From an optimization exercise on the open Yosys and OpenROAD flow, aimed at small area; shortcuts taken in it are not production practice.
RTL that was checked went through simulation tests only; none was proved equivalent to the original.
The series may have gaps, and a smaller design here may also do less where the tests do not look.
Function not checked in runs 2 to 4 and 8 to 10: the RTL went through the layout flow alone.

[flow/design.v]
`timescale 1ns/1ns
module ALU(sel,sub,A,B,Result,Sum);
	input [1:0] sel;
	input sub;
	input [31:0] A,B;
	output reg [31:0] Result;
	output [31:0] Sum;
	assign Sum = A + (B ^ {32{sub}}) + {31'd0,sub};
	wire lt = (A[31] ^ B[31]) ? A[31] : Sum[31];
	always @(*) begin
		case (sel)
			2'd0: Result = A & B;
			2'd1: Result = A | B;
			2'd2: Result = Sum;
			default: Result = {31'd0, lt};
		endcase
	end
endmodule
`timescale 1ns/1ns
module RegisterFile(clk,rst,we,waddr,wdata,raddr,rdata);
	input clk,rst,we;
	input [4:0] waddr,raddr;
	input [31:0] wdata;
	output reg [31:0] rdata;
	reg [1023:0] mem;
	reg [31:0] valid;
	wire [31:0] wsel = we ? (32'd1 << waddr) : 32'd0;
	wire [31:0] rsel = valid & (32'd1 << raddr);
	integer i;
	always @(posedge clk) begin
		for (i = 0; i < 32; i = i + 1)
			if (wsel[i]) mem[i*32 +: 32] <= wdata;
	end
	always @(posedge clk or posedge rst) begin
		if (rst) valid <= 32'd0;
		else valid <= valid | wsel;
	end
	always @(*) begin
		rdata = 32'd0;
		for (i = 0; i < 32; i = i + 1)
			rdata = rdata | (mem[i*32 +: 32] & {32{rsel[i]}});
	end
endmodule
`timescale 1ns/1ns
module PIPE_Top(clk,rst,InstOut,DMReadData,PCOut,DMAddress,DMWriteData,MemRead,MemWrite);
	input clk,rst;
	input [31:0]InstOut,DMReadData;
	output MemRead,MemWrite;
	output [31:0]DMWriteData,DMAddress,PCOut;
	reg [31:0] pc;
	wire [31:0] pc4 = pc + 32'd4;
	reg [31:0] id_pc4;
	reg [30:0] id_inst_lo;
	reg id_inst_hi;            
	wire [31:0] id_inst = {id_inst_hi, id_inst_lo};
	wire [5:0] op = id_inst[31:26];
	wire [5:0] fn = id_inst[5:0];
	wire [4:0] id_rs = id_inst[25:21];
	wire [4:0] id_rt = id_inst[20:16];
	wire op_r = op == 6'd0, op_addi = op == 6'd1, op_slti = op == 6'd2, op_lw = op == 6'd3, op_sw = op == 6'd4,
	     op_beq = op == 6'd5, op_j = op == 6'd6, op_jr = op == 6'd7, op_jal = op == 6'd8;
	wire d_regwrite = op_r | op_addi | op_slti | op_lw | op_jal;
	wire d_jmp = op_j | op_jr | op_jal;
	wire d_alusrc = op_addi | op_slti | op_lw | op_sw;
	reg [1:0] d_sel; reg d_sub;
	always @(*) begin
		if (op_addi | op_lw | op_sw) begin d_sel = 2'd2; d_sub = 1'b0; end
		else if (op_beq) begin d_sel = 2'd2; d_sub = 1'b1; end
		else if (op_slti) begin d_sel = 2'd3; d_sub = 1'b1; end
		else case (fn)
			6'd1: begin d_sel = 2'd2; d_sub = 1'b0; end
			6'd2: begin d_sel = 2'd2; d_sub = 1'b1; end
			6'd8: begin d_sel = 2'd1; d_sub = 1'b0; end
			6'd16: begin d_sel = 2'd3; d_sub = 1'b1; end
			default: begin d_sel = 2'd0; d_sub = 1'b0; end
		endcase
	end
	reg ex_regwrite, ex_memread, ex_memwrite, ex_branch, ex_jmp;    
	reg ex_jr, ex_jal, ex_alusrc, ex_regdst, ex_sub;
	reg [1:0] ex_sel;
	reg [31:0] ex_pc4, ex_a, ex_b;
	reg [25:0] ex_inst;
	wire [4:0] ex_rs = ex_inst[25:21];
	wire [4:0] ex_rt = ex_inst[20:16];
	wire [4:0] ex_rd = ex_inst[15:11];
	wire stall = ex_memread & ((ex_rt == id_rs) | (ex_rt == id_rt));
	reg ph_p, ph_n;
	wire first_half = ph_p ^ ph_n;
	wire [4:0] raddr = first_half ? id_rt : id_rs;
	wire [31:0] rdata;
	reg [31:0] rt_n;
	reg mem_regwrite; reg [4:0] mem_rd; wire [31:0] wbval;
	RegisterFile rf(clk, rst, mem_regwrite, mem_rd, wbval, raddr, rdata);
	always @(posedge clk or posedge rst)
		if (rst) ph_p <= 1'b0; else ph_p <= ~ph_p;
	always @(negedge clk) begin
		ph_n <= ph_p;
		rt_n <= rdata;
	end
	wire id_byp_rs = mem_regwrite & (mem_rd == id_rs) & (mem_rd != 5'd0);
	wire id_byp_rt = mem_regwrite & (mem_rd == id_rt) & (mem_rd != 5'd0);
	reg mem_memread, mem_memwrite, mem_taken;     
	reg mem_jal;
	reg [31:0] mem_result, mem_sd;
	wire fa_mem = mem_regwrite & (mem_rd == ex_rs) & (mem_rd != 5'd0);
	wire fb_mem = mem_regwrite & (mem_rd == ex_rt) & (mem_rd != 5'd0);
	wire [31:0] opa = fa_mem ? mem_result : ex_a;
	wire [31:0] rtv = fb_mem ? mem_result : ex_b;
	wire [31:0] imm = {{16{ex_inst[15]}}, ex_inst[15:0]};
	wire [31:0] opb = ex_alusrc ? imm : rtv;
	wire [31:0] alu_res, alu_sum;
	ALU alu(ex_sel, ex_sub, opa, opb, alu_res, alu_sum);
	wire [31:0] target = ex_pc4 + {imm[29:0], 2'b00};
	wire [4:0] ex_dest = ex_jal ? 5'd31 : ex_regdst ? ex_rd : ex_rt;
	assign DMAddress = mem_result;
	assign DMWriteData = mem_sd;
	assign MemRead = mem_memread;
	assign MemWrite = mem_memwrite;
	assign wbval = mem_jal ? mem_sd : mem_memread ? DMReadData : mem_result;
	wire [31:0] jtarget = ex_jr ? opa : {ex_pc4[31:28], ex_inst, 2'b00};
	wire [31:0] npc = ex_jmp ? jtarget : mem_taken ? mem_result : pc4;
	assign PCOut = pc;
	always @(posedge clk or posedge rst) begin
		if (rst) begin
			pc <= 32'd0;
			id_inst_hi <= 1'b1;
			ex_regwrite <= 1'b0; ex_memread <= 1'b0; ex_memwrite <= 1'b0; ex_branch <= 1'b0; ex_jmp <= 1'b0;
			mem_regwrite <= 1'b0; mem_memread <= 1'b0; mem_memwrite <= 1'b0; mem_taken <= 1'b0;
		end else begin
			if (!stall) begin
				pc <= npc;
				id_inst_hi <= InstOut[31];
			end
			ex_regwrite <= d_regwrite & ~stall;
			ex_memread <= op_lw & ~stall;
			ex_memwrite <= op_sw & ~stall;
			ex_branch <= op_beq & ~stall;
			ex_jmp <= d_jmp & ~stall;
			mem_regwrite <= ex_regwrite;
			mem_memread <= ex_memread;
			mem_memwrite <= ex_memwrite;
			mem_taken <= ex_branch & (alu_sum == 32'd0);
		end
	end
	always @(posedge clk) begin
		if (!stall) begin
			id_pc4 <= pc4;
			id_inst_lo <= InstOut[30:0];
		end
		ex_jr <= op_jr; ex_jal <= op_jal; ex_alusrc <= d_alusrc; ex_regdst <= op_r;
		ex_sel <= d_sel; ex_sub <= d_sub;
		ex_pc4 <= id_pc4; ex_inst <= id_inst[25:0];
		ex_a <= id_byp_rs ? wbval : rdata;
		ex_b <= id_byp_rt ? wbval : rt_n;
		mem_jal <= ex_jal;
		mem_rd <= ex_dest;
		mem_result <= ex_branch ? target : alu_res;
		mem_sd <= ex_jal ? ex_pc4 : rtv;
	end
endmodule
[flow/run.sh]
#!/bin/bash
# synth_recipe.tcl (not shown) runs the flow's synth.tcl, then flattens the netlist and writes it again
# the make line also repeats each setting of config.mk as NAME=value (left out here)
make -C /OpenROAD-flow-scripts/flow DESIGN_CONFIG=/design/flow/config.mk WORK_HOME=/design/flow/orfs CLKGATE_MAP_FILE= SYNTH_SCRIPT=/design/flow/synth_recipe.tcl finish
[flow/config.mk]
export PLATFORM = sky130hd
export DESIGN_NAME = PIPE_Top
export DESIGN_NICKNAME = PIPE_Top
export VERILOG_FILES = /design/flow/design.v
export SDC_FILE = /design/flow/constraint.sdc
export NUM_CORES = 4
export LEC_CHECK = 0
export CAP_MARGIN = 20
export CORE_MARGIN = 2
export CORE_UTILIZATION = 50
export CTS_BUF_LIST = sky130_fd_sc_hd__clkbuf_8
export CTS_CLUSTER_SIZE = 30
export PLACE_DENSITY = 0.65
export SLEW_MARGIN = 20
[flow/constraint.sdc]
create_clock -name core_clock -period 8.5 [get_ports {clk}]
set_input_delay 1.7000 -clock core_clock [delete_from_list [all_inputs] [get_ports {clk}]]
set_output_delay 1.7000 -clock core_clock [all_outputs]
set_load 0.01 [all_outputs]
==> impl_results.md, run 1 <==
- Outcome: finished clean
- Post-synth top area share: 59.2%
- Synth Warn #: 3
- WL/cell: 32.8 um
- Rows: 121
- CP Max Fanout: 14
- Tapcell count: 1476
- R2R Path Start: ph_n
- Share of layout cells above drive strength 1: 17.6%
- Sequential cells: 1394
- CTS resizes: 0
- WP depth: 10
- Synthesized net count: 3815
- CTS clk-pin slew, worst paths: 0.06 ns
- CP Launch Type: register
- MaxCap Viol Count: 0
- Chip height: 336 um
- Clock buffer count: 261
- FILL cells: 8434
- Max-Slew Margin vs Limit: 21.5%
- Largest net degree at the start of global routing: 71
- Count of multi-input gates: 1987
- Worst reg-to-reg setup slack: 0.33 ns
- Slowest cell on the critical path: mux2i_1
- Mux contribution to synthesized area: 4.75%
- IO Pins: 164
- XOR/XNOR Fraction of Synth Area: 2.33%
- PortBufs: 163
- Kind of critical path: reg2reg
- Vias in the first global route: 34786
- HP Class: reg2reg
- Post-synth EDFFs: 1087
- FF+latch area: 39200 sq um
- Largest register by flop count: rf.mem
- Arr. time, crit path: 8.95 ns
- Netlist cell types: 79
- Grt ovf: 0
- Placed cells: 5258
- Final hold violations: 0
- Post-synthesis register bit count: 1394
- Remaining antenna violation count after routing: 0
- Global placer's final weighted congestion: 0.945
- Ant. Diodes: 1
- Max FFs per register: 1024
- Critical path cell sequence: xor2_2 > mux2i_1 > nor2b_1 > and3_2 > buf_4 > a22o_1 > a221oi_1 > nand4_1 > or3_1 > mux2_2
- Via density: 6.43
- Sink Count: 1394
- Core area: 109000 sq um
- Kind of end point of the critical path: register
- Unrepaired setup endpoints after global routing: no
- Synth Area in Compound Gates: 12.2%
- Hold path cells: 0
- Final Setup Violations: 0
- Top_reg_cell synth: edfxtp_1
- Sequential share of cell area: 61.1%
- Postcts setup bufs: 0
- CP bufs+invs: 1
- Worst skew pair latency: 0.92 ns
- Critical path launch point: ph_n
- End of the worst register-to-register path: ex_a[20]
- Adder-cell share of the synthesized area: 1.99%
- Sequential-to-total area share from yosys stat: 71.0%
- Synth area leader: edfxtp_1
- Path depth of the worst reg2reg path: 10
## run 1: layer usage
layer	up-vias	part of all wire [%]	GRT usage [%]	routed length (um)
met5	-	0.10	1.11	195
met4	6	4.3	13.4	8070
met3	467	13	8.64	23500
met2	2515	45	50.7	84700
met1	18369	38	44.0	70400
li1	15289	-	-	-
## run 1: cells by family after synthesis
logic type               count (synthesis)
AO/OA/AOI/OAI                          915
buffers and inverters                  304
AND/OR/NAND/NOR                        588
flip-flops                            1394
XOR/XNOR                               145
adder cells (fa/ha/maj)                 92
multiplexers                           247
## run 1: cells in the mapped netlist, types with 17 or more instances
| cell | number |
|---|---|
| a22oi_1 | 306 |
| a21o_1 | 36 |
| xnor2_1 | 101 |
| nor2_1 | 107 |
| dfxtp_1 | 232 |
| o21ai_0 | 81 |
| ha_1 | 62 |
| a211oi_1 | 22 |
| a21oi_1 | 115 |
| buf_2 | 19 |
| and3_1 | 44 |
| nor2b_1 | 17 |
| edfxtp_1 | 1087 |
| a22o_1 | 105 |
| or3_1 | 31 |
| o211ai_1 | 28 |
| or2_2 | 35 |
| nand3_1 | 58 |
| dfrtp_1 | 74 |
| mux2i_1 | 131 |
| inv_1 | 82 |
| o21a_1 | 25 |
| a221oi_1 | 119 |
| nand2_1 | 108 |
| buf_1 | 19 |
| nand4_1 | 94 |
| mux2_2 | 116 |
| nor3_1 | 37 |
| clkbuf_1 | 176 |
| maj3_1 | 28 |
| xor2_1 | 42 |
## run 1: worst min path at each step
| stage | from | endpoint | slack, ns |
|---|---|---|---|
| after CTS | id_pc4[17] | ex_pc4[17] | 0.34 |
| after global placement | id_pc4[15] | ex_pc4[15] | 0.32 |
| final | id_pc4[21] | ex_pc4[21] | 0.33 |
| after floorplan | id_inst_lo[10] | ex_inst[10] | 0.32 |
| after global routing | id_pc4[18] | ex_pc4[18] | 0.34 |
| after detailed placement | id_inst_lo[7] | ex_inst[7] | 0.33 |
## run 1: per-stage QoR
step                      hold WS (ns)  worst slack, ns  instance area, sq um
final                            0.335            0.329                 64200
after global routing             0.345           0.0658                 64200
after CTS                        0.339            0.359                 64100
after detailed placement         0.327            0.286                 59500
after global placement           0.325            0.444                 59500
after floorplan                  0.323             1.37                 55100
run_1/m1.png
(1.5 px per um) Cells faint in the background.
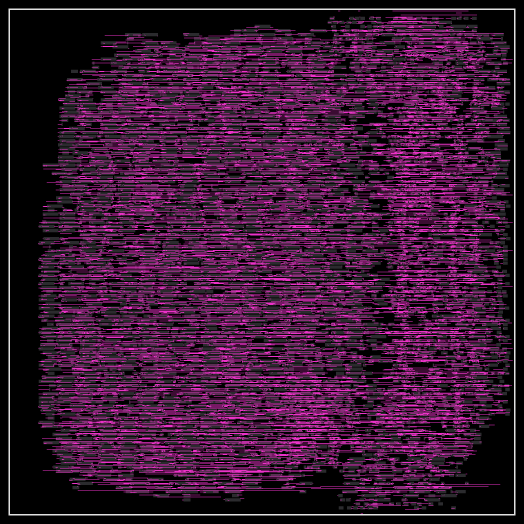
share of all routed wire	38%
main direction	horizontal
wire length on this layer	70.4 mm
Via Count: 36646
DRT Wirelength: 187 mm
met1 Track Usage GR: 44.0%

run_1/m2.png
(1 px per um) Cells faint in the background.
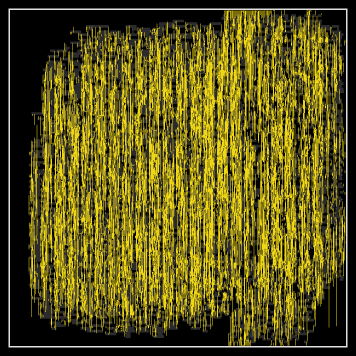
longest straight run	124 um
nets with wire on the layer	3478
wire length on this layer	84.7 mm
share of all routed wire	45%
main direction	vertical
met2 usage: 50.7%

run_1/m3.png
(2 px per um) Cells faint in the background.
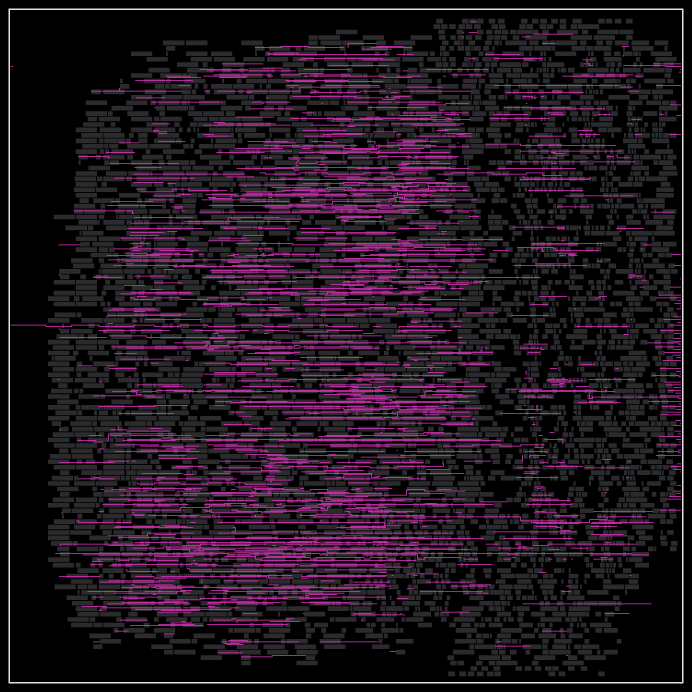
longest straight run	161 um
share of all routed wire	13%
wire length on this layer	23.5 mm
met3 Resource Use GR: 8.64%

run_1/m4.png
(1.5 px per um)
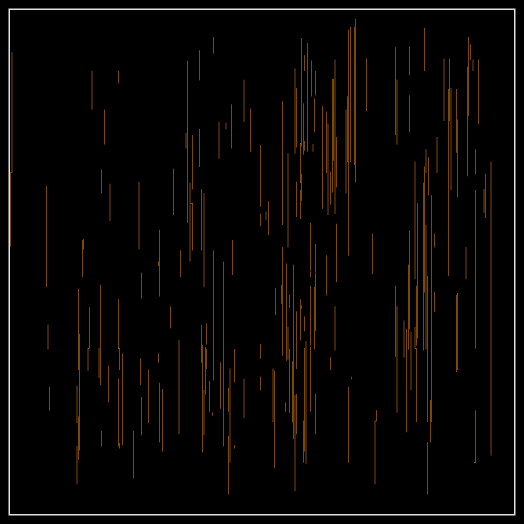
main direction	vertical
wire length on this layer	8070 um
nets with wire on the layer	114
share of all routed wire	4.3%
longest straight run	196 um

==> run 1 -> run 2 <==
--- a/flow/design.v
+++ b/flow/design.v
@@ -97,15 +97,18 @@
 		ph_n <= ph_p;
 		rt_n <= rdata;
 	end
-	wire id_byp_rs = mem_regwrite & (mem_rd == id_rs) & (mem_rd != 5'd0);
-	wire id_byp_rt = mem_regwrite & (mem_rd == id_rt) & (mem_rd != 5'd0);
 	reg mem_memread, mem_memwrite, mem_taken;     
 	reg mem_jal;
 	reg [31:0] mem_result, mem_sd;
+	reg wb_regwrite;                               
+	reg [4:0] wb_rd;
+	reg [31:0] wb_val;
 	wire fa_mem = mem_regwrite & (mem_rd == ex_rs) & (mem_rd != 5'd0);
+	wire fa_wb  = wb_regwrite & (wb_rd == ex_rs) & (wb_rd != 5'd0);
 	wire fb_mem = mem_regwrite & (mem_rd == ex_rt) & (mem_rd != 5'd0);
-	wire [31:0] opa = fa_mem ? mem_result : ex_a;
-	wire [31:0] rtv = fb_mem ? mem_result : ex_b;
+	wire fb_wb  = wb_regwrite & (wb_rd == ex_rt) & (wb_rd != 5'd0);
+	wire [31:0] opa = fa_mem ? mem_result : fa_wb ? wb_val : ex_a;
+	wire [31:0] rtv = fb_mem ? mem_result : fb_wb ? wb_val : ex_b;
 	wire [31:0] imm = {{16{ex_inst[15]}}, ex_inst[15:0]};
 	wire [31:0] opb = ex_alusrc ? imm : rtv;
 	wire [31:0] alu_res, alu_sum;
@@ -126,6 +129,7 @@
 			id_inst_hi <= 1'b1;
 			ex_regwrite <= 1'b0; ex_memread <= 1'b0; ex_memwrite <= 1'b0; ex_branch <= 1'b0; ex_jmp <= 1'b0;
 			mem_regwrite <= 1'b0; mem_memread <= 1'b0; mem_memwrite <= 1'b0; mem_taken <= 1'b0;
+			wb_regwrite <= 1'b0;
 		end else begin
 			if (!stall) begin
 				pc <= npc;
@@ -140,6 +144,7 @@
 			mem_memread <= ex_memread;
 			mem_memwrite <= ex_memwrite;
 			mem_taken <= ex_branch & (alu_sum == 32'd0);
+			wb_regwrite <= mem_regwrite;
 		end
 	end
 	always @(posedge clk) begin
@@ -150,11 +155,12 @@
 		ex_jr <= op_jr; ex_jal <= op_jal; ex_alusrc <= d_alusrc; ex_regdst <= op_r;
 		ex_sel <= d_sel; ex_sub <= d_sub;
 		ex_pc4 <= id_pc4; ex_inst <= id_inst[25:0];
-		ex_a <= id_byp_rs ? wbval : rdata;
-		ex_b <= id_byp_rt ? wbval : rt_n;
+		ex_a <= rdata; ex_b <= rt_n;
 		mem_jal <= ex_jal;
 		mem_rd <= ex_dest;
 		mem_result <= ex_branch ? target : alu_res;
 		mem_sd <= ex_jal ? ex_pc4 : rtv;
+		wb_rd <= mem_rd;
+		wb_val <= wbval;
 	end
 endmodule
--- a/flow/config.mk
+++ b/flow/config.mk
@@ -7,8 +7,6 @@
 export LEC_CHECK = 0
 export CAP_MARGIN = 20
 export CORE_MARGIN = 2
-export CORE_UTILIZATION = 50
-export CTS_BUF_LIST = sky130_fd_sc_hd__clkbuf_8
-export CTS_CLUSTER_SIZE = 30
-export PLACE_DENSITY = 0.65
+export CORE_UTILIZATION = 30
+export PLACE_DENSITY = 0.5
 export SLEW_MARGIN = 20
==> run 2 against run 1 <==
Effect of this change: die area rose by 68%; still clean on timing, DRC and antenna; synthesized cell count grew 3.3%; utilization decreased by 23 points; clock-buffer cell count shrank 60; via count down 0.55%; wire length is 13% higher; design area rose by 3.9%.
==> impl_results.md, run 2 <==
- Max FFs per register: 1024
- CTS resizes: 0
- Die ar.: 189000 sq um
- Synth area leaders: edfxtp_1 (59%), dfxtp_1 (9.7%), a22oi_1 (4.5%), dfrtp_1 (3.4%), mux2i_1 (2.4%)
- Final Setup Violations: 0
- Final TNS setup: 0 ns
- Hold path cells: 0
- Post-route design area: 66600 sq um
- Critical path cell sequence: xnor2_1 > buf_4 > mux2i_1 > nor2_1 > and3_2 > a22o_1 > a221oi_1 > nand3_1 > or4_1
- MaxCap Viol Count: 0
- Remaining antenna violation count after routing: 0
- CP Launch Type: register
- Path depth of the worst reg2reg path: 9
- Unrepaired setup endpoints after global routing: no
- Die Wd: 435 um
- CP Max Fanout: 19
- Sink Count: 1432
- Setup WS pre-CTS: 0.665 ns
- Max-Slew Margin vs Limit: 18.1%
- Top-count cell post-synth: edfxtp_1
- Worst-margin pin slew: 1.22 ns
- Post-synth ARST share: 5.31%
- Vias in the first global route: 35613
- Synthesized net count: 3936
- Largest net degree at the start of global routing: 69
- Worst path required time: 4.81 ns
- PortBufs: 163
- Share of layout cells above drive strength 1: 14.6%
- Root buf cell: clkbuf_16
- Chip height: 435 um
- Final core utilization: 36.0%
- Synth Warn #: 3
- Post-synthesis register bit count: 1432
- WL/cell: 31.5 um
- CTS clk-pin slew, worst paths: 0.06 ns
- Post-synth top area share: 58.6%
- Worst hold margin: 0.334 ns
- Worst skew pair latency: 0.79 ns
- Via density: 5.44
- Slowest cell on the critical path: or4_1
- Synthesized netlist cell count: 3806
- Kind of end point of the critical path: register
- Placed cells: 6371
- Sequential-to-total area share from yosys stat: 71.7%
- Postcts setup bufs: 0
- CTS tree: done
- Grt ovf: 0
- Synth area leader: edfxtp_1
- Layout area overhead: 19.6%
- IO Pins: 164
- Fin nets: 4205
- Largest register by flop count: rf.mem
- Most instantiated cells after synthesis: edfxtp_1 (1087), a22oi_1 (336), dfxtp_1 (269), clkbuf_1 (191), nand2_1 (177)
- Gr usage total: 21.7%
- Global placer's final weighted congestion: 0.911
- Final setup margin: 0.539 ns
- Post-synth EDFFs: 1087
- Outcome: finished clean
- Kind of critical path: reg2reg
- Placed instance area: 61400 sq um
- Rows: 158
- Top_reg_cell synth: edfxtp_1
- Hold-fix buffers, CTS: 0
- Netlist cell types: 76
- Slowest Stage Delay on Critical Path: 0.71 ns
- Total CTS buffers: 149
- HP Class: reg2reg
- Final HPWL DP: 129 mm
- Arr. time, crit path: 4.27 ns
- Final hold violations: 0
run 2: cell types whose count changed after synthesis, sizes merged, moves of 14 or more:
cell and change:
a22o -14, a221oi -15, o21a -19, a21oi +22
clkbuf +15, mux2 -50, inv -40, nor2 +41
nand2 +69, o211ai -25, nand3 +14, dfxtp +37
a22oi +30, o21ai +78
run 2: routing by layer:
layer  track usage [%]  up-vias  routed length [um]
li1                  -    15471                   -
met1              29.7    18811               87800
met2              35.2     1864               98700
met3              3.50      300               17600
met4              7.04        0                6610
met5                 0        -                   0
run 2: logic make-up (layout without fill, tap and decap cells):
family                   after synthesis  after routing  share of synthesized area, %
buffers and inverters                274            670                          1.88
AND/OR/NAND/NOR                      709            709                          6.45
adder cells (fa/ha/maj)               93             93                          1.99
flip-flops                          1432           1432                          71.7
other                                  0             14                             0
XOR/XNOR                             146            146                          2.30
multiplexers                         197            197                          3.69
AO/OA/AOI/OAI                        955            955                          12.0
run 2: critical path: cells and delay by family (launching register included):
family                    cells  cell delay [ns]
muxes                         1             0.38
DFF                           1             0.41
buffers and inverters         1             0.24
AOI/OAI and AO/OA             2             0.73
and+or+nand+nor               4             1.53
xor gates and xnor gates      1             0.18
run 2: cell type report:
| cell class | instances | area, sq um |
|---|---|---|
| tap | 2480 | 3100 |
| sequential | 1432 | 39900 |
| multi-input combinational | 2100 | 15200 |
| timing repair buffer | 315 | 2940 |
| inverter | 44 | 168 |
| antenna | 14 | 35.0 |
| clock buffer | 201 | 4240 |
| clock inverter | 110 | 997 |
| fill | 17668 | 118000 |
run 2: worst paths after layout:
check	end	start	slack (ns)
setup / recovery	rt_n[20]	ph_p	0.54
hold / removal	ex_inst[11]	id_inst_lo[11]	0.33
setup reg to reg	rt_n[20]	ph_p	0.54
hold reg to reg	ex_inst[11]	id_inst_lo[11]	0.33
max in group asynchronous	mem_memread	rst	5.98
min in group asynchronous	rf.valid[30]	rst	1.30
run_2/placed.png
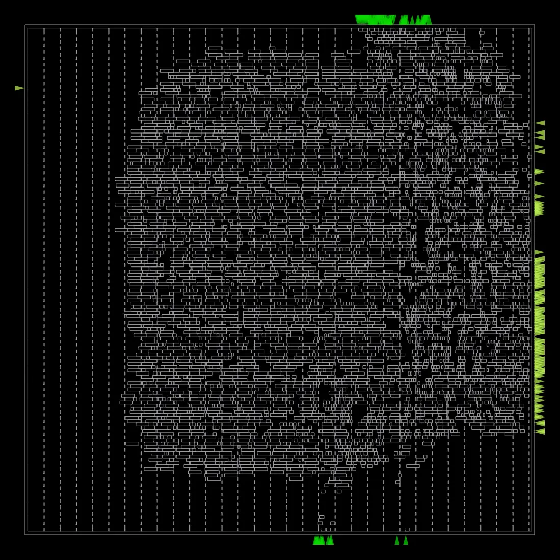
tapcell count: 2480
sequential cells: 1432
core area: 185000 sq um

run_2/m1.png
(1 px per um) Cells faint in the background.
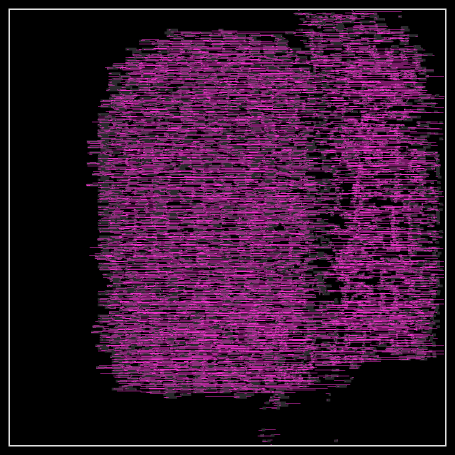
wire length on this layer	87.8 mm
main direction	horizontal
nets with wire on the layer	4028
longest straight run	133 um
share of all routed wire	42%
met1 Track Usage GR: 29.7%
Via Count: 36446
DRT Wirelength: 211 mm

run_2/m3.png
(1.5 px per um) Cells faint in the background.
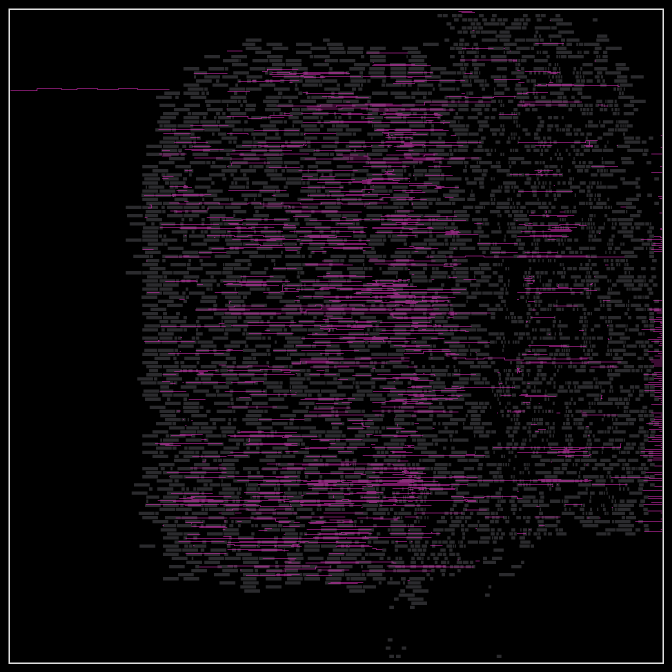
main direction	horizontal
longest straight run	178 um
met3 Resource Use GR: 3.50%

==> run 2 -> run 3 <==
--- a/flow/config.mk
+++ b/flow/config.mk
@@ -8,5 +8,7 @@
 export CAP_MARGIN = 20
 export CORE_MARGIN = 2
 export CORE_UTILIZATION = 30
+export CTS_BUF_LIST = sky130_fd_sc_hd__clkbuf_4
+export CTS_CLUSTER_SIZE = 20
 export PLACE_DENSITY = 0.5
 export SLEW_MARGIN = 20
==> run 3 against run 2 <==
Effect of this change: sequential cell count did not move; first-iteration DRC count rose by 3.2%; worst setup slack got worse by 0.050 ns; global-route usage rose by 0.22 points; wire length rose by 1.3%; sequential share of layout area rose by 0.061 points; worst hold slack got worse by 0.045 ns; utilization barely moved; clock-buffer cell count rose by 354; critical endpoint is now rt_n[28].
==> impl_results.md, run 3 <==
- Outcome: finished clean
- FILL cells: 17947
- Arr. time, crit path: 4.79 ns
- Global-route wire length before repair: 294 mm
- Top cell by count, worst path: buf_4
- Top-count cell post-synth: edfxtp_1
- CTS clk-pin slew, worst paths: 0.06 ns
- H-tree level count: 5
- Post-synth EDFFs: 1087
- Vias in the first global route: 37511
- Worst skew pair latency: 1.36 ns
- Largest register by flop count: rf.mem
- Core area: 185000 sq um
- Final hold violations: 0
- Worst-margin pin slew: 1.18 ns
- Remaining antenna violation count after routing: 0
- PortBufs: 163
- Post-route design area: 66600 sq um
- Hold path cells: 0
- Top_reg_cell synth: edfxtp_1
- Synth area leaders: edfxtp_1 (59%), dfxtp_1 (9.7%), a22oi_1 (4.5%), dfrtp_1 (3.4%), mux2i_1 (2.4%)
- Cell family with most CP delay: simple AND/OR/NAND/NOR gates
- R2R Path Start: ph_p
- CTS resizes: 0
- Path depth of the worst reg2reg path: 8
- Most instantiated cells after synthesis: edfxtp_1 (1087), a22oi_1 (336), dfxtp_1 (269), clkbuf_1 (191), nand2_1 (177)
- CP bufs+invs: 2
- Commonest non-fill, non-tap cell in the layout: edfxtp_1
- Syn Std Cell Area: 55700 sq um
- Root buf cell: clkbuf_4
- Synth Warn #: 3
- Global placer's final weighted congestion: 0.911
- WL/cell: 30.1 um
- MaxCap Viol Count: 0
- Fin nets: 4436
- Postcts setup bufs: 0
- IO Pins: 164
- Sink Count: 1432
- Critical path launch point: ph_p
- Die ar.: 189000 sq um
- Synth area leader: edfxtp_1
- CP Max Fanout: 23
- Max FFs per register: 1024
- Sequential-to-total area share from yosys stat: 71.7%
- Antenna violations before repair: 12
- Via density: 5.38
- Final TNS setup: 0 ns
- Starting Density: 30.1%
- End of the worst register-to-register path: rt_n[28]
- Total CTS buffers: 379
- Max-Slew Margin vs Limit: 21.7%
- Hold-fix buffers, CTS: 0
- Largest net degree at the start of global routing: 69
- Drt first pass iters: 8
- CTS tree: done
- Grt ovf: 0
- Synthesized net count: 3936
- Share of layout cells above drive strength 1: 21.8%
- Final cell count without fillers: 7087
- Number of DRC violations after detailed-routing iteration 0: 5110
- Critical path cell sequence: xnor2_1 > buf_4 > o31ai_1 > and3_2 > buf_4 > a22oi_1 > nand4_1 > or4_1
- HP Class: reg2reg
- Worst reg-to-reg setup slack: 0.49 ns
- Worst setup path end: rt_n[28]
- WP depth: 8
- Worst path required time: 5.28 ns
- Gr usage total: 22.0%
- Final core utilization: 36.0%
- Layout area overhead: 19.5%
- Placed instance area: 61400 sq um
- Final Setup Violations: 0
- Slowest cell on the critical path: and3_2
- Netlist cell types: 76
- Slew Viols, Final: 0
- Kind of critical path: reg2reg
- Placed cells: 6371
- Slowest Stage Delay on Critical Path: 1.06 ns
- Post-synthesis register bit count: 1432
- Post-synth top area share: 58.6%
- Remaining DRCs: 0
- Clock skew: 0.263 ns
- Syn Area/Cell: 14.6 sq um
- Clock buffer depth: 4
- Kind of end point of the critical path: register
- Post-synth ARST share: 5.31%
- Unrepaired setup endpoints after global routing: no
- Rows: 158
- Final HPWL DP: 129 mm
- Synthesized netlist cell count: 3806
- Chip height: 435 um
- Die Wd: 435 um
- CP Launch Type: register
- Most frequent cells in the layout: edfxtp_1 (1087), clkbuf_4 (555), a22oi_1 (336), dfxtp_1 (266), nand2_1 (176)
==> run 3: cell counts after synthesis <==
Identical to the previous run, type by type.
==> run 3: metal layers <==
| layer | routed length, um | GRT usage (%) | vias to the layer above |
|---|---|---|---|
| li1 | - | - | 16175 |
| met1 | 86700 | 29.5 | 19438 |
| met2 | 101000 | 35.6 | 2203 |
| met3 | 19700 | 4.18 | 309 |
| met4 | 6070 | 7.15 | 2 |
| met5 | 128 | 0 | - |
==> run 3: cell type report <==
type	count	area [sq um]	area share, %
multi-input combinational	2100	15200	22.9
timing repair buffer	316	2960	4.45
clock buffer	555	4170	6.26
antenna	16	40.0	0.0601
tap	2480	3100	4.66
inverter	44	168	0.252
clock inverter	144	975	1.46
sequential	1432	39900	60.0
==> run 3: worst min path at each step <==
stage	startpoint	end
after floorplan	id_inst_lo[10]	ex_inst[10]
after global placement	id_pc4[18]	ex_pc4[18]
after detailed placement	id_pc4[8]	ex_pc4[8]
after CTS	id_pc4[1]	ex_pc4[1]
after global routing	id_pc4[1]	ex_pc4[1]
final	id_pc4[1]	ex_pc4[1]
==> run 3: stage by stage <==
step	setup slack, ns	hold WS (ns)
2_1_floorplan	1.17	0.323
3_3_place_gp	0.546	0.325
3_5_place_dp	0.665	0.327
4_1_cts	0.515	0.270
5_1_grt	0.373	0.298
6_report	0.490	0.289
==> run 3: logic make-up (layout without fill, tap and decap cells) <==
group                    Yosys count  in the layout  synth area share, %
flip-flops                      1432           1432                 71.7
AO/OA/AOI/OAI                    955            955                 12.0
AND/OR/NAND/NOR                  709            709                 6.45
buffers and inverters            274           1059                 1.88
multiplexers                     197            197                 3.69
XOR/XNOR                         146            146                 2.30
adder cells (fa/ha/maj)           93             93                 1.99
other                              0             16                    0
run_3/m3.png
(1.5 px per um) Cells faint in the background.
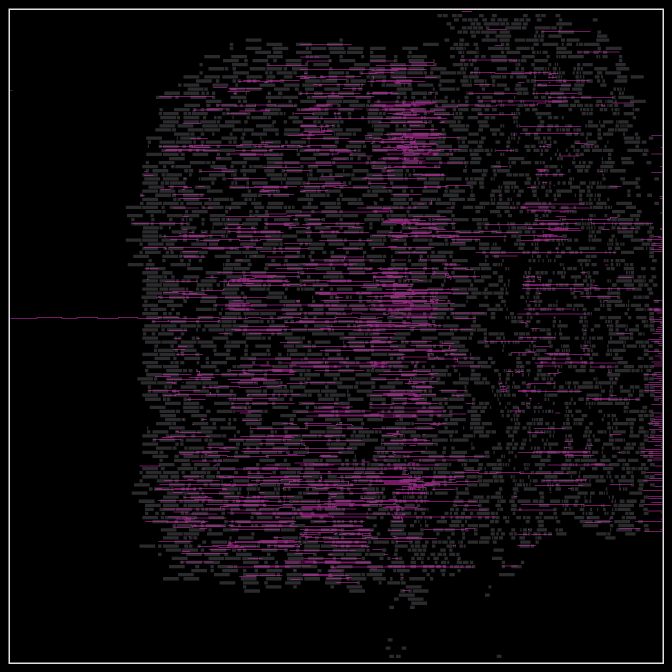
share of all routed wire	9.3%
wire length on this layer	19700 um
nets with wire on the layer	550
longest straight run	161 um
main direction	horizontal
Via Count: 38127
met3 Resource Use GR: 4.18%
DRT Wirelength: 213 mm

run_3/m1.png
(1 px per um) Cells faint in the background.
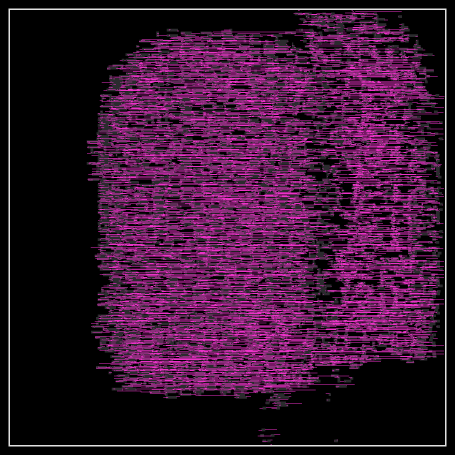
share of all routed wire	41%
wire length on this layer	86.7 mm
longest straight run	149 um
main direction	horizontal
met1 Track Usage GR: 29.5%

run_3/m4.png
(1 px per um)
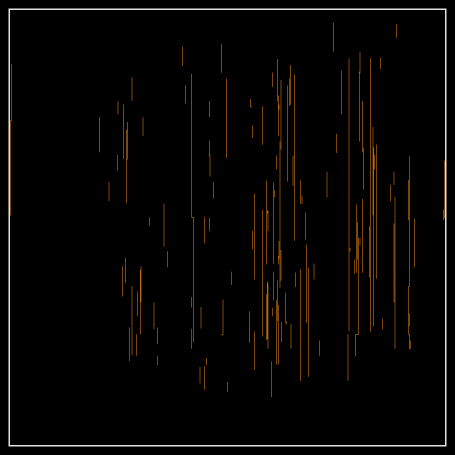
longest straight run	273 um
share of all routed wire	2.8%
nets with wire on the layer	100
main direction	vertical
wire length on this layer	6070 um

==> run 3 -> run 4 <==
==> flow/config.mk (replaced) <==
export PLATFORM = sky130hd
export DESIGN_NAME = PIPE_Top
export DESIGN_NICKNAME = PIPE_Top
export VERILOG_FILES = /design/flow/design.v
export SDC_FILE = /design/flow/constraint.sdc
export NUM_CORES = 4
export LEC_CHECK = 0
export CAP_MARGIN = 20
export CORE_MARGIN = 2
export CORE_UTILIZATION = 50
export CTS_BUF_LIST = sky130_fd_sc_hd__clkbuf_8
export CTS_CLUSTER_SIZE = 30
export PLACE_DENSITY = 0.65
export SLEW_MARGIN = 20
==> run 4 against run 3 <==
Effect of this change: worst setup slack better by 0.023 ns; global-route usage rose by 11 points; critical path depth increased by 2; clock-buffer cell count down 305; critical endpoint is now rt_n[26]; largest cell class unchanged.
==> impl_results.md, run 4 <==
- Slowest cell on the critical path: and3_2
- Outcome: finished clean
- Post-synthesis register bit count: 1432
- MaxCap Viol Count: 0
- Most instantiated cells after synthesis: edfxtp_1 (1087), a22oi_1 (336), dfxtp_1 (269), clkbuf_1 (191), nand2_1 (177)
- Largest register by flop count: rf.mem
- Clock buffer depth: 3
- Synth area leaders: edfxtp_1 (59%), dfxtp_1 (9.7%), a22oi_1 (4.5%), dfrtp_1 (3.4%), mux2i_1 (2.4%)
- IO Pins: 164
- Share of layout cells above drive strength 1: 16.2%
- Commonest non-fill, non-tap cell in the layout: edfxtp_1
- Most frequent cells in the layout: edfxtp_1 (1087), a22oi_1 (336), dfxtp_1 (266), clkbuf_8 (250), nand2_1 (176)
- Synth Warn #: 3
- R2R Path Start: ph_p
- Synth area leader: edfxtp_1
- Sink Count: 1432
- Synthesized netlist cell count: 3806
- Final HPWL DP: 115 mm
- H-tree level count: 4
- Final setup margin: 0.513 ns
- Remaining DRCs: 0
- Sequential-to-total area share from yosys stat: 71.7%
- Clock skew: 0.115 ns
- Core area: 111000 sq um
- Global-route wire length before repair: 264 mm
- Remaining antenna violation count after routing: 0
- Post-synth ARST share: 5.31%
- Worst-margin pin slew: 1.17 ns
- PortBufs: 163
- Synthesized net count: 3936
- Hold endpoint: ex_inst[13]
- Fin nets: 4274
- Drt first pass iters: 6
- Max FFs per register: 1024
- WL/cell: 32.6 um
- Slew Viols, Final: 0
- Placed instance area: 60200 sq um
- Final core utilization: 58.5%
- HP Class: reg2reg
- Layout area overhead: 16.3%
- Antenna violations before repair: 15
- Grt ovf: 0
- Cell family with most CP delay: simple AND/OR/NAND/NOR gates
- Via density: 6.39
- CTS resizes: 0
- Worst path required time: 4.93 ns
- Hold-fix buffers, CTS: 0
- Post-synth EDFFs: 1087
- Starting Density: 50.3%
- Final hold violations: 0
- Syn Area/Cell: 14.6 sq um
- Gr usage total: 33.1%
- Final TNS setup: 0 ns
- Die ar.: 114000 sq um
- Postcts setup bufs: 0
- Hold Crit Start: id_inst_lo[13]
- Hold path cells: 0
- Arr. time, crit path: 4.41 ns
- CP Max Fanout: 19
- Top_reg_cell synth: edfxtp_1
- Top cell by count, worst path: buf_4
- Chip height: 338 um
- Syn Std Cell Area: 55700 sq um
- Worst reg-to-reg setup slack: 0.51 ns
- Mux contribution to synthesized area: 3.69%
- Setup WS pre-CTS: 0.694 ns
- Vias in the first global route: 35546
- Synth Area in Compound Gates: 12.0%
- Global placer's final weighted congestion: 0.975
- CP bufs+invs: 2
- Largest family of logic cells by synthesized area: compound AO/OA/AOI/OAI gates
- Unrepaired setup endpoints after global routing: no
- Post-synth top area share: 58.6%
- CP Launch Type: register
- CTS tree: done
- Max-Slew Margin vs Limit: 21.9%
- Path depth of the worst reg2reg path: 10
- Number of DRC violations after detailed-routing iteration 0: 5604
- Critical path cell sequence: xnor2_1 > buf_4 > mux2i_1 > nor2_1 > and3_2 > buf_4 > a22o_1 > a221oi_1 > nand4_1 > or3_1
- Worst hold margin: 0.337 ns
- Slowest Stage Delay on Critical Path: 0.53 ns
- CTS clk-pin slew, worst paths: 0.06 ns
- FILL cells: 8561
- Die Wd: 338 um
- Post-route design area: 64800 sq um
- Final Setup Violations: 0
- End of the worst register-to-register path: rt_n[26]
- Largest net degree at the start of global routing: 84
- Critical path launch point: ph_p
- Root buf cell: clkbuf_8
- XOR/XNOR Fraction of Synth Area: 2.30%
- Adder-cell share of the synthesized area: 1.99%
- Post-Synth Simple-Gate Area: 6.45%
- Top-count cell post-synth: edfxtp_1
- Total CTS buffers: 215
- Kind of critical path: reg2reg
- Kind of end point of the critical path: register
- Netlist cell types: 76
- Worst skew pair latency: 0.91 ns
- Rows: 122
## run 4: cell counts after synthesis
No cell type changed its count.
## run 4: per-stage QoR
stage	instances
after floorplan	3806
after global placement	5383
after detailed placement	5383
after CTS	5822
after global routing	5828
final	5829
## run 4: how the worst max path moves through the flow
stage / endpoint / slack, ns / cells after the start
after floorplan: rt_n[11] / 1.17 / 12
after global placement: rt_n[26] / 0.74 / 10
after detailed placement: rt_n[26] / 0.69 / 10
after CTS: rt_n[26] / 0.55 / 10
after global routing: rt_n[26] / 0.35 / 10
final: rt_n[26] / 0.51 / 10
## run 4: final cells by class
cell class              instances  area [sq um]  area share (%)
diodes                          7          17.5          0.0270
clock inverters               190          1130            1.75
multi-input cells            2100         15200            23.5
flip-flops and latches       1432         39900            61.7
repair buffers                318          3010            4.64
clock buffers                 250          3440            5.31
well taps                    1488          1860            2.87
inverters                      44           166           0.257
## run 4: layer usage
| layer | vias to the layer above | track usage [%] | wire, um |
|---|---|---|---|
| li1 | 15632 | - | - |
| met1 | 18502 | 44.4 | 71100 |
| met2 | 2649 | 51.6 | 86900 |
| met3 | 462 | 7.50 | 23100 |
| met4 | 4 | 15.1 | 9210 |
| met5 | - | 0 | 15 |
## run 4: cells by family (layout without fill, tap and decap cells)
kind of cell / Yosys count / count (layout)
other: 0 / 7
flip-flops: 1432 / 1432
adder cells (fa/ha/maj): 93 / 93
AO/OA/AOI/OAI: 955 / 955
XOR/XNOR: 146 / 146
buffers and inverters: 274 / 802
AND/OR/NAND/NOR: 709 / 709
multiplexers: 197 / 197
run_4/m2.png
(1 px per um) Cells faint in the background.
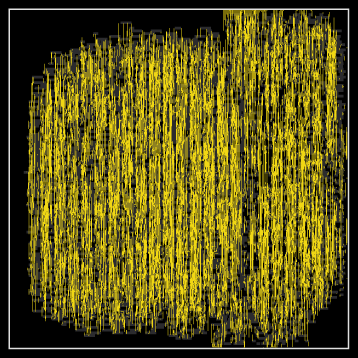
main direction	vertical
share of all routed wire	46%
wire length on this layer	86.9 mm
longest straight run	101 um
nets with wire on the layer	3555
met2 usage: 51.6%
DRT Wirelength: 190 mm
Via Count: 37249

run_4/m4.png
(1.5 px per um)
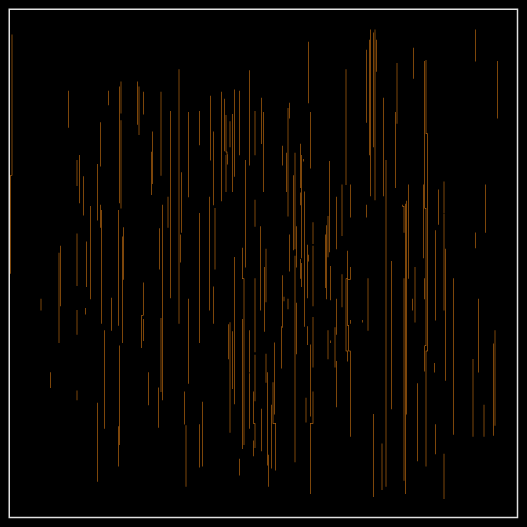
nets with wire on the layer	113
wire length on this layer	9210 um
longest straight run	218 um

run_4/m1.png
(1.5 px per um) Cells faint in the background.
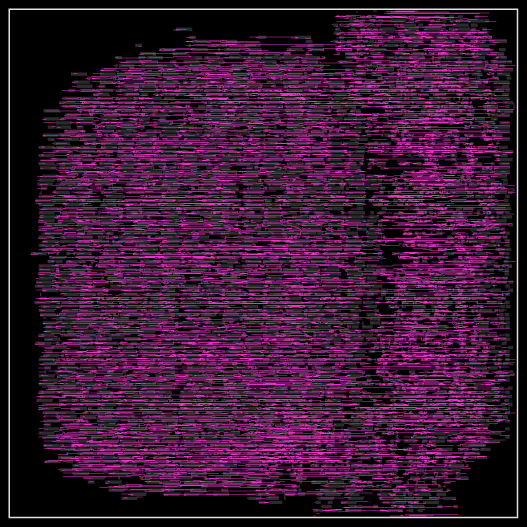
main direction	horizontal
nets with wire on the layer	4069
wire length on this layer	71.1 mm
longest straight run	108 um
share of all routed wire	37%
met1 Track Usage GR: 44.4%

==> run 4 -> run 5 <==
--- a/flow/design.v
+++ b/flow/design.v
@@ -17,15 +17,15 @@
 	end
 endmodule
 `timescale 1ns/1ns
-module RegisterFile(clk,rst,we,waddr,wdata,raddr,rdata);
-	input clk,rst,we;
+module RegisterFile(clk,rst,we,waddr,wdata,raddr,rbyp,rdata);
+	input clk,rst,we,rbyp;
 	input [4:0] waddr,raddr;
 	input [31:0] wdata;
 	output reg [31:0] rdata;
 	reg [1023:0] mem;
 	reg [31:0] valid;
 	wire [31:0] wsel = we ? (32'd1 << waddr) : 32'd0;
-	wire [31:0] rsel = valid & (32'd1 << raddr);
+	wire [31:0] rsel = rbyp ? 32'd0 : valid & (32'd1 << raddr);
 	integer i;
 	always @(posedge clk) begin
 		for (i = 0; i < 32; i = i + 1)
@@ -36,7 +36,7 @@
 		else valid <= valid | wsel;
 	end
 	always @(*) begin
-		rdata = 32'd0;
+		rdata = wdata & {32{rbyp}};
 		for (i = 0; i < 32; i = i + 1)
 			rdata = rdata | (mem[i*32 +: 32] & {32{rsel[i]}});
 	end
@@ -90,7 +90,10 @@
 	wire [31:0] rdata;
 	reg [31:0] rt_n;
 	reg mem_regwrite; reg [4:0] mem_rd; wire [31:0] wbval;
-	RegisterFile rf(clk, rst, mem_regwrite, mem_rd, wbval, raddr, rdata);
+	wire id_byp_rs = mem_regwrite & (mem_rd == id_rs) & (mem_rd != 5'd0);
+	wire id_byp_rt = mem_regwrite & (mem_rd == id_rt) & (mem_rd != 5'd0);
+	wire rbyp = first_half ? id_byp_rt : id_byp_rs;
+	RegisterFile rf(clk, rst, mem_regwrite, mem_rd, wbval, raddr, rbyp, rdata);
 	always @(posedge clk or posedge rst)
 		if (rst) ph_p <= 1'b0; else ph_p <= ~ph_p;
 	always @(negedge clk) begin
@@ -100,15 +103,10 @@
 	reg mem_memread, mem_memwrite, mem_taken;     
 	reg mem_jal;
 	reg [31:0] mem_result, mem_sd;
-	reg wb_regwrite;                               
-	reg [4:0] wb_rd;
-	reg [31:0] wb_val;
 	wire fa_mem = mem_regwrite & (mem_rd == ex_rs) & (mem_rd != 5'd0);
-	wire fa_wb  = wb_regwrite & (wb_rd == ex_rs) & (wb_rd != 5'd0);
 	wire fb_mem = mem_regwrite & (mem_rd == ex_rt) & (mem_rd != 5'd0);
-	wire fb_wb  = wb_regwrite & (wb_rd == ex_rt) & (wb_rd != 5'd0);
-	wire [31:0] opa = fa_mem ? mem_result : fa_wb ? wb_val : ex_a;
-	wire [31:0] rtv = fb_mem ? mem_result : fb_wb ? wb_val : ex_b;
+	wire [31:0] opa = fa_mem ? mem_result : ex_a;
+	wire [31:0] rtv = fb_mem ? mem_result : ex_b;
 	wire [31:0] imm = {{16{ex_inst[15]}}, ex_inst[15:0]};
 	wire [31:0] opb = ex_alusrc ? imm : rtv;
 	wire [31:0] alu_res, alu_sum;
@@ -129,7 +127,6 @@
 			id_inst_hi <= 1'b1;
 			ex_regwrite <= 1'b0; ex_memread <= 1'b0; ex_memwrite <= 1'b0; ex_branch <= 1'b0; ex_jmp <= 1'b0;
 			mem_regwrite <= 1'b0; mem_memread <= 1'b0; mem_memwrite <= 1'b0; mem_taken <= 1'b0;
-			wb_regwrite <= 1'b0;
 		end else begin
 			if (!stall) begin
 				pc <= npc;
@@ -144,7 +141,6 @@
 			mem_memread <= ex_memread;
 			mem_memwrite <= ex_memwrite;
 			mem_taken <= ex_branch & (alu_sum == 32'd0);
-			wb_regwrite <= mem_regwrite;
 		end
 	end
 	always @(posedge clk) begin
@@ -160,7 +156,5 @@
 		mem_rd <= ex_dest;
 		mem_result <= ex_branch ? target : alu_res;
 		mem_sd <= ex_jal ? ex_pc4 : rtv;
-		wb_rd <= mem_rd;
-		wb_val <= wbval;
 	end
 endmodule
==> flow/flow/run.sh (new file) <==
#!/bin/bash
# Standard layout, with two changes: clock tree synthesis inserts no dummy
# loads and uses larger sink clusters, and the port buffers are the smallest buffer cell.
set -e
export CTS_ARGS="-sink_clustering_enable -repair_clock_nets -dont_use_dummy_load -buf_list sky130_fd_sc_hd__clkbuf_8 -sink_clustering_size 16 -sink_clustering_max_diameter 60"
export BUFFER_PORTS_ARGS="-buffer_cell sky130_fd_sc_hd__buf_1"
bash standard.sh > standard.log 2>&1
==> flow/standard.sh (new file) <==
#!/bin/bash
# synth_recipe.tcl (not shown) runs the flow's synth.tcl, then flattens the netlist and writes it again
# the make line also repeats each setting of config.mk as NAME=value (left out here)
make -C /OpenROAD-flow-scripts/flow DESIGN_CONFIG=/design/flow/config.mk WORK_HOME=/design/flow/orfs CLKGATE_MAP_FILE= SYNTH_SCRIPT=/design/flow/synth_recipe.tcl "${@:-finish}"
removed: flow/run.sh
==> run 5 against run 4 <==
Effect of this change: now fails the layout checks on setup timing; critical endpoint is now rt_n[8]; critical path depth rose by 4; highest routed layer unchanged; non-clock buffer count is 41 higher; register-to-register slack lost 0.53 ns; clock skew increased by 0.017 ns; first-iteration DRC count rose by 0.39%; largest cell class unchanged; design area decreased by 7.1%.
==> impl_results.md, run 5 <==
- Outcome: finished with violations
- MaxCap Viol Count: 0
- Largest register by flop count: rf.mem
- Antenna violations before repair: 8
- Worst path required time: 4.79 ns
- Path depth of the worst reg2reg path: 14
- CP Launch Type: register
- Netlist cell types: 83
- IO Pins: 164
- WL/cell: 35.8 um
- Sink Count: 1394
- Post-synth ARST share: 5.38%
- PortBufs: 163
- FILL cells: 8725
- Global-route wire length before repair: 267 mm
- CTS tree: done
- Chip height: 335 um
- Die ar.: 112000 sq um
- Max FFs per register: 1024
- Final Setup Violations: 1
- CP Max Fanout: 20
- Sequential-to-total area share from yosys stat: 71.5%
- Synthesized net count: 3793
- Largest net degree at the start of global routing: 66
- Share of layout cells above drive strength 1: 13.2%
- Most instantiated cells after synthesis: edfxtp_1 (1087), a22oi_1 (249), dfxtp_1 (232), clkbuf_1 (162), nand2_1 (160)
- Top_reg_cell synth: edfxtp_1
- Final cell count without fillers: 5384
- Max-Slew Margin vs Limit: 20.9%
- H-tree level count: 3
- R2R Path Start: ph_p
- Number of DRC violations after detailed-routing iteration 0: 5626
- HP Class: reg2reg
- Setup WS pre-CTS: 0.0661 ns
- Worst hold margin: 0.325 ns
- Syn Std Cell Area: 54700 sq um
- Starting Density: 50.4%
- Post-synthesis register bit count: 1394
- Worst skew pair latency: 0.84 ns
- Die Wd: 335 um
- Hold path cells: 0
- Global placer's final weighted congestion: 0.958
- FF+latch area: 39200 sq um
- Multi-input logic area: 15100 sq um
- Arr. time, crit path: 4.80 ns
- Critical path launch point: ph_p
- Most frequent cells in the layout: edfxtp_1 (1087), a22oi_1 (249), dfxtp_1 (229), buf_4 (185), buf_1 (163)
- CTS clk-pin slew, worst paths: 0.09 ns
- Commonest non-fill, non-tap cell in the layout: edfxtp_1
- Hold Crit Start: id_pc4[15]
- Placed cells: 5238
- Root buf cell: clkbuf_8
- Grt ovf: 0
- Final setup margin: -0.0154 ns
- Synth Warn #: 3
- Synthesized netlist cell count: 3663
- SO Faults: setup timing
- Most used routing layer: met2
- Gr usage total: 33.9%
- Top-count cell post-synth: edfxtp_1
- Layout area overhead: 9.91%
- Syn Area/Cell: 14.9 sq um
-- run 5: path summary, 6_finish.rpt --
path                            slack [ns]      endpoint
max in group asynchronous             6.29   mem_memread
worst min-delay path                  0.33    ex_pc4[15]
worst max register to register       -0.02       rt_n[8]
worst max-delay path                 -0.02       rt_n[8]
min in group asynchronous             0.96  rf.valid[14]
worst min register to register        0.33    ex_pc4[15]
-- run 5: through the flow --
| step | setup TNS [ns] | area, sq um |
|---|---|---|
| 2_1_floorplan | 0 | 54700 |
| 6_report | -0.0154 | 60200 |
| 3_3_place_gp | 0 | 58500 |
| 3_5_place_dp | 0 | 58500 |
| 4_1_cts | 0 | 60100 |
| 5_1_grt | -0.00491 | 60200 |
-- run 5: area by class of cell --
class / instances / area share [%]
multi-input combinational: 1994 / 25.1
clock buffer: 106 / 2.42
sequential: 1394 / 65.1
tap: 1414 / 2.94
timing repair buffer: 359 / 3.68
clock inverter: 33 / 0.206
inverter: 79 / 0.499
antenna: 5 / 0.0208
-- run 5: worst max-delay path, cell delays in order (launching register included) --
cell,delay [ns]
dfrtp_1,0.45
xnor2_4,0.25
mux2_2,0.40
or3_1,0.36
a211oi_4,0.33
buf_4,0.20
buf_12,0.11
buf_6,0.27
nor4_2,0.10
buf_4,0.28
a22o_1,0.29
a221oi_1,0.30
nand4_1,0.12
nor3_1,0.26
nand2_1,0.28
-- run 5: routing by layer --
metal	wire (um)	vias up	share of wire [%]
li1	-	15022	-
met1	71100	18280	37
met2	90100	2580	47
met3	22400	470	12
met4	8860	4	4.6
met5	21	-	0.011
-- run 5: logic make-up after synthesis --
| kind of cell | share of synthesized area, % |
|---|---|
| multiplexers | 3.68 |
| XOR/XNOR | 2.22 |
| buffers and inverters | 1.91 |
| flip-flops | 71.5 |
| AO/OA/AOI/OAI | 12.6 |
| adder cells (fa/ha/maj) | 2.00 |
| AND/OR/NAND/NOR | 6.01 |
-- run 5: repair_timing --
action / CTS / global route
hold buffers: 0 / 0
endpoints found under the setup margin: 1 / 3
buffers inserted: 0 / 2
pin swaps: 0 / 1
resized for setup: 1 / 2
gates cloned: 0 / 1
run_5/m1.png
(1.5 px per um) Cells faint in the background.
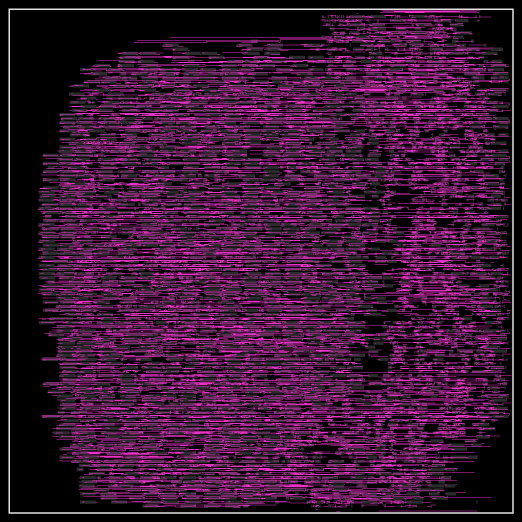
longest straight run	142 um
wire length on this layer	71.1 mm
nets with wire on the layer	3893
DRT Wirelength: 193 mm
met1 Track Usage GR: 45.3%

run_5/m2.png
(1 px per um) Cells faint in the background.
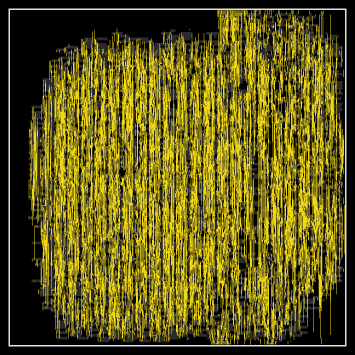
nets with wire on the layer	3392
wire length on this layer	90.1 mm
main direction	vertical
longest straight run	157 um
share of all routed wire	47%
met2 usage: 54.5%
Via Count: 36356

run_5/m4.png
(1.5 px per um)
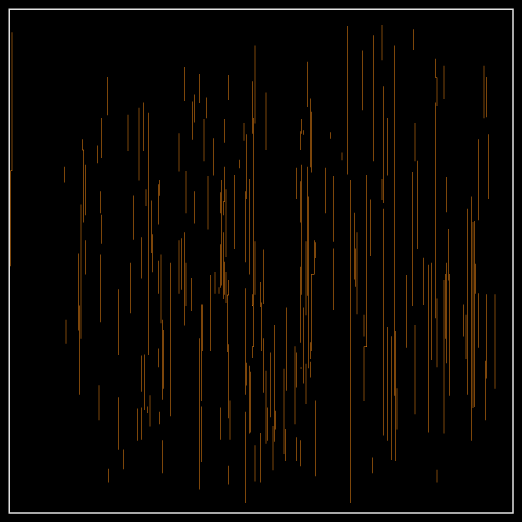
main direction	vertical
nets with wire on the layer	108
share of all routed wire	4.6%
longest straight run	233 um
wire length on this layer	8860 um

==> run 5 -> run 6 <==
==> flow/flow/run.sh (replaced) <==
#!/bin/bash
# Standard layout, with two changes: clock tree synthesis inserts no dummy
# loads and uses larger sink clusters, and the port buffers are the smallest buffer cell.
set -e
export CTS_ARGS="-sink_clustering_enable -repair_clock_nets -dont_use_dummy_load -buf_list sky130_fd_sc_hd__clkbuf_16 -sink_clustering_size 32 -sink_clustering_max_diameter 80"
export BUFFER_PORTS_ARGS="-buffer_cell sky130_fd_sc_hd__buf_1"
bash standard.sh > standard.log 2>&1
==> run 6 against run 5 <==
Effect of this change: now clean on timing, DRC and antenna; utilization is essentially flat; design area is essentially flat; worst setup slack gained 0.13 ns; wire length shrank 0.19%; clock-buffer cell count shrank 49; register-to-register slack gained 0.13 ns; critical path type unchanged; largest cell class unchanged.
==> impl_results.md, run 6 <==
- Arr. time, crit path: 4.67 ns
- Most used routing layer: met2
- Share of layout cells above drive strength 1: 12.1%
- Synthesized net count: 3793
- R2R Path Start: ph_p
- Netlist cell types: 83
- CTS tree: done
- Remaining antenna violation count after routing: 0
- IO Pins: 164
- Starting Density: 50.4%
- Synth Warn #: 3
- Worst skew pair latency: 0.76 ns
- Synth area leaders: edfxtp_1 (60%), dfxtp_1 (8.5%), a22oi_1 (3.4%), dfrtp_1 (3.4%), mux2i_1 (2.5%)
- MaxCap Viol Count: 0
- Clock skew: 0.0982 ns
- Final Setup Violations: 0
- Path depth of the worst reg2reg path: 12
- Kind of end point of the critical path: register
- Final HPWL DP: 120 mm
- Commonest non-fill, non-tap cell in the layout: edfxtp_1
- Outcome: finished clean
- Die ar.: 112000 sq um
- Grt ovf: 0
- Drt first pass iters: 6
- Setup WS pre-CTS: 0.0661 ns
- Gr usage total: 33.7%
- CP Launch Type: register
- Post-synth top area share: 59.6%
- Placed cells: 5238
- Chip height: 335 um
- Syn Area/Cell: 14.9 sq um
- Most instantiated cells after synthesis: edfxtp_1 (1087), a22oi_1 (249), dfxtp_1 (232), clkbuf_1 (162), nand2_1 (160)
- HP Class: reg2reg
- Worst reg-to-reg setup slack: 0.12 ns
- Final core utilization: 55.3%
- Largest register by flop count: rf.mem
- Post-synth ARST share: 5.38%
- Post-synthesis register bit count: 1394
- Sequential-to-total area share from yosys stat: 71.5%
- Post-route design area: 60100 sq um
- Clock buffer depth: 3
- Number of DRC violations after detailed-routing iteration 0: 5479
- Die Wd: 335 um
- Max-Slew Margin vs Limit: 19.9%
- Unrepaired setup endpoints after global routing: no
- CTS clk-pin slew, worst paths: 0.12 ns
- Remaining DRCs: 0
- Global placer's final weighted congestion: 0.958
- Critical path launch point: ph_p
- WL/cell: 36.0 um
- Worst-margin pin slew: 1.19 ns
- Synthesized netlist cell count: 3663
- Via density: 6.81
- Worst hold margin: 0.326 ns
- Worst path required time: 4.79 ns
- Max FFs per register: 1024
- Antenna violations before repair: 9
- Rows: 121
- Worst setup path end: rt_n[6]
- Core area: 109000 sq um
- Kind of critical path: reg2reg
- Sink Count: 1394
- Most frequent cells in the layout: edfxtp_1 (1087), a22oi_1 (249), dfxtp_1 (229), buf_4 (185), buf_1 (163)
- Top_reg_cell synth: edfxtp_1
- Post-synth EDFFs: 1087
- Final cell count without fillers: 5336
- End of the worst register-to-register path: rt_n[6]
- Final TNS setup: 0 ns
- Total CTS buffers: 57
- Final setup margin: 0.118 ns
- Placed instance area: 58500 sq um
- Vias in the first global route: 34540
- Root buf cell: clkbuf_16
- Global-route wire length before repair: 265 mm
- Layout area overhead: 9.83%
- Slew Viols, Final: 0
[run 6: cell count changes in the layout (fill, tap and decap cells not counted)]
| cell | previous run | this run |
|---|---|---|
| diode_2 | 5 | 7 |
| buf_12 | 9 | 8 |
| clkbuf_16 | 1 | 58 |
| clkbuf_8 | 106 | 0 |
[run 6: cells by family (layout without fill, tap and decap cells)]
kind of cell	after synthesis	in the layout	synth area share, %
DFF	1394	1394	71.5
AOI/OAI and AO/OA	929	929	12.6
and+or+nand+nor	640	640	6.01
buffers and inverters	275	527	1.91
muxes	194	194	3.68
xor gates and xnor gates	139	139	2.22
adders and majority gates	92	92	2.00
other	0	7	0
[run 6: final cells by class]
class | count | area, sq um | area share, %
sequential | 1394 | 39200 | 65.2
tap | 1414 | 1770 | 2.94
clock buffer | 57 | 1430 | 2.37
timing repair buffer | 358 | 2200 | 3.65
clock inverter | 33 | 124 | 0.206
inverter | 79 | 300 | 0.499
antenna | 7 | 17.5 | 0.0291
multi-input combinational | 1994 | 15100 | 25.1
[run 6: how the worst min path moves through the flow]
| stage | depth (start not counted) | startpoint | slack [ns] | endpoint |
|---|---|---|---|---|
| after CTS | 0 | id_pc4[22] | 0.32 | ex_pc4[22] |
| final | 0 | id_pc4[22] | 0.33 | ex_pc4[22] |
| after detailed placement | 0 | id_inst_lo[12] | 0.33 | ex_inst[12] |
| after global placement | 0 | id_pc4[24] | 0.32 | ex_pc4[24] |
| after global routing | 0 | id_pc4[12] | 0.33 | ex_pc4[12] |
| after floorplan | 0 | id_inst_lo[10] | 0.32 | ex_inst[10] |
[run 6: worst max-delay path, cell delays in order, from the launching register on]
cell	delay (ns)
dfrtp_1	0.44
xnor2_4	0.25
mux2_2	0.40
or3_1	0.36
a211oi_4	0.41
clkbuf_16	0.31
nor4_2	0.09
buf_4	0.29
a221oi_1	0.40
nand3_1	0.12
nor4_1	0.54
buf_4	0.20
nand2_1	0.16
[run 6: per-layer routing]
metal  vias up  share of wire (%)
li1      14948                  -
met5         -              0.014
met2      2465                 47
met3       464                 11
met4         4                4.7
met1     18439                 37
[run 6: what timing repair did]
action	CTS	global route
buffers inserted	0	1
endpoints found under the setup margin	0	5
gates resized for setup	0	3
hold buffers	0	0
run_6/m3.png
(2 px per um) Cells faint in the background.
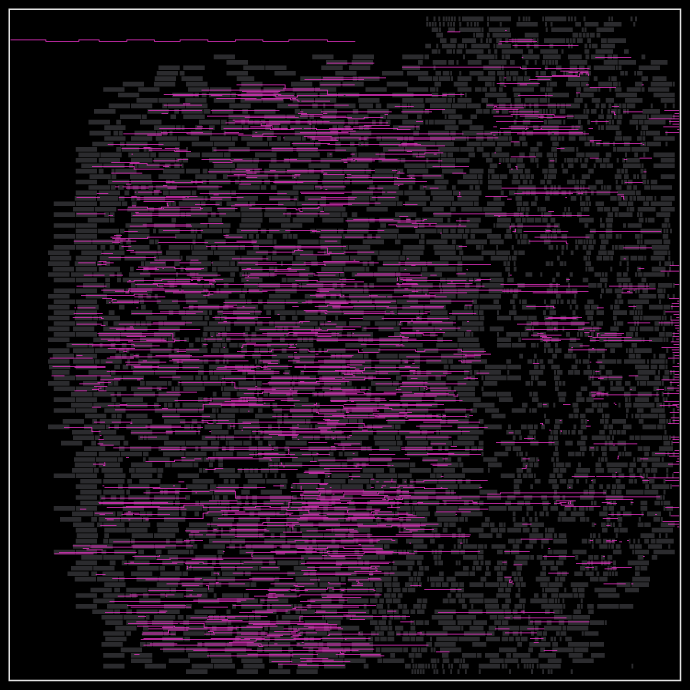
share of all routed wire	11%
wire length on this layer	21.3 mm
nets with wire on the layer	579
met3 Resource Use GR: 6.20%
Via Count: 36320

run_6/m2.png
(1 px per um) Cells faint in the background.
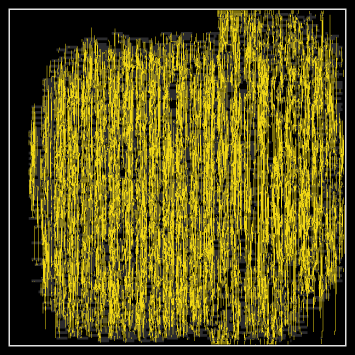
longest straight run	157 um
wire length on this layer	90.0 mm
main direction	vertical
DRT Wirelength: 192 mm
met2 usage: 54.5%

run_6/m1.png
(1.5 px per um) Cells faint in the background.
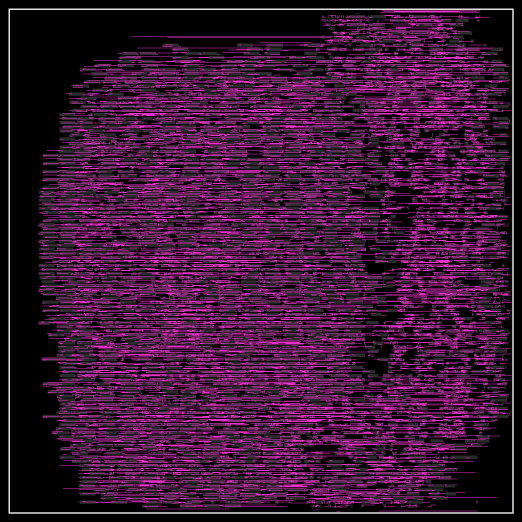
nets with wire on the layer	3862
wire length on this layer	71.9 mm
main direction	horizontal
share of all routed wire	37%
met1 Track Usage GR: 45.0%

==> run 6 -> run 7 <==
==> flow/flow/run.sh (replaced) <==
#!/bin/bash
# Standard layout, with two changes: clock tree synthesis inserts no dummy
# loads and uses larger sink clusters, and the port buffers are the smallest buffer cell.
set -e
export CTS_ARGS="-sink_clustering_enable -repair_clock_nets -dont_use_dummy_load -buf_list sky130_fd_sc_hd__clkbuf_16 -sink_clustering_size 28 -sink_clustering_max_diameter 70"
export BUFFER_PORTS_ARGS="-buffer_cell sky130_fd_sc_hd__buf_1"
bash standard.sh > standard.log 2>&1
--- a/flow/config.mk
+++ b/flow/config.mk
@@ -8,7 +8,6 @@
 export CAP_MARGIN = 20
 export CORE_MARGIN = 2
 export CORE_UTILIZATION = 50
-export CTS_BUF_LIST = sky130_fd_sc_hd__clkbuf_8
-export CTS_CLUSTER_SIZE = 30
 export PLACE_DENSITY = 0.65
+export SETUP_SLACK_MARGIN = 0.15
 export SLEW_MARGIN = 20
==> run 7 against run 6 <==
Effect of this change: clock skew is 0.022 ns lower; critical path depth fell by 1; via count fell by 0.13%; critical endpoint is now rt_n[22]; clock-buffer cell count up 16; global-route usage grew 0.096 points; non-clock buffer count up 1; wire length up 0.12%; first-iteration DRC count is 5.7% higher; synthesized cell count did not move; still clean on timing, DRC and antenna.
==> impl_results.md, run 7 <==
- Outcome: finished clean
- Top_reg_cell synth: edfxtp_1
- Arr. time, crit path: 4.60 ns
- Hold endpoint: ex_pc4[18]
- Commonest non-fill, non-tap cell in the layout: edfxtp_1
- PortBufs: 163
- Max FFs per register: 1024
- CP Max Fanout: 10
- WL/cell: 36.0 um
- Die ar.: 112000 sq um
- Share of layout cells above drive strength 1: 12.6%
- Post-synth ARST share: 5.38%
- Post-synth EDFFs: 1087
- Global-route wire length before repair: 266 mm
- Netlist cell types: 83
- Worst path required time: 4.80 ns
- Via density: 6.78
- Grt ovf: 0
- Most frequent cells in the layout: edfxtp_1 (1087), a22oi_1 (249), dfxtp_1 (229), buf_4 (184), buf_1 (163)
- Remaining DRCs: 0
- MaxCap Viol Count: 0
- Final hold violations: 0
- Total CTS buffers: 73
- Largest net degree at the start of global routing: 66
- End of the worst register-to-register path: rt_n[22]
- Post-synthesis register bit count: 1394
- Synth Area in Compound Gates: 12.6%
- R2R Path Start: ph_p
- Final TNS setup: 0 ns
- Placed cells: 5238
- Synth Warn #: 3
- Max-Slew Margin vs Limit: 17.4%
- Core area: 109000 sq um
- Final core utilization: 55.7%
- Post-route design area: 60600 sq um
- Starting Density: 50.4%
- Hold path cells: 0
- XOR/XNOR Fraction of Synth Area: 2.22%
- Syn Std Cell Area: 54700 sq um
- Number of DRC violations after detailed-routing iteration 0: 5789
- Final Setup Violations: 0
- CTS clk-pin slew, worst paths: 0.07 ns
- Largest family of logic cells by synthesized area: compound AO/OA/AOI/OAI gates
- CP Launch Type: register
- Vias in the first global route: 34743
- Layout area overhead: 10.7%
- Post-Synth Simple-Gate Area: 6.01%
- Clock skew: 0.0766 ns
- Root buf cell: clkbuf_16
- Chip height: 335 um
- Mux contribution to synthesized area: 3.68%
- Slowest cell on the critical path: or3_1
- H-tree level count: 3
- Sequential-to-total area share from yosys stat: 71.5%
- Remaining antenna violation count after routing: 0
- Syn Area/Cell: 14.9 sq um
- Adder-cell share of the synthesized area: 2.00%
- Die Wd: 335 um
- Post-synth top area share: 59.6%
- Most instantiated cells after synthesis: edfxtp_1 (1087), a22oi_1 (249), dfxtp_1 (232), clkbuf_1 (162), nand2_1 (160)
- Fin nets: 4064
- Worst-margin pin slew: 1.23 ns
- Synthesized net count: 3793
- CTS tree: done
- Worst skew pair latency: 0.70 ns
- Global placer's final weighted congestion: 0.958
- Kind of critical path: reg2reg
- Slowest Stage Delay on Critical Path: 0.49 ns
- Final cell count without fillers: 5348
- Slew Viols, Final: 0
- Gr usage total: 33.8%
- Drt first pass iters: 8
- Top-count cell post-synth: edfxtp_1
- Final HPWL DP: 120 mm
- Antenna violations before repair: 7
- IO Pins: 164
- Synthesized netlist cell count: 3663
- Synth area leader: edfxtp_1
- Clock buffer depth: 3
- Critical path cell sequence: xnor2_4 > mux2_2 > or3_1 > a211oi_4 > buf_4 > nor3b_1 > and3b_2 > buf_4 > a221oi_1 > nand4_1 > or3_1
- HP Class: reg2reg
- Kind of end point of the critical path: register
- Rows: 121
- Largest register by flop count: rf.mem
- Sink Count: 1394
- Synth area leaders: edfxtp_1 (60%), dfxtp_1 (8.5%), a22oi_1 (3.4%), dfrtp_1 (3.4%), mux2i_1 (2.5%)
- Worst reg-to-reg setup slack: 0.19 ns
- Placed instance area: 58500 sq um
- Path depth of the worst reg2reg path: 11
- Unrepaired setup endpoints after global routing: yes
- Hold Crit Start: id_pc4[18]
## run 7: how the worst max path moves through the flow
stage | from | to | slack (ns)
2_1_floorplan | DMReadData[20] | rt_n[20] | 0.55
3_3_place_gp | ph_p | rt_n[6] | 0.08
3_5_place_dp | ph_p | rt_n[6] | 0.07
4_1_cts | ph_p | rt_n[28] | 0.17
5_1_grt | ph_p | rt_n[10] | 0.13
6_report | ph_p | rt_n[22] | 0.19
## run 7: cell type report
cell class / count / area, sq um
fill: 8642 / 48100
sequential: 1394 / 39200
multi-input combinational: 1994 / 15200
timing repair buffer: 359 / 2220
clock buffer: 73 / 1830
tap: 1414 / 1770
inverter: 79 / 300
clock inverter: 33 / 124
antenna: 2 / 5.00
## run 7: metrics by stage
step                worst slack [ns]  hold WS (ns)
floorplan                      0.553         0.323
global placement              0.0770         0.325
detailed placement            0.0661         0.327
CTS                            0.169         0.338
global route                   0.127         0.350
finish                         0.194         0.337
## run 7: critical path, delay by kind of cell (launching register included)
family          cells  cell delay, ns
simple gates        5            1.63
compound gates      2            0.70
buf+inv             2            0.52
flops               1            0.44
mux                 1            0.40
xor+xnor            1            0.25
## run 7: what timing repair did
item	in CTS	in global routing
setup endpoints to repair	2	17
hold buffers	0	0
gates cloned	0	1
resized for setup	1	11
pin swaps	0	1
setup buffers	0	2
## run 7: routing by layer
layer  GRT usage, %  up-vias  share of wire [%]
met3           6.63      492                 12
met5              0        -              0.014
li1               -    14970                  -
met2           54.6     2617                 47
met4           13.9        4                4.7
met1           45.0    18188                 37
## run 7: logic make-up (layout without fill, tap and decap cells)
family                     Yosys count  in the layout
AOI/OAI and AO/OA                  929            929
xor gates and xnor gates           139            139
adders and majority gates           92             92
buffers and inverters              275            544
DFF                               1394           1394
muxes                              194            194
other                                0              2
and+or+nand+nor                    640            640
run_7/m4.png
(1.5 px per um)
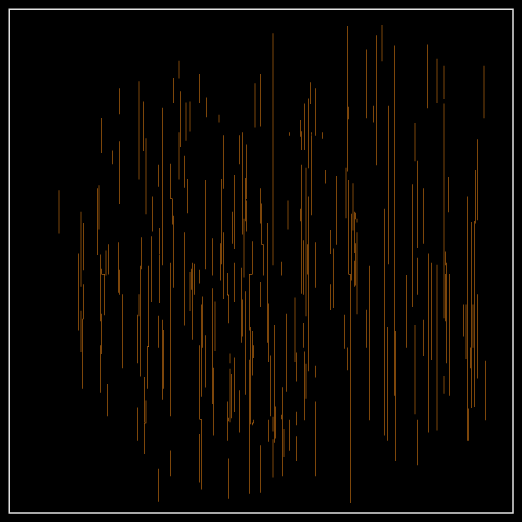
longest straight run	233 um
share of all routed wire	4.7%
main direction	vertical
DRT Wirelength: 192 mm
Via Count: 36271

run_7/m3.png
(2 px per um) Cells faint in the background.
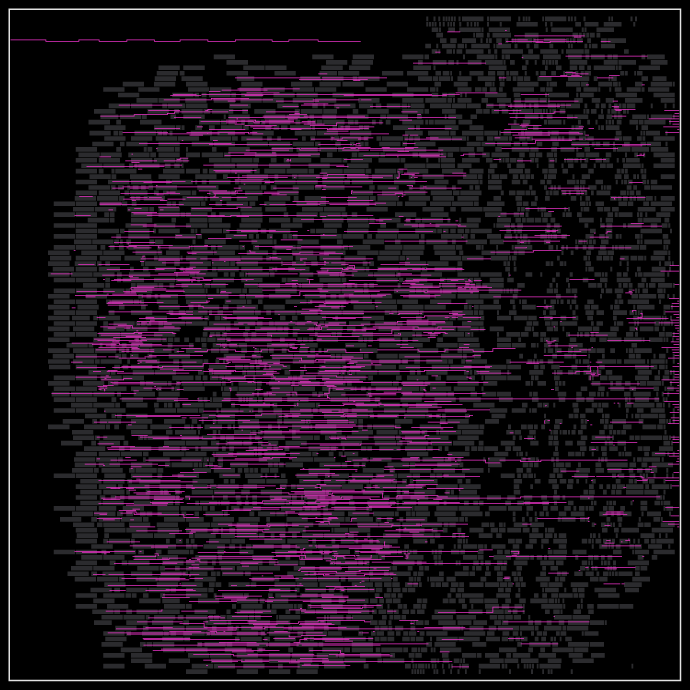
nets with wire on the layer	579
main direction	horizontal
longest straight run	165 um
wire length on this layer	22.5 mm
share of all routed wire	12%
met3 Resource Use GR: 6.63%

run_7/m1.png
(1.5 px per um) Cells faint in the background.
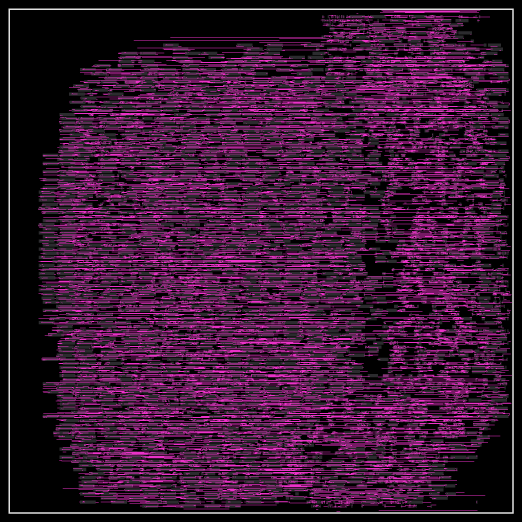
wire length on this layer	71.1 mm
nets with wire on the layer	3879
longest straight run	123 um
met1 Track Usage GR: 45.0%

==> run 7 -> run 8 <==
--- a/flow/design.v
+++ b/flow/design.v
@@ -86,7 +86,9 @@
 	wire stall = ex_memread & ((ex_rt == id_rs) | (ex_rt == id_rt));
 	reg ph_p, ph_n;
 	wire first_half = ph_p ^ ph_n;
-	wire [4:0] raddr = first_half ? id_rt : id_rs;
+	reg [4:0] ra_p, ra_n;
+	wire [4:0] raddr = ra_p ^ ra_n;
+	wire [4:0] rt_next = stall ? id_rt : InstOut[20:16];
 	wire [31:0] rdata;
 	reg [31:0] rt_n;
 	reg mem_regwrite; reg [4:0] mem_rd; wire [31:0] wbval;
@@ -95,9 +97,11 @@
 	wire rbyp = first_half ? id_byp_rt : id_byp_rs;
 	RegisterFile rf(clk, rst, mem_regwrite, mem_rd, wbval, raddr, rbyp, rdata);
 	always @(posedge clk or posedge rst)
-		if (rst) ph_p <= 1'b0; else ph_p <= ~ph_p;
+		if (rst) begin ph_p <= 1'b0; ra_p <= 5'd0; end
+		else begin ph_p <= ~ph_p; ra_p <= rt_next ^ ra_n; end
 	always @(negedge clk) begin
 		ph_n <= ph_p;
+		ra_n <= id_rs ^ ra_p;
 		rt_n <= rdata;
 	end
 	reg mem_memread, mem_memwrite, mem_taken;     
--- a/flow/config.mk
+++ b/flow/config.mk
@@ -9,5 +9,4 @@
 export CORE_MARGIN = 2
 export CORE_UTILIZATION = 50
 export PLACE_DENSITY = 0.65
-export SETUP_SLACK_MARGIN = 0.15
 export SLEW_MARGIN = 20
==> run 8 against run 7 <==
Effect of this change: still clean; first-iteration DRC count rose by 2.1%; register-to-register slack improved by 0.09 ns; die area increased by 0.61%; clock-buffer cell count down 3; worst setup slack improved by 0.086 ns; clock skew is 0.015 ns higher; sequential cell count is 10 higher.
==> impl_results.md, run 8 <==
- Syn Area/Cell: 15.1 sq um
- Final Setup Violations: 0
- WL/cell: 35.8 um
- End of the worst register-to-register path: rt_n[14]
- Post-route design area: 60500 sq um
- Die Wd: 336 um
- Gr usage total: 33.3%
- Postcts setup bufs: 0
- Chip height: 336 um
- Hold path cells: 0
- CTS tree: done
- Largest net degree at the start of global routing: 63
- Most instantiated cells after synthesis: edfxtp_1 (1087), dfxtp_1 (237), a22oi_1 (191), a221oi_1 (159), nand2_1 (154)
- Global-route wire length before repair: 262 mm
- Post-synth ARST share: 5.70%
- Root buf cell: clkbuf_16
- Grt ovf: 0
- Share of layout cells above drive strength 1: 11.9%
- Outcome: finished clean
- Commonest non-fill, non-tap cell in the layout: edfxtp_1
- Max-Slew Margin vs Limit: 20.7%
- H-tree level count: 3
- Remaining antenna violation count after routing: 0
- CP Launch Type: register
- Synth Area in Compound Gates: 12.6%
- Worst reg-to-reg setup slack: 0.28 ns
- Synth area leaders: edfxtp_1 (59%), dfxtp_1 (8.6%), dfrtp_1 (3.6%), a22oi_1 (2.6%), a221oi_1 (2.5%)
- Arr. time, crit path: 4.59 ns
- Netlist cell types: 76
- Largest register by flop count: rf.mem
- HP Class: reg2reg
- Syn Std Cell Area: 55100 sq um
- Die ar.: 113000 sq um
- Post-synth EDFFs: 1087
- Total CTS buffers: 70
- Layout area overhead: 9.86%
- Worst skew pair latency: 0.71 ns
- Remaining DRCs: 0
- Synthesized netlist cell count: 3651
- Starting Density: 50.5%
- Adder-cell share of the synthesized area: 1.95%
- Most frequent cells in the layout: edfxtp_1 (1087), dfxtp_1 (233), a22oi_1 (191), buf_1 (163), a221oi_1 (159)
- Top_reg_cell synth: edfxtp_1
- Synthesized net count: 3781
- XOR/XNOR Fraction of Synth Area: 2.54%
- CP Max Fanout: 12
- Sequential-to-total area share from yosys stat: 71.5%
- Vias in the first global route: 33732
- Final HPWL DP: 113 mm
- CTS clk-pin slew, worst paths: 0.11 ns
- Final TNS setup: 0 ns
- Placed instance area: 58600 sq um
- Slew Viols, Final: 0
- Kind of end point of the critical path: register
- Most used routing layer: met2
- PortBufs: 163
- Synth Warn #: 3
- Kind of critical path: reg2reg
- Largest family of logic cells by synthesized area: compound AO/OA/AOI/OAI gates
- Post-synth top area share: 59.3%
- Post-synthesis register bit count: 1404
- Global placer's final weighted congestion: 0.965
- MaxCap Viol Count: 0
- Drt first pass iters: 8
- Final hold violations: 0
- Sink Count: 1404
- Clock skew: 0.0912 ns
- Worst path required time: 4.87 ns
- Number of DRC violations after detailed-routing iteration 0: 5912
- Synth area leader: edfxtp_1
- Worst hold margin: 0.311 ns
- Via density: 6.80
- Antenna violations before repair: 8
- Unrepaired setup endpoints after global routing: no
- Met1 Track Usage GR: 44.5%
- Mux contribution to synthesized area: 3.69%
- Max FFs per register: 1024
- IO Pins: 164
- Fin nets: 4018
- Worst-margin pin slew: 1.18 ns
- Path depth of the worst reg2reg path: 12
- Top-count cell post-synth: edfxtp_1
- Met2 usage: 53.0%
- Clock buffer depth: 3
- R2R Path Start: ph_p
- Hold endpoint: ex_pc4[8]
- Hold Crit Start: id_pc4[8]
- Post-Synth Simple-Gate Area: 5.70%
## run 8: per-stage QoR
step                setup slack, ns  cells  util, %
floorplan                     0.553   3651        -
CTS                           0.204   5299     55.5
global placement              0.285   5192     53.7
global route                  0.150   5300     55.5
finish                        0.280   5305     55.5
detailed placement            0.269   5192     53.7
## run 8: cells by family after synthesis
logic type	Yosys count
flops	1404
compound gates	923
simple gates	606
buf+inv	274
mux	195
xor+xnor	159
fa+ha+maj	90
## run 8: worst max path at each step
stage,from,endpoint,slack (ns)
after global routing,ph_p,rt_n[14],0.15
final,ph_p,rt_n[14],0.28
after floorplan,DMReadData[29],rt_n[29],0.55
after global placement,ph_p,rt_n[4],0.29
after CTS,ph_p,rt_n[31],0.20
after detailed placement,ph_p,rt_n[4],0.27
## run 8: timing repair
action                                 in CTS  in global routing
endpoints found under the hold margin       0                  0
setup endpoints to repair                   0                  3
resized for setup                           0                  1
hold buffers                                0                  0
## run 8: critical path: stages (launching register included)
cell and delay (ns):
dfrtp_1 0.43, xnor2_2 0.18, mux2i_1 0.22, mux2_2 0.35, and3_1 0.20, and2_2 0.36, buf_4 0.29, nor4_2 0.96
buf_4 0.43, a22o_1 0.17, a221oi_1 0.04, nand4_1 0.15, or3_1 0.12
## run 8: cell type report
type                       instances  area [sq um]
clock inverter                    38           143
timing repair buffer             336          2130
clock buffer                      70          1750
inverter                          65           249
tap                             1414          1770
fill                            8633         48500
antenna                            5          12.5
sequential                      1404         39400
multi-input combinational       1973         15100
## run 8: layer usage
metal | vias to the layer above | wire length [um] | share of wire [%]
li1 | 14869 | - | -
met2 | 2517 | 88100 | 46
met4 | 10 | 8350 | 4.4
met1 | 18249 | 70200 | 37
met5 | - | 65 | 0.034
met3 | 442 | 23300 | 12
run_8/m4.png
(1.5 px per um)
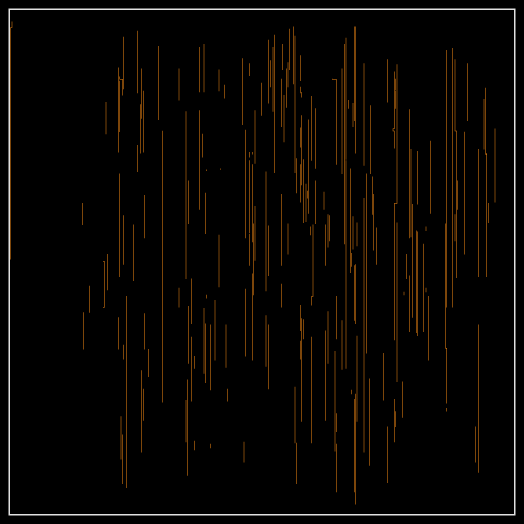
main direction	vertical
share of all routed wire	4.4%
wire length on this layer	8350 um
longest straight run	181 um
nets with wire on the layer	110
DRT Wirelength: 190 mm
Via Count: 36087

run_8/placed.png
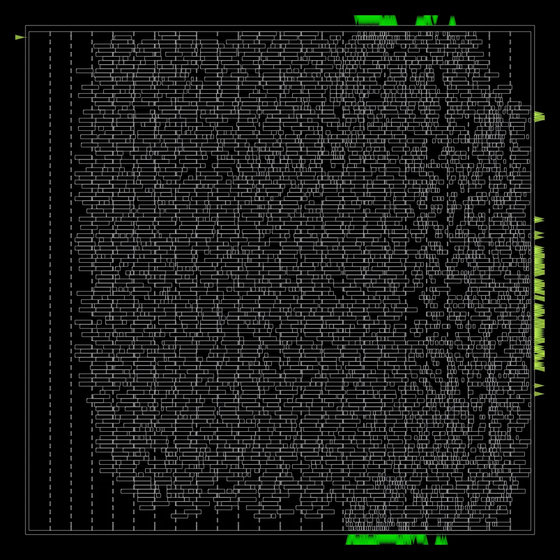
FILL cells: 8633
core area: 109000 sq um
sequential share of cell area: 65.1%
Rows: 121

run_8/m3.png
(2 px per um) Cells faint in the background.
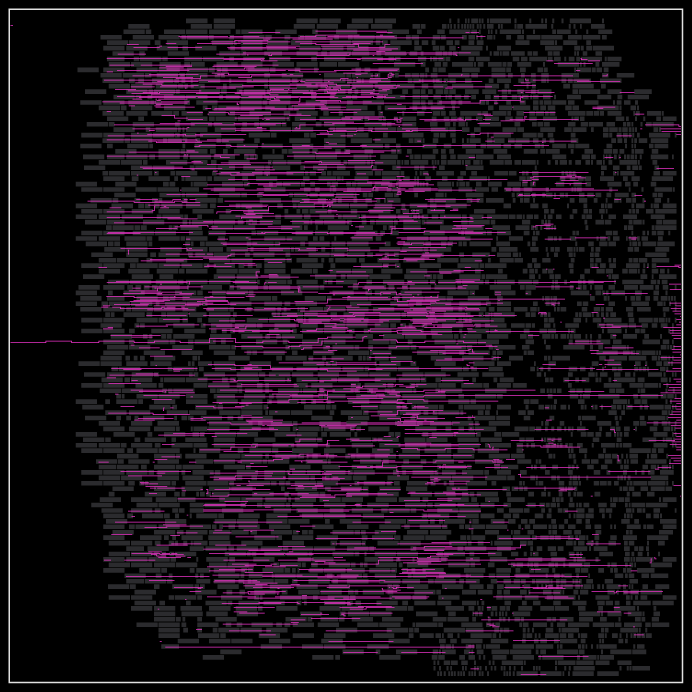
wire length on this layer	23.3 mm
nets with wire on the layer	533
main direction	horizontal
longest straight run	162 um
met3 Resource Use GR: 7.33%

==> run 8 -> run 9 <==
--- a/flow/flow/run.sh
+++ b/flow/flow/run.sh
@@ -4,4 +4,5 @@
 set -e
 export CTS_ARGS="-sink_clustering_enable -repair_clock_nets -dont_use_dummy_load -buf_list sky130_fd_sc_hd__clkbuf_16 -sink_clustering_size 28 -sink_clustering_max_diameter 70"
 export BUFFER_PORTS_ARGS="-buffer_cell sky130_fd_sc_hd__buf_1"
+export RECOVER_POWER=100
 bash standard.sh > standard.log 2>&1
==> run 9 against run 8 <==
Effect of this change: now fails the layout checks on capacitance limit, slew limit; utilization shrank 0.50 points; clock-buffer cell count is the same; die area is the same; design area shrank 0.90%; non-clock buffer count is the same; final cell count is essentially flat; register-to-register slack lost 0.14 ns; synthesized cell count is the same; critical path depth grew 1; largest cell class unchanged.
==> impl_results.md, run 9 <==
- Via density: 6.81
- Fin nets: 4018
- Cell family with most CP delay: simple AND/OR/NAND/NOR gates
- Post-synth ARST share: 5.70%
- Unrepaired setup endpoints after global routing: no
- Syn Area/Cell: 15.1 sq um
- Arr. time, crit path: 4.73 ns
- Synth Warn #: 3
- Most frequent cells in the layout: edfxtp_1 (1087), dfxtp_1 (233), a22oi_1 (191), buf_1 (163), a221oi_1 (159)
- Final Setup Violations: 0
- Worst-margin pin slew: 4.37 ns
- Synthesized net count: 3781
- WL/cell: 35.9 um
- Core area: 109000 sq um
- Final hold violations: 0
- Kind of end point of the critical path: register
- Die ar.: 113000 sq um
- Synth area leader: edfxtp_1
- Rows: 121
- Sequential-to-total area share from yosys stat: 71.5%
- Gr usage total: 33.3%
- Largest register by flop count: rf.mem
- Top-count cell post-synth: edfxtp_1
- Remaining DRCs: 0
- SO Faults: capacitance limit, slew limit
- Root buf cell: clkbuf_16
- Synth area leaders: edfxtp_1 (59%), dfxtp_1 (8.6%), dfrtp_1 (3.6%), a22oi_1 (2.6%), a221oi_1 (2.5%)
- Global placer's final weighted congestion: 0.965
- Outcome: finished with violations
- Clock buffer depth: 3
- CTS clk-pin slew, worst paths: 0.11 ns
- Worst path required time: 4.86 ns
- Final TNS setup: 0 ns
- Drt first pass iters: 6
- Synthesized netlist cell count: 3651
- Syn Std Cell Area: 55100 sq um
- Die Wd: 336 um
- Max FFs per register: 1024
- H-tree level count: 3
- Starting Density: 50.5%
- Largest net degree at the start of global routing: 63
- Critical path cell sequence: xnor2_1 > mux2i_1 > mux2_2 > and3_1 > and2_2 > buf_4 > nor4_4 > clkbuf_2 > a22o_1 > a221oi_1 > nand3_1 > nor4_1 > nand2_1
- Multi-input logic area: 14800 sq um
- Placed instance area: 58600 sq um
- Most instantiated cells after synthesis: edfxtp_1 (1087), dfxtp_1 (237), a22oi_1 (191), a221oi_1 (159), nand2_1 (154)
- Top_reg_cell synth: edfxtp_1
- Final HPWL DP: 113 mm
- Post-synth EDFFs: 1087
- Max-Slew Margin vs Limit: -192%
- Total CTS buffers: 70
- Antenna violations before repair: 8
- CP Max Fanout: 12
- Grt ovf: 0
- MaxCap Viol Count: 48
- Sink Count: 1404
- IO Pins: 164
- CP Launch Type: register
- Postcts setup bufs: 0
- Remaining antenna violation count after routing: 0
- Worst skew pair latency: 0.71 ns
- Chip height: 336 um
- Global-route wire length before repair: 262 mm
- Number of DRC violations after detailed-routing iteration 0: 5892
- PortBufs: 163
- Post-synth top area share: 59.3%
- Layout area overhead: 8.87%
- Slew Viols, Final: 1443
- CP bufs+invs: 2
- Slowest Stage Delay on Critical Path: 0.96 ns
- Netlist cell types: 76
- Commonest non-fill, non-tap cell in the layout: edfxtp_1
- CTS tree: done
- HP Class: reg2reg
- Post-route design area: 60000 sq um
- Clock skew: 0.0901 ns
- Slowest cell on the critical path: nor4_4
- Kind of critical path: reg2reg
- Post-synthesis register bit count: 1404
- Vias in the first global route: 33732
- FF+latch area: 39400 sq um
- Share of layout cells above drive strength 1: 8.26%
==> run 9: cell counts after synthesis <==
Identical to the previous run, type by type.
==> run 9: final cells by class <==
class,instances,area share [%]
timing repair buffer,336,3.02
clock buffer,70,2.92
clock inverter,38,0.238
tap,1414,2.95
antenna,4,0.0167
multi-input combinational,1973,24.7
sequential,1404,65.7
inverter,65,0.411
==> run 9: cells by family (layout without fill, tap and decap cells) <==
| kind of cell | Yosys count | count (layout) | share of synthesized area [%] |
|---|---|---|---|
| buf+inv | 274 | 509 | 2.04 |
| xor+xnor | 159 | 159 | 2.54 |
| flops | 1404 | 1404 | 71.5 |
| other cells | 0 | 4 | 0 |
| compound gates | 923 | 923 | 12.6 |
| mux | 195 | 195 | 3.69 |
| fa+ha+maj | 90 | 90 | 1.95 |
| simple gates | 606 | 606 | 5.70 |
==> run 9: timing repair <==
item | 4_1_cts | 5_1_grt
gates resized for setup | 0 | 1
hold buffers | 0 | 0
endpoints found under the setup margin | 0 | 3
==> run 9: per-layer routing <==
layer / GRT usage (%) / routed length, um
met5: 0 / 44
met4: 13.4 / 8400
met3: 7.33 / 23300
met2: 53.0 / 88200
met1: 44.5 / 70200
==> run 9: path summary, 6_finish.rpt <==
path	endpoint	cells past startpoint	slack (ns)	startpoint
setup / recovery	rt_n[5]	13	0.14	ph_p
setup reg to reg	rt_n[5]	13	0.14	ph_p
min in group asynchronous	pc[20]	2	1.51	rst
hold / removal	ex_pc4[8]	0	0.31	id_pc4[8]
max in group asynchronous	ex_branch	3	3.07	rst
hold reg to reg	ex_pc4[8]	0	0.31	id_pc4[8]
==> run 9: through the flow <==
step	cells	hold slack (ns)	utilization (%)	setup WS (ns)
floorplan	3651	0.323	-	0.553
global placement	5192	0.325	53.7	0.285
detailed placement	5192	0.328	53.7	0.269
CTS	5299	0.317	55.5	0.204
global route	5300	0.323	55.0	0.0794
finish	5304	0.314	55.0	0.135
run_9/m1.png
(1.5 px per um) Cells faint in the background.
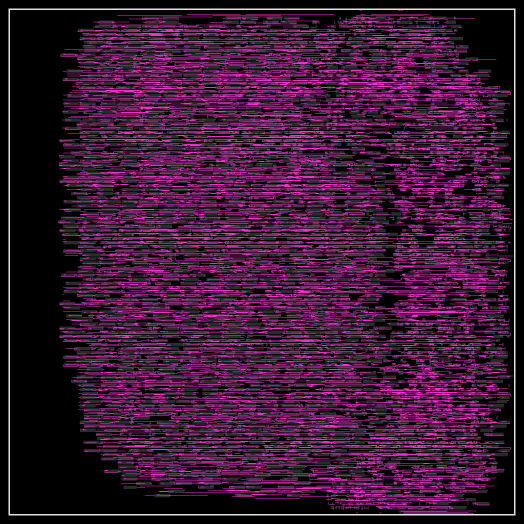
longest straight run	150 um
main direction	horizontal
wire length on this layer	70.2 mm
share of all routed wire	37%
nets with wire on the layer	3799
DRT Wirelength: 190 mm
Via Count: 36100
met1 Track Usage GR: 44.5%

run_9/placed.png
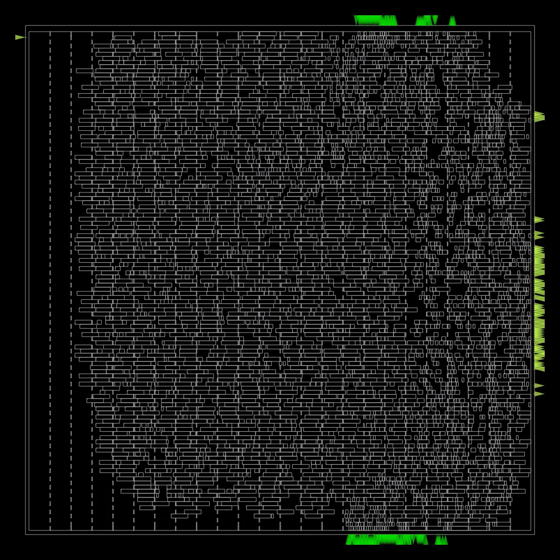
FILL cells: 8771
final core utilization: 55.0%

run_9/m4.png
(1.5 px per um)
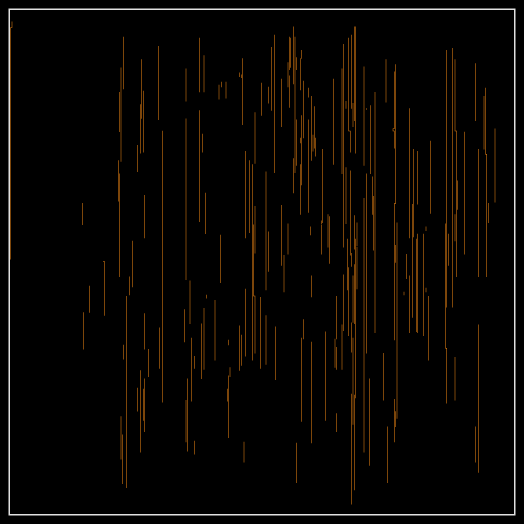
share of all routed wire	4.4%
longest straight run	181 um
nets with wire on the layer	109
main direction	vertical

==> run 9 -> run 10 <==
--- a/flow/flow/run.sh
+++ b/flow/flow/run.sh
@@ -4,5 +4,4 @@
 set -e
 export CTS_ARGS="-sink_clustering_enable -repair_clock_nets -dont_use_dummy_load -buf_list sky130_fd_sc_hd__clkbuf_16 -sink_clustering_size 28 -sink_clustering_max_diameter 70"
 export BUFFER_PORTS_ARGS="-buffer_cell sky130_fd_sc_hd__buf_1"
-export RECOVER_POWER=100
 bash standard.sh > standard.log 2>&1
--- a/flow/config.mk
+++ b/flow/config.mk
@@ -7,6 +7,6 @@
 export LEC_CHECK = 0
 export CAP_MARGIN = 20
 export CORE_MARGIN = 2
-export CORE_UTILIZATION = 50
-export PLACE_DENSITY = 0.65
+export CORE_UTILIZATION = 65
+export PLACE_DENSITY = 0.8
 export SLEW_MARGIN = 20
==> run 10 against run 9 <==
Effect of this change: the run now finishes clean; register-to-register slack better by 0.14 ns; non-clock buffer count is 5 lower; critical path type unchanged; worst setup slack improved by 0.14 ns; first-iteration DRC count rose by 13%; utilization increased by 17 points; highest routed layer unchanged; design area is 0.42% higher; final cell count is 5.5% lower; clock-buffer cell count shrank 4; area after synthesis stayed put; sequential share of layout area is 0.27 points lower.
==> impl_results.md, run 10 <==
- Outcome: finished clean
- Synthesized netlist cell count: 3651
- Final Setup Violations: 0
- WL/cell: 36.0 um
- PortBufs: 163
- Worst path required time: 4.76 ns
- Synth Warn #: 3
- CTS clk-pin slew, worst paths: 0.10 ns
- Final HPWL DP: 108 mm
- Via density: 7.38
- IO Pins: 164
- Synth area leader: edfxtp_1
- Remaining antenna violation count after routing: 0
- Hold Crit Start: id_pc4[17]
- Die ar.: 87100 sq um
- Remaining DRCs: 0
- Netlist cell types: 76
- Sink Count: 1404
- Top-count cell post-synth: edfxtp_1
- Worst-margin pin slew: 1.17 ns
- Critical path launch point: ph_p
- Starting Density: 65.7%
- Number of DRC violations after detailed-routing iteration 0: 6662
- Post-synthesis register bit count: 1404
- Hold-fix buffers, CTS: 0
- Synth area leaders: edfxtp_1 (59%), dfxtp_1 (8.6%), dfrtp_1 (3.6%), a22oi_1 (2.6%), a221oi_1 (2.5%)
- Syn Std Cell Area: 55100 sq um
- Top_reg_cell synth: edfxtp_1
- CP Max Fanout: 22
- Sequential-to-total area share from yosys stat: 71.5%
- HP Class: reg2reg
- Unrepaired setup endpoints after global routing: no
- Max FFs per register: 1024
- Clock buffer depth: 3
- Gr usage total: 41.1%
- Global-route wire length before repair: 250 mm
- R2R Path Start: ph_p
- Rows: 106
- Layout area overhead: 9.33%
- Synthesized net count: 3781
- Post-synth EDFFs: 1087
- Kind of critical path: reg2reg
- Total CTS buffers: 66
- Max-Slew Margin vs Limit: 21.5%
- Core area: 83800 sq um
- Largest net degree at the start of global routing: 73
- Grt ovf: 0
- Antenna violations before repair: 10
- Slowest cell on the critical path: dfrtp_1
- Die Wd: 295 um
- CTS resizes: 0
- Post-synth ARST share: 5.70%
- Most frequent cells in the layout: edfxtp_1 (1087), dfxtp_1 (233), a22oi_1 (191), buf_1 (163), a221oi_1 (159)
- CTS tree: done
- Global placer's final weighted congestion: 0.969
- Worst skew pair latency: 0.71 ns
- Slew Viols, Final: 0
- Postcts setup bufs: 0
- Vias in the first global route: 34680
- Largest register by flop count: rf.mem
- Critical path cell sequence: xnor2_2 > mux2i_1 > xnor2_1 > nor3_1 > and2_2 > buf_12 > nor4_2 > buf_4 > buf_4 > a221oi_1 > nand3_1 > nor4_1 > nand2_1
- Root buf cell: clkbuf_16
- Commonest non-fill, non-tap cell in the layout: edfxtp_1
- Syn Area/Cell: 15.1 sq um
- Final hold violations: 0
- Post-synth top area share: 59.3%
- Most instantiated cells after synthesis: edfxtp_1 (1087), dfxtp_1 (237), a22oi_1 (191), a221oi_1 (159), nand2_1 (154)
- Kind of end point of the critical path: register
- Arr. time, crit path: 4.49 ns
- Chip height: 295 um
- Share of layout cells above drive strength 1: 11.7%
- Top cell by count, worst path: buf_4
- Final TNS setup: 0 ns
- H-tree level count: 3
- Fin nets: 4009
- MaxCap Viol Count: 0
- Clock skew: 0.113 ns
- Slowest Stage Delay on Critical Path: 0.44 ns
- Drt first pass iters: 8
- CP Launch Type: register
==> run 10: cell counts after synthesis <==
Identical to the previous run, type by type.
==> run 10: routing by layer <==
layer / GRT usage [%] / part of all wire, % / routed length [um]
met5: 0 / 0.028 / 50
met4: 22.1 / 6.4 / 11600
met3: 14.2 / 16 / 28900
met2: 61.8 / 44 / 79400
met1: 53.2 / 34 / 60600
==> run 10: cell type report <==
type | count | area (sq um)
diodes | 2 | 5.00
clock buffers | 66 | 1650
clock inverters | 38 | 143
fillers | 5239 | 23600
inverters | 65 | 249
multi-input cells | 1973 | 15100
flip-flops and latches | 1404 | 39400
well taps | 1134 | 1420
repair buffers | 331 | 2290
==> run 10: logic make-up after synthesis <==
kind of cell	synth area share [%]
flip-flops	71.5
AND/OR/NAND/NOR	5.70
multiplexers	3.69
AO/OA/AOI/OAI	12.6
adder cells (fa/ha/maj)	1.95
XOR/XNOR	2.54
buffers and inverters	2.04
==> run 10: worst paths after layout <==
| path | end | slack, ns | cells after the start |
|---|---|---|---|
| min in group asynchronous | pc[20] | 1.08 | 2 |
| max | rt_n[27] | 0.27 | 13 |
| max in group asynchronous | ex_branch | 6.15 | 3 |
| min | ex_pc4[17] | 0.34 | 0 |
| min reg2reg | ex_pc4[17] | 0.34 | 0 |
| max reg2reg | rt_n[27] | 0.27 | 13 |
==> run 10: critical path: cells and delay by family, from the launching register on <==
| kind | cells | cell delay [ns] |
|---|---|---|
| XOR/XNOR | 2 | 0.44 |
| AND/OR/NAND/NOR | 6 | 1.45 |
| flip-flops | 1 | 0.44 |
| multiplexers | 1 | 0.27 |
| AO/OA/AOI/OAI | 1 | 0.40 |
| buffers and inverters | 3 | 0.83 |
==> run 10: per-stage QoR <==
step / hold slack [ns] / setup WS [ns] / instance area (sq um) / utilization (%) / instances
2_1_floorplan: 0.323 / 0.553 / 55100 / - / 3651
3_3_place_gp: 0.325 / 0.547 / 58400 / 69.7 / 4908
3_5_place_dp: 0.327 / 0.379 / 58400 / 69.7 / 4908
4_1_cts: 0.341 / 0.362 / 60200 / 71.8 / 5011
5_1_grt: 0.344 / 0.211 / 60200 / 71.8 / 5012
6_report: 0.340 / 0.271 / 60200 / 71.8 / 5013
run_10/m3.png
(2 px per um) Cells faint in the background.
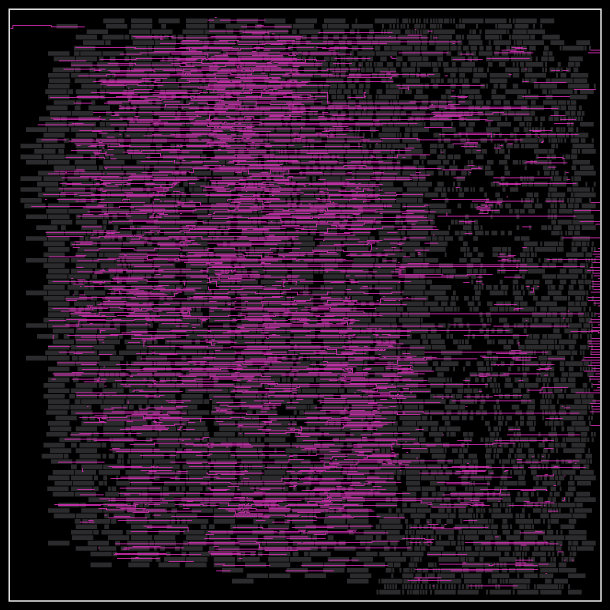
longest straight run	175 um
share of all routed wire	16%
nets with wire on the layer	684
wire length on this layer	28.9 mm
main direction	horizontal
DRT Wirelength: 181 mm
met3 Resource Use GR: 14.2%

run_10/m2.png
(1 px per um) Cells faint in the background.
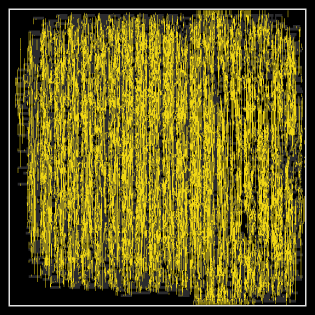
wire length on this layer	79.4 mm
nets with wire on the layer	3452
main direction	vertical
share of all routed wire	44%
longest straight run	116 um
Via Count: 36982
met2 usage: 61.8%

run_10/m1.png
(1.5 px per um) Cells faint in the background.
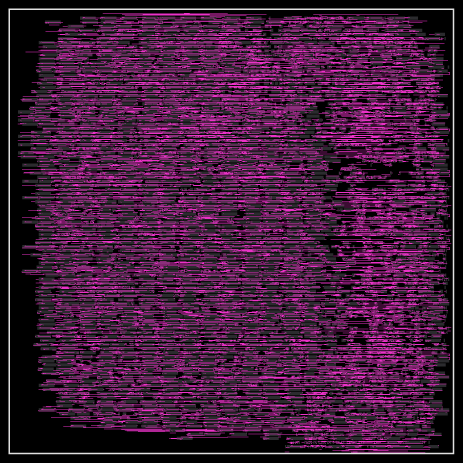
longest straight run	96.1 um
wire length on this layer	60.6 mm
met1 Track Usage GR: 53.2%

==> run 10 -> run 11 <==
--- a/flow/design.v
+++ b/flow/design.v
@@ -23,17 +23,14 @@
 	input [31:0] wdata;
 	output reg [31:0] rdata;
 	reg [1023:0] mem;
-	reg [31:0] valid;
 	wire [31:0] wsel = we ? (32'd1 << waddr) : 32'd0;
-	wire [31:0] rsel = rbyp ? 32'd0 : valid & (32'd1 << raddr);
+	wire [31:0] wen = wsel | {32{rst}};
+	wire [31:0] wd = rst ? 32'd0 : wdata;
+	wire [31:0] rsel = rbyp ? 32'd0 : (32'd1 << raddr);
 	integer i;
 	always @(posedge clk) begin
 		for (i = 0; i < 32; i = i + 1)
-			if (wsel[i]) mem[i*32 +: 32] <= wdata;
-	end
-	always @(posedge clk or posedge rst) begin
-		if (rst) valid <= 32'd0;
-		else valid <= valid | wsel;
+			if (wen[i]) mem[i*32 +: 32] <= wd;
 	end
 	always @(*) begin
 		rdata = wdata & {32{rbyp}};
--- a/flow/config.mk
+++ b/flow/config.mk
@@ -7,6 +7,7 @@
 export LEC_CHECK = 0
 export CAP_MARGIN = 20
 export CORE_MARGIN = 2
-export CORE_UTILIZATION = 65
-export PLACE_DENSITY = 0.8
+export CORE_UTILIZATION = 50
+export PLACE_DENSITY = 0.65
+export SETUP_SLACK_MARGIN = 0.1
 export SLEW_MARGIN = 20
==> run 11 against run 10 <==
Effect of this change: first-iteration DRC count decreased by 16%; utilization decreased by 16 points; final cell count increased by 6.6%; largest cell class unchanged.
==> impl_results.md, run 11 <==
- Outcome: finished clean
- Placed cells: 5238
- Top cell by count, worst path: buf_4
- Critical path cell sequence: xnor2_1 > buf_4 > mux2i_1 > xnor2_1 > nor4_2 > and3_1 > buf_12 > buf_4 > nor4_2 > buf_4 > a22o_1 > a221oi_1 > nand4_1 > nor3_2 > nand2_1
- Largest register by flop count: rf.mem
- Postcts setup bufs: 0
- Worst hold margin: 0.298 ns
- Netlist cell types: 81
- Synthesized netlist cell count: 3702
- Sink Count: 1372
- Fin nets: 4073
- Sequential-to-total area share from yosys stat: 71.4%
- Post-synth ARST share: 3.50%
- Final TNS setup: 0 ns
- Final setup margin: 0.239 ns
- Synth area leaders: edfxtp_1 (60%), dfxtp_1 (8.8%), a22oi_1 (2.8%), mux2i_1 (2.3%), a221oi_1 (2.2%)
- Synth area leader: edfxtp_1
- Worst-margin pin slew: 1.16 ns
- Final core utilization: 55.5%
- Final Setup Violations: 0
- Rows: 120
- Hold path cells: 0
- Chip height: 333 um
- Final hold violations: 0
- Die Wd: 333 um
- Starting Density: 50.4%
- CTS tree: done
- Kind of end point of the critical path: register
- Worst reg-to-reg setup slack: 0.24 ns
- Setup WS pre-CTS: 0.236 ns
- Share of layout cells above drive strength 1: 10.1%
- Kind of critical path: reg2reg
- Via density: 6.79
- CP Max Fanout: 24
- Remaining DRCs: 0
- Max-Slew Margin vs Limit: 22.1%
- Slowest cell on the critical path: dfrtp_1
- R2R Path Start: ph_p
- PortBufs: 163
- Remaining antenna violation count after routing: 0
- Most frequent cells in the layout: edfxtp_1 (1087), nor2_1 (249), a21oi_1 (240), dfxtp_1 (234), a22oi_1 (200)
- Post-synth top area share: 60.4%
- MaxCap Viol Count: 0
- Drt first pass iters: 7
- Path depth of the worst reg2reg path: 15
- Max FFs per register: 1024
- Slowest Stage Delay on Critical Path: 0.42 ns
- Top_reg_cell synth: edfxtp_1
- Most instantiated cells after synthesis: edfxtp_1 (1087), nor2_1 (253), a21oi_1 (240), dfxtp_1 (237), a22oi_1 (200)
- Hold endpoint: ex_pc4[5]
- Worst path required time: 4.74 ns
- Die ar.: 111000 sq um
- Root buf cell: clkbuf_16
- Placed instance area: 57600 sq um
- Critical path launch point: ph_p
- Synth Warn #: 3
- CP Launch Type: register
- Synthesized net count: 3832
- Post-synthesis register bit count: 1372
- Commonest non-fill, non-tap cell in the layout: edfxtp_1
- Unrepaired setup endpoints after global routing: no
- End of the worst register-to-register path: rt_n[5]
- Clock skew: 0.0957 ns
- Syn Area/Cell: 14.6 sq um
- IO Pins: 164
- Top-count cell post-synth: edfxtp_1
- Worst skew pair latency: 0.69 ns
- H-tree level count: 3
- Vias in the first global route: 34231
- Global-route wire length before repair: 260 mm
- Post-route design area: 59500 sq um
- Global placer's final weighted congestion: 0.984
- Final HPWL DP: 115 mm
- Core area: 107000 sq um
- Layout area overhead: 10.0%
- Slew Viols, Final: 0
- Antenna violations before repair: 8
- HP Class: reg2reg
- Final cell count without fillers: 5345
- Arr. time, crit path: 4.50 ns
- Post-synth EDFFs: 1087
- FILL cells: 8582
- Clock buffer depth: 3
- Total CTS buffers: 69
- Number of DRC violations after detailed-routing iteration 0: 5624
- Grt ovf: 0
- Largest net degree at the start of global routing: 72
- Hold Crit Start: id_pc4[5]
- Gr usage total: 33.2%
- CTS clk-pin slew, worst paths: 0.10 ns
- WL/cell: 35.2 um
- Syn Std Cell Area: 54100 sq um
[run 11: changes by cell type after synthesis, sizes merged, moves of 21 or more]
cell    change
nor2      +151
a21oi     +130
buf        -34
dfrtp      -32
clkbuf     +31
o211ai     -31
nand2      -29
or2        -29
a221oi     -21
[run 11: cells by family after synthesis]
family	synth area share, %
flip-flops	71.4
AO/OA/AOI/OAI	12.6
AND/OR/NAND/NOR	6.16
buffers and inverters	1.80
multiplexers	3.48
XOR/XNOR	2.58
adder cells (fa/ha/maj)	1.97
[run 11: area by class of cell]
type / count / area [sq um] / share of cell area, %
flip-flops and latches: 1372 / 38600 / 64.9
multi-input cells: 2077 / 15100 / 25.3
repair buffers: 338 / 2010 / 3.38
well taps: 1403 / 1760 / 2.95
clock buffers: 69 / 1730 / 2.90
inverters: 47 / 179 / 0.301
clock inverters: 38 / 143 / 0.240
diodes: 1 / 2.50 / 0.00421
[run 11: per-layer routing]
| layer | track usage, % | vias to the layer above | wire [um] |
|---|---|---|---|
| met4 | 11.8 | 4 | 7300 |
| li1 | - | 14982 | - |
| met1 | 45.4 | 18245 | 70300 |
| met2 | 53.0 | 2629 | 86800 |
| met3 | 6.98 | 413 | 23500 |
| met5 | 0 | - | 26 |
[run 11: how the worst max path moves through the flow]
stage	slack, ns	cells after the start	end
floorplan	0.89	12	rt_n[24]
global placement	0.24	15	rt_n[5]
detailed placement	0.24	15	rt_n[5]
CTS	0.17	15	rt_n[5]
global route	0.10	15	rt_n[6]
finish	0.24	15	rt_n[5]
[run 11: repair_timing]
action | 4_1_cts | 5_1_grt
hold buffers | 0 | 0
resized for setup | 0 | 2
setup endpoints to repair | 0 | 13
[run 11: worst max-delay path: cells and delay by family (launching register included)]
family | cells | cell delay, ns
and+or+nand+nor | 6 | 1.53
buffers and inverters | 4 | 0.84
AOI/OAI and AO/OA | 2 | 0.56
DFF | 1 | 0.42
xor gates and xnor gates | 2 | 0.25
muxes | 1 | 0.22
run_11/m3.png
(2 px per um) Cells faint in the background.
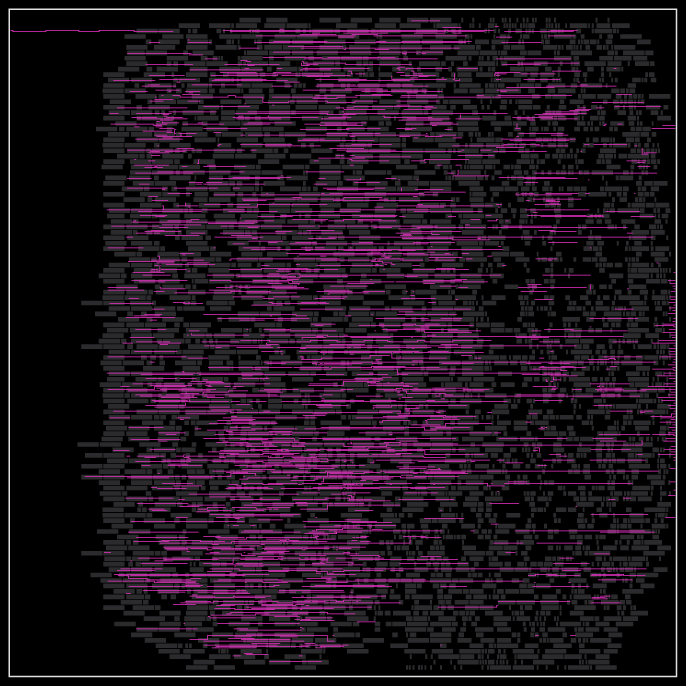
main direction	horizontal
nets with wire on the layer	576
wire length on this layer	23.5 mm
share of all routed wire	13%
longest straight run	196 um
Via Count: 36273
met3 Resource Use GR: 6.98%
DRT Wirelength: 188 mm

run_11/m2.png
(1 px per um) Cells faint in the background.
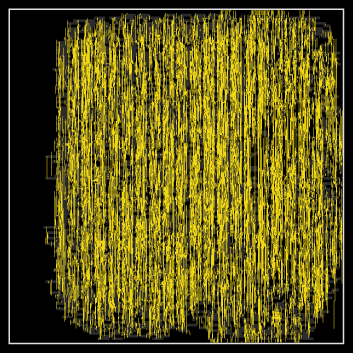
share of all routed wire	46%
main direction	vertical
nets with wire on the layer	3387
wire length on this layer	86.8 mm
longest straight run	177 um
met2 usage: 53.0%

run_11/m4.png
(1.5 px per um)
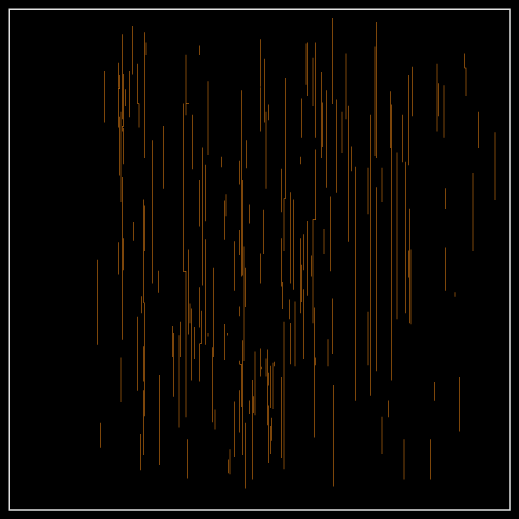
wire length on this layer	7300 um
nets with wire on the layer	99
main direction	vertical

==> run 11 -> run 12 <==
--- a/flow/config.mk
+++ b/flow/config.mk
@@ -8,6 +8,6 @@
 export CAP_MARGIN = 20
 export CORE_MARGIN = 2
 export CORE_UTILIZATION = 50
+export GPL_TIMING_DRIVEN = 0
 export PLACE_DENSITY = 0.65
-export SETUP_SLACK_MARGIN = 0.1
 export SLEW_MARGIN = 20
==> run 12 against run 11 <==
Effect of this change: the layout now fails its checks (setup timing); final cell count grew 2.5%; worst hold slack gained 0.025 ns; highest routed layer unchanged.
==> impl_results.md, run 12 <==
- Critical path cell sequence: xor2_2 > clkbuf_2 > nand3_1 > nor2_2 > buf_2 > a221oi_1 > nand4_1 > nor3_2 > nand2_2
- Slowest cell on the critical path: buf_2
- Synth area leader: edfxtp_1
- Syn Area/Cell: 14.6 sq um
- Largest register by flop count: rf.mem
- CP Max Fanout: 11
- Largest family of logic cells by synthesized area: compound AO/OA/AOI/OAI gates
- Final Setup Violations: 2
- Starting Density: 50.4%
- Fin nets: 4206
- Slew Viols, Final: 0
- Final hold violations: 0
- Sink Count: 1372
- Vias in the first global route: 35295
- Antenna violations before repair: 6
- Top-count cell post-synth: edfxtp_1
- Clock buffer depth: 3
- Share of layout cells above drive strength 1: 12.5%
- Multi-input logic area: 15500 sq um
- XOR/XNOR Fraction of Synth Area: 2.58%
- H-tree level count: 3
- Commonest non-fill, non-tap cell in the layout: edfxtp_1
- Met2 routed WL: 96.5 mm
- Synthesized netlist cell count: 3702
- CTS tree: done
- Arr. time, crit path: 9.14 ns
- Remaining DRCs: 0
- Adder-cell share of the synthesized area: 1.97%
- Clock skew: 0.117 ns
- HP Class: reg2reg
- WL met3: 26.6 mm
- Final HPWL DP: 150 mm
- Netlist cell types: 81
- Unrepaired setup endpoints after global routing: yes
- Post-synth top area share: 60.4%
- Gr usage total: 37.8%
- MaxCap Viol Count: 0
- Synth Warn #: 3
- Grt ovf: 0
- Largest net degree at the start of global routing: 45
- Root buf cell: clkbuf_16
- Post-synthesis register bit count: 1372
- Mux contribution to synthesized area: 3.48%
- Drt first pass iters: 6
- Worst hold margin: 0.323 ns
- Most instantiated cells after synthesis: edfxtp_1 (1087), nor2_1 (253), a21oi_1 (240), dfxtp_1 (237), a22oi_1 (200)
- Global placer's final weighted congestion: 1.03
- Most frequent cells in the layout: edfxtp_1 (1087), dfxtp_1 (236), a21oi_1 (234), nor2_1 (218), a22oi_1 (200)
- Slowest Stage Delay on Critical Path: 0.75 ns
- Kind of end point of the critical path: register
- Layout area overhead: 14.0%
- Post-synth EDFFs: 1087
- WL/cell: 39.0 um
- Worst path required time: 9.09 ns
- Global-route wire length before repair: 287 mm
- Post-synth ARST share: 3.50%
- FF+latch area: 38600 sq um
- Worst skew pair latency: 0.71 ns
- Remaining antenna violation count after routing: 0
- Chip height: 333 um
- Final setup margin: -0.0502 ns
- Setup WS pre-CTS: -1.53 ns
- PortBufs: 162
- Synth area leaders: edfxtp_1 (60%), dfxtp_1 (8.8%), a22oi_1 (2.8%), mux2i_1 (2.3%), a221oi_1 (2.2%)
- Die Wd: 333 um
- Die ar.: 111000 sq um
- M1 wire length: 76.0 mm
- Outcome: finished with violations
- Total CTS buffers: 77
- Top layer in use: met5
- Synthesized net count: 3832
- Sequential-to-total area share from yosys stat: 71.4%
- Hold-fix buffers, CTS: 0
- Top_reg_cell synth: edfxtp_1
- Worst-margin pin slew: 1.23 ns
- CTS clk-pin slew, worst paths: 0.10 ns
- Kind of critical path: reg2reg
- Max FFs per register: 1024
- CP Launch Type: register
- FILL cells: 8484
- Number of DRC violations after detailed-routing iteration 0: 6493
- SO Faults: setup timing
- IO Pins: 164
- Max-Slew Margin vs Limit: 18.0%
- Synth Area in Compound Gates: 12.6%
- Syn Std Cell Area: 54100 sq um
- Via density: 6.87
- Post-Synth Simple-Gate Area: 6.16%
## run 12: cell counts after synthesis
No cell type changed its count.
## run 12: metal layers
metal / GRT usage [%] / up-vias
li1: - / 15274
met4: 20.4 / 10
met1: 48.5 / 18857
met3: 9.50 / 633
met2: 59.2 / 2863
met5: 0 / -
## run 12: what timing repair did
action                     4_1_cts  5_1_grt
pin swaps                       10       13
gates resized for setup        179       87
setup endpoints to repair       65       51
buffers inserted                 0        0
## run 12: metrics by stage
step / util, % / instances / setup TNS (ns) / cell area (sq um)
6_report: 57.5 / 5478 / -0.0684 / 61600
5_1_grt: 57.5 / 5477 / -0.0384 / 61600
4_1_cts: 57.3 / 5477 / -0.00425 / 61400
3_5_place_dp: 55.0 / 5366 / -73.90 / 58900
3_3_place_gp: 52.6 / 5267 / -289.85 / 56400
2_1_floorplan: - / 3702 / 0 / 54100
## run 12: final timing paths
path	startpoint	to	slack [ns]	cells past startpoint
max	ra_n[4]	ex_a[5]	-0.05	9
min	id_pc4[16]	ex_pc4[16]	0.32	0
max reg2reg	ra_n[4]	ex_a[5]	-0.05	9
min reg2reg	id_pc4[16]	ex_pc4[16]	0.32	0
max in group asynchronous	rst	mem_taken	5.88	4
min in group asynchronous	rst	mem_regwrite	1.91	3
## run 12: critical path: cells and delay by family (launching register included)
| family | cells | cell delay [ns] |
|---|---|---|
| AO/OA/AOI/OAI | 1 | 0.21 |
| XOR/XNOR | 1 | 0.70 |
| buffers and inverters | 2 | 1.26 |
| flip-flops | 1 | 0.52 |
| AND/OR/NAND/NOR | 5 | 1.46 |
## run 12: final cells by class
class | count | share of cell area, %
repair buffers | 261 | 4.03
plain buffers | 202 | 1.76
multi-input cells | 2077 | 25.1
well taps | 1403 | 2.85
diodes | 1 | 0.00406
inverters | 47 | 0.286
clock buffers | 77 | 3.13
clock inverters | 38 | 0.231
flip-flops and latches | 1372 | 62.6
run_12/m2.png
(1 px per um) Cells faint in the background.
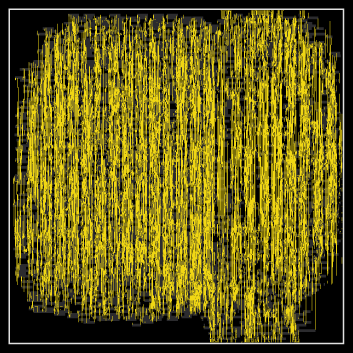
share of all routed wire	45%
main direction	vertical
wire length on this layer	96.5 mm
longest straight run	175 um
met2 usage: 59.2%
DRT Wirelength: 214 mm
Via Count: 37637

run_12/placed.png
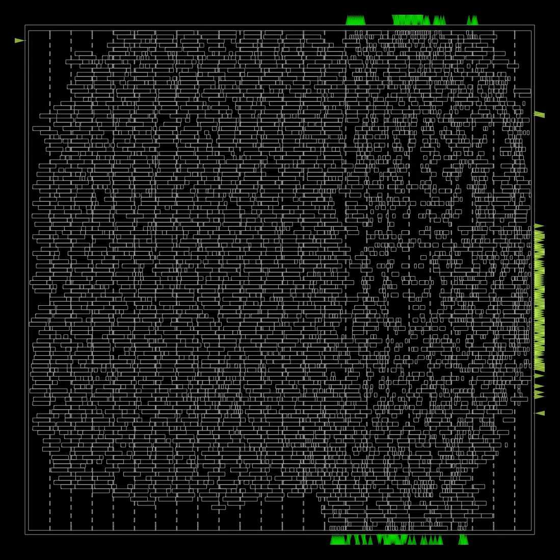
core area: 107000 sq um
Rows: 120
final cell count without fillers: 5478
sequential share of cell area: 62.6%
tapcell count: 1403

run_12/m3.png
(2 px per um) Cells faint in the background.
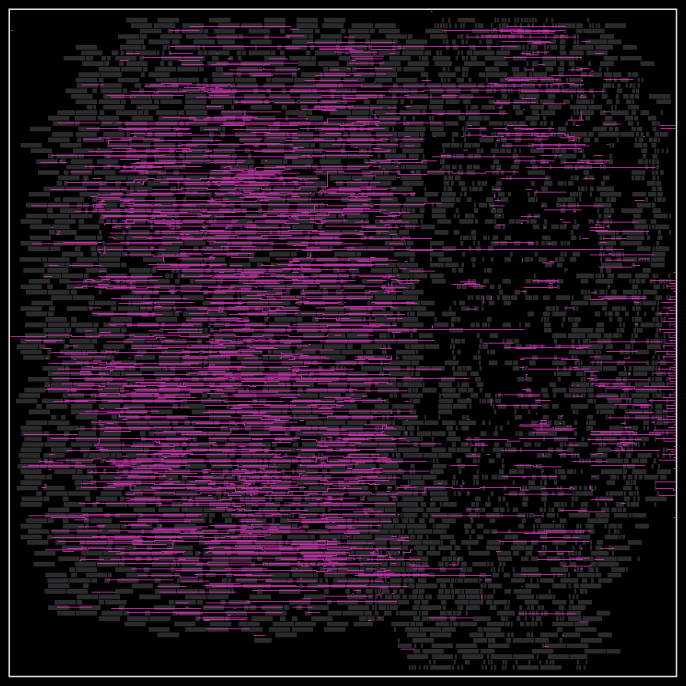
longest straight run	222 um
nets with wire on the layer	656
met3 Resource Use GR: 9.50%

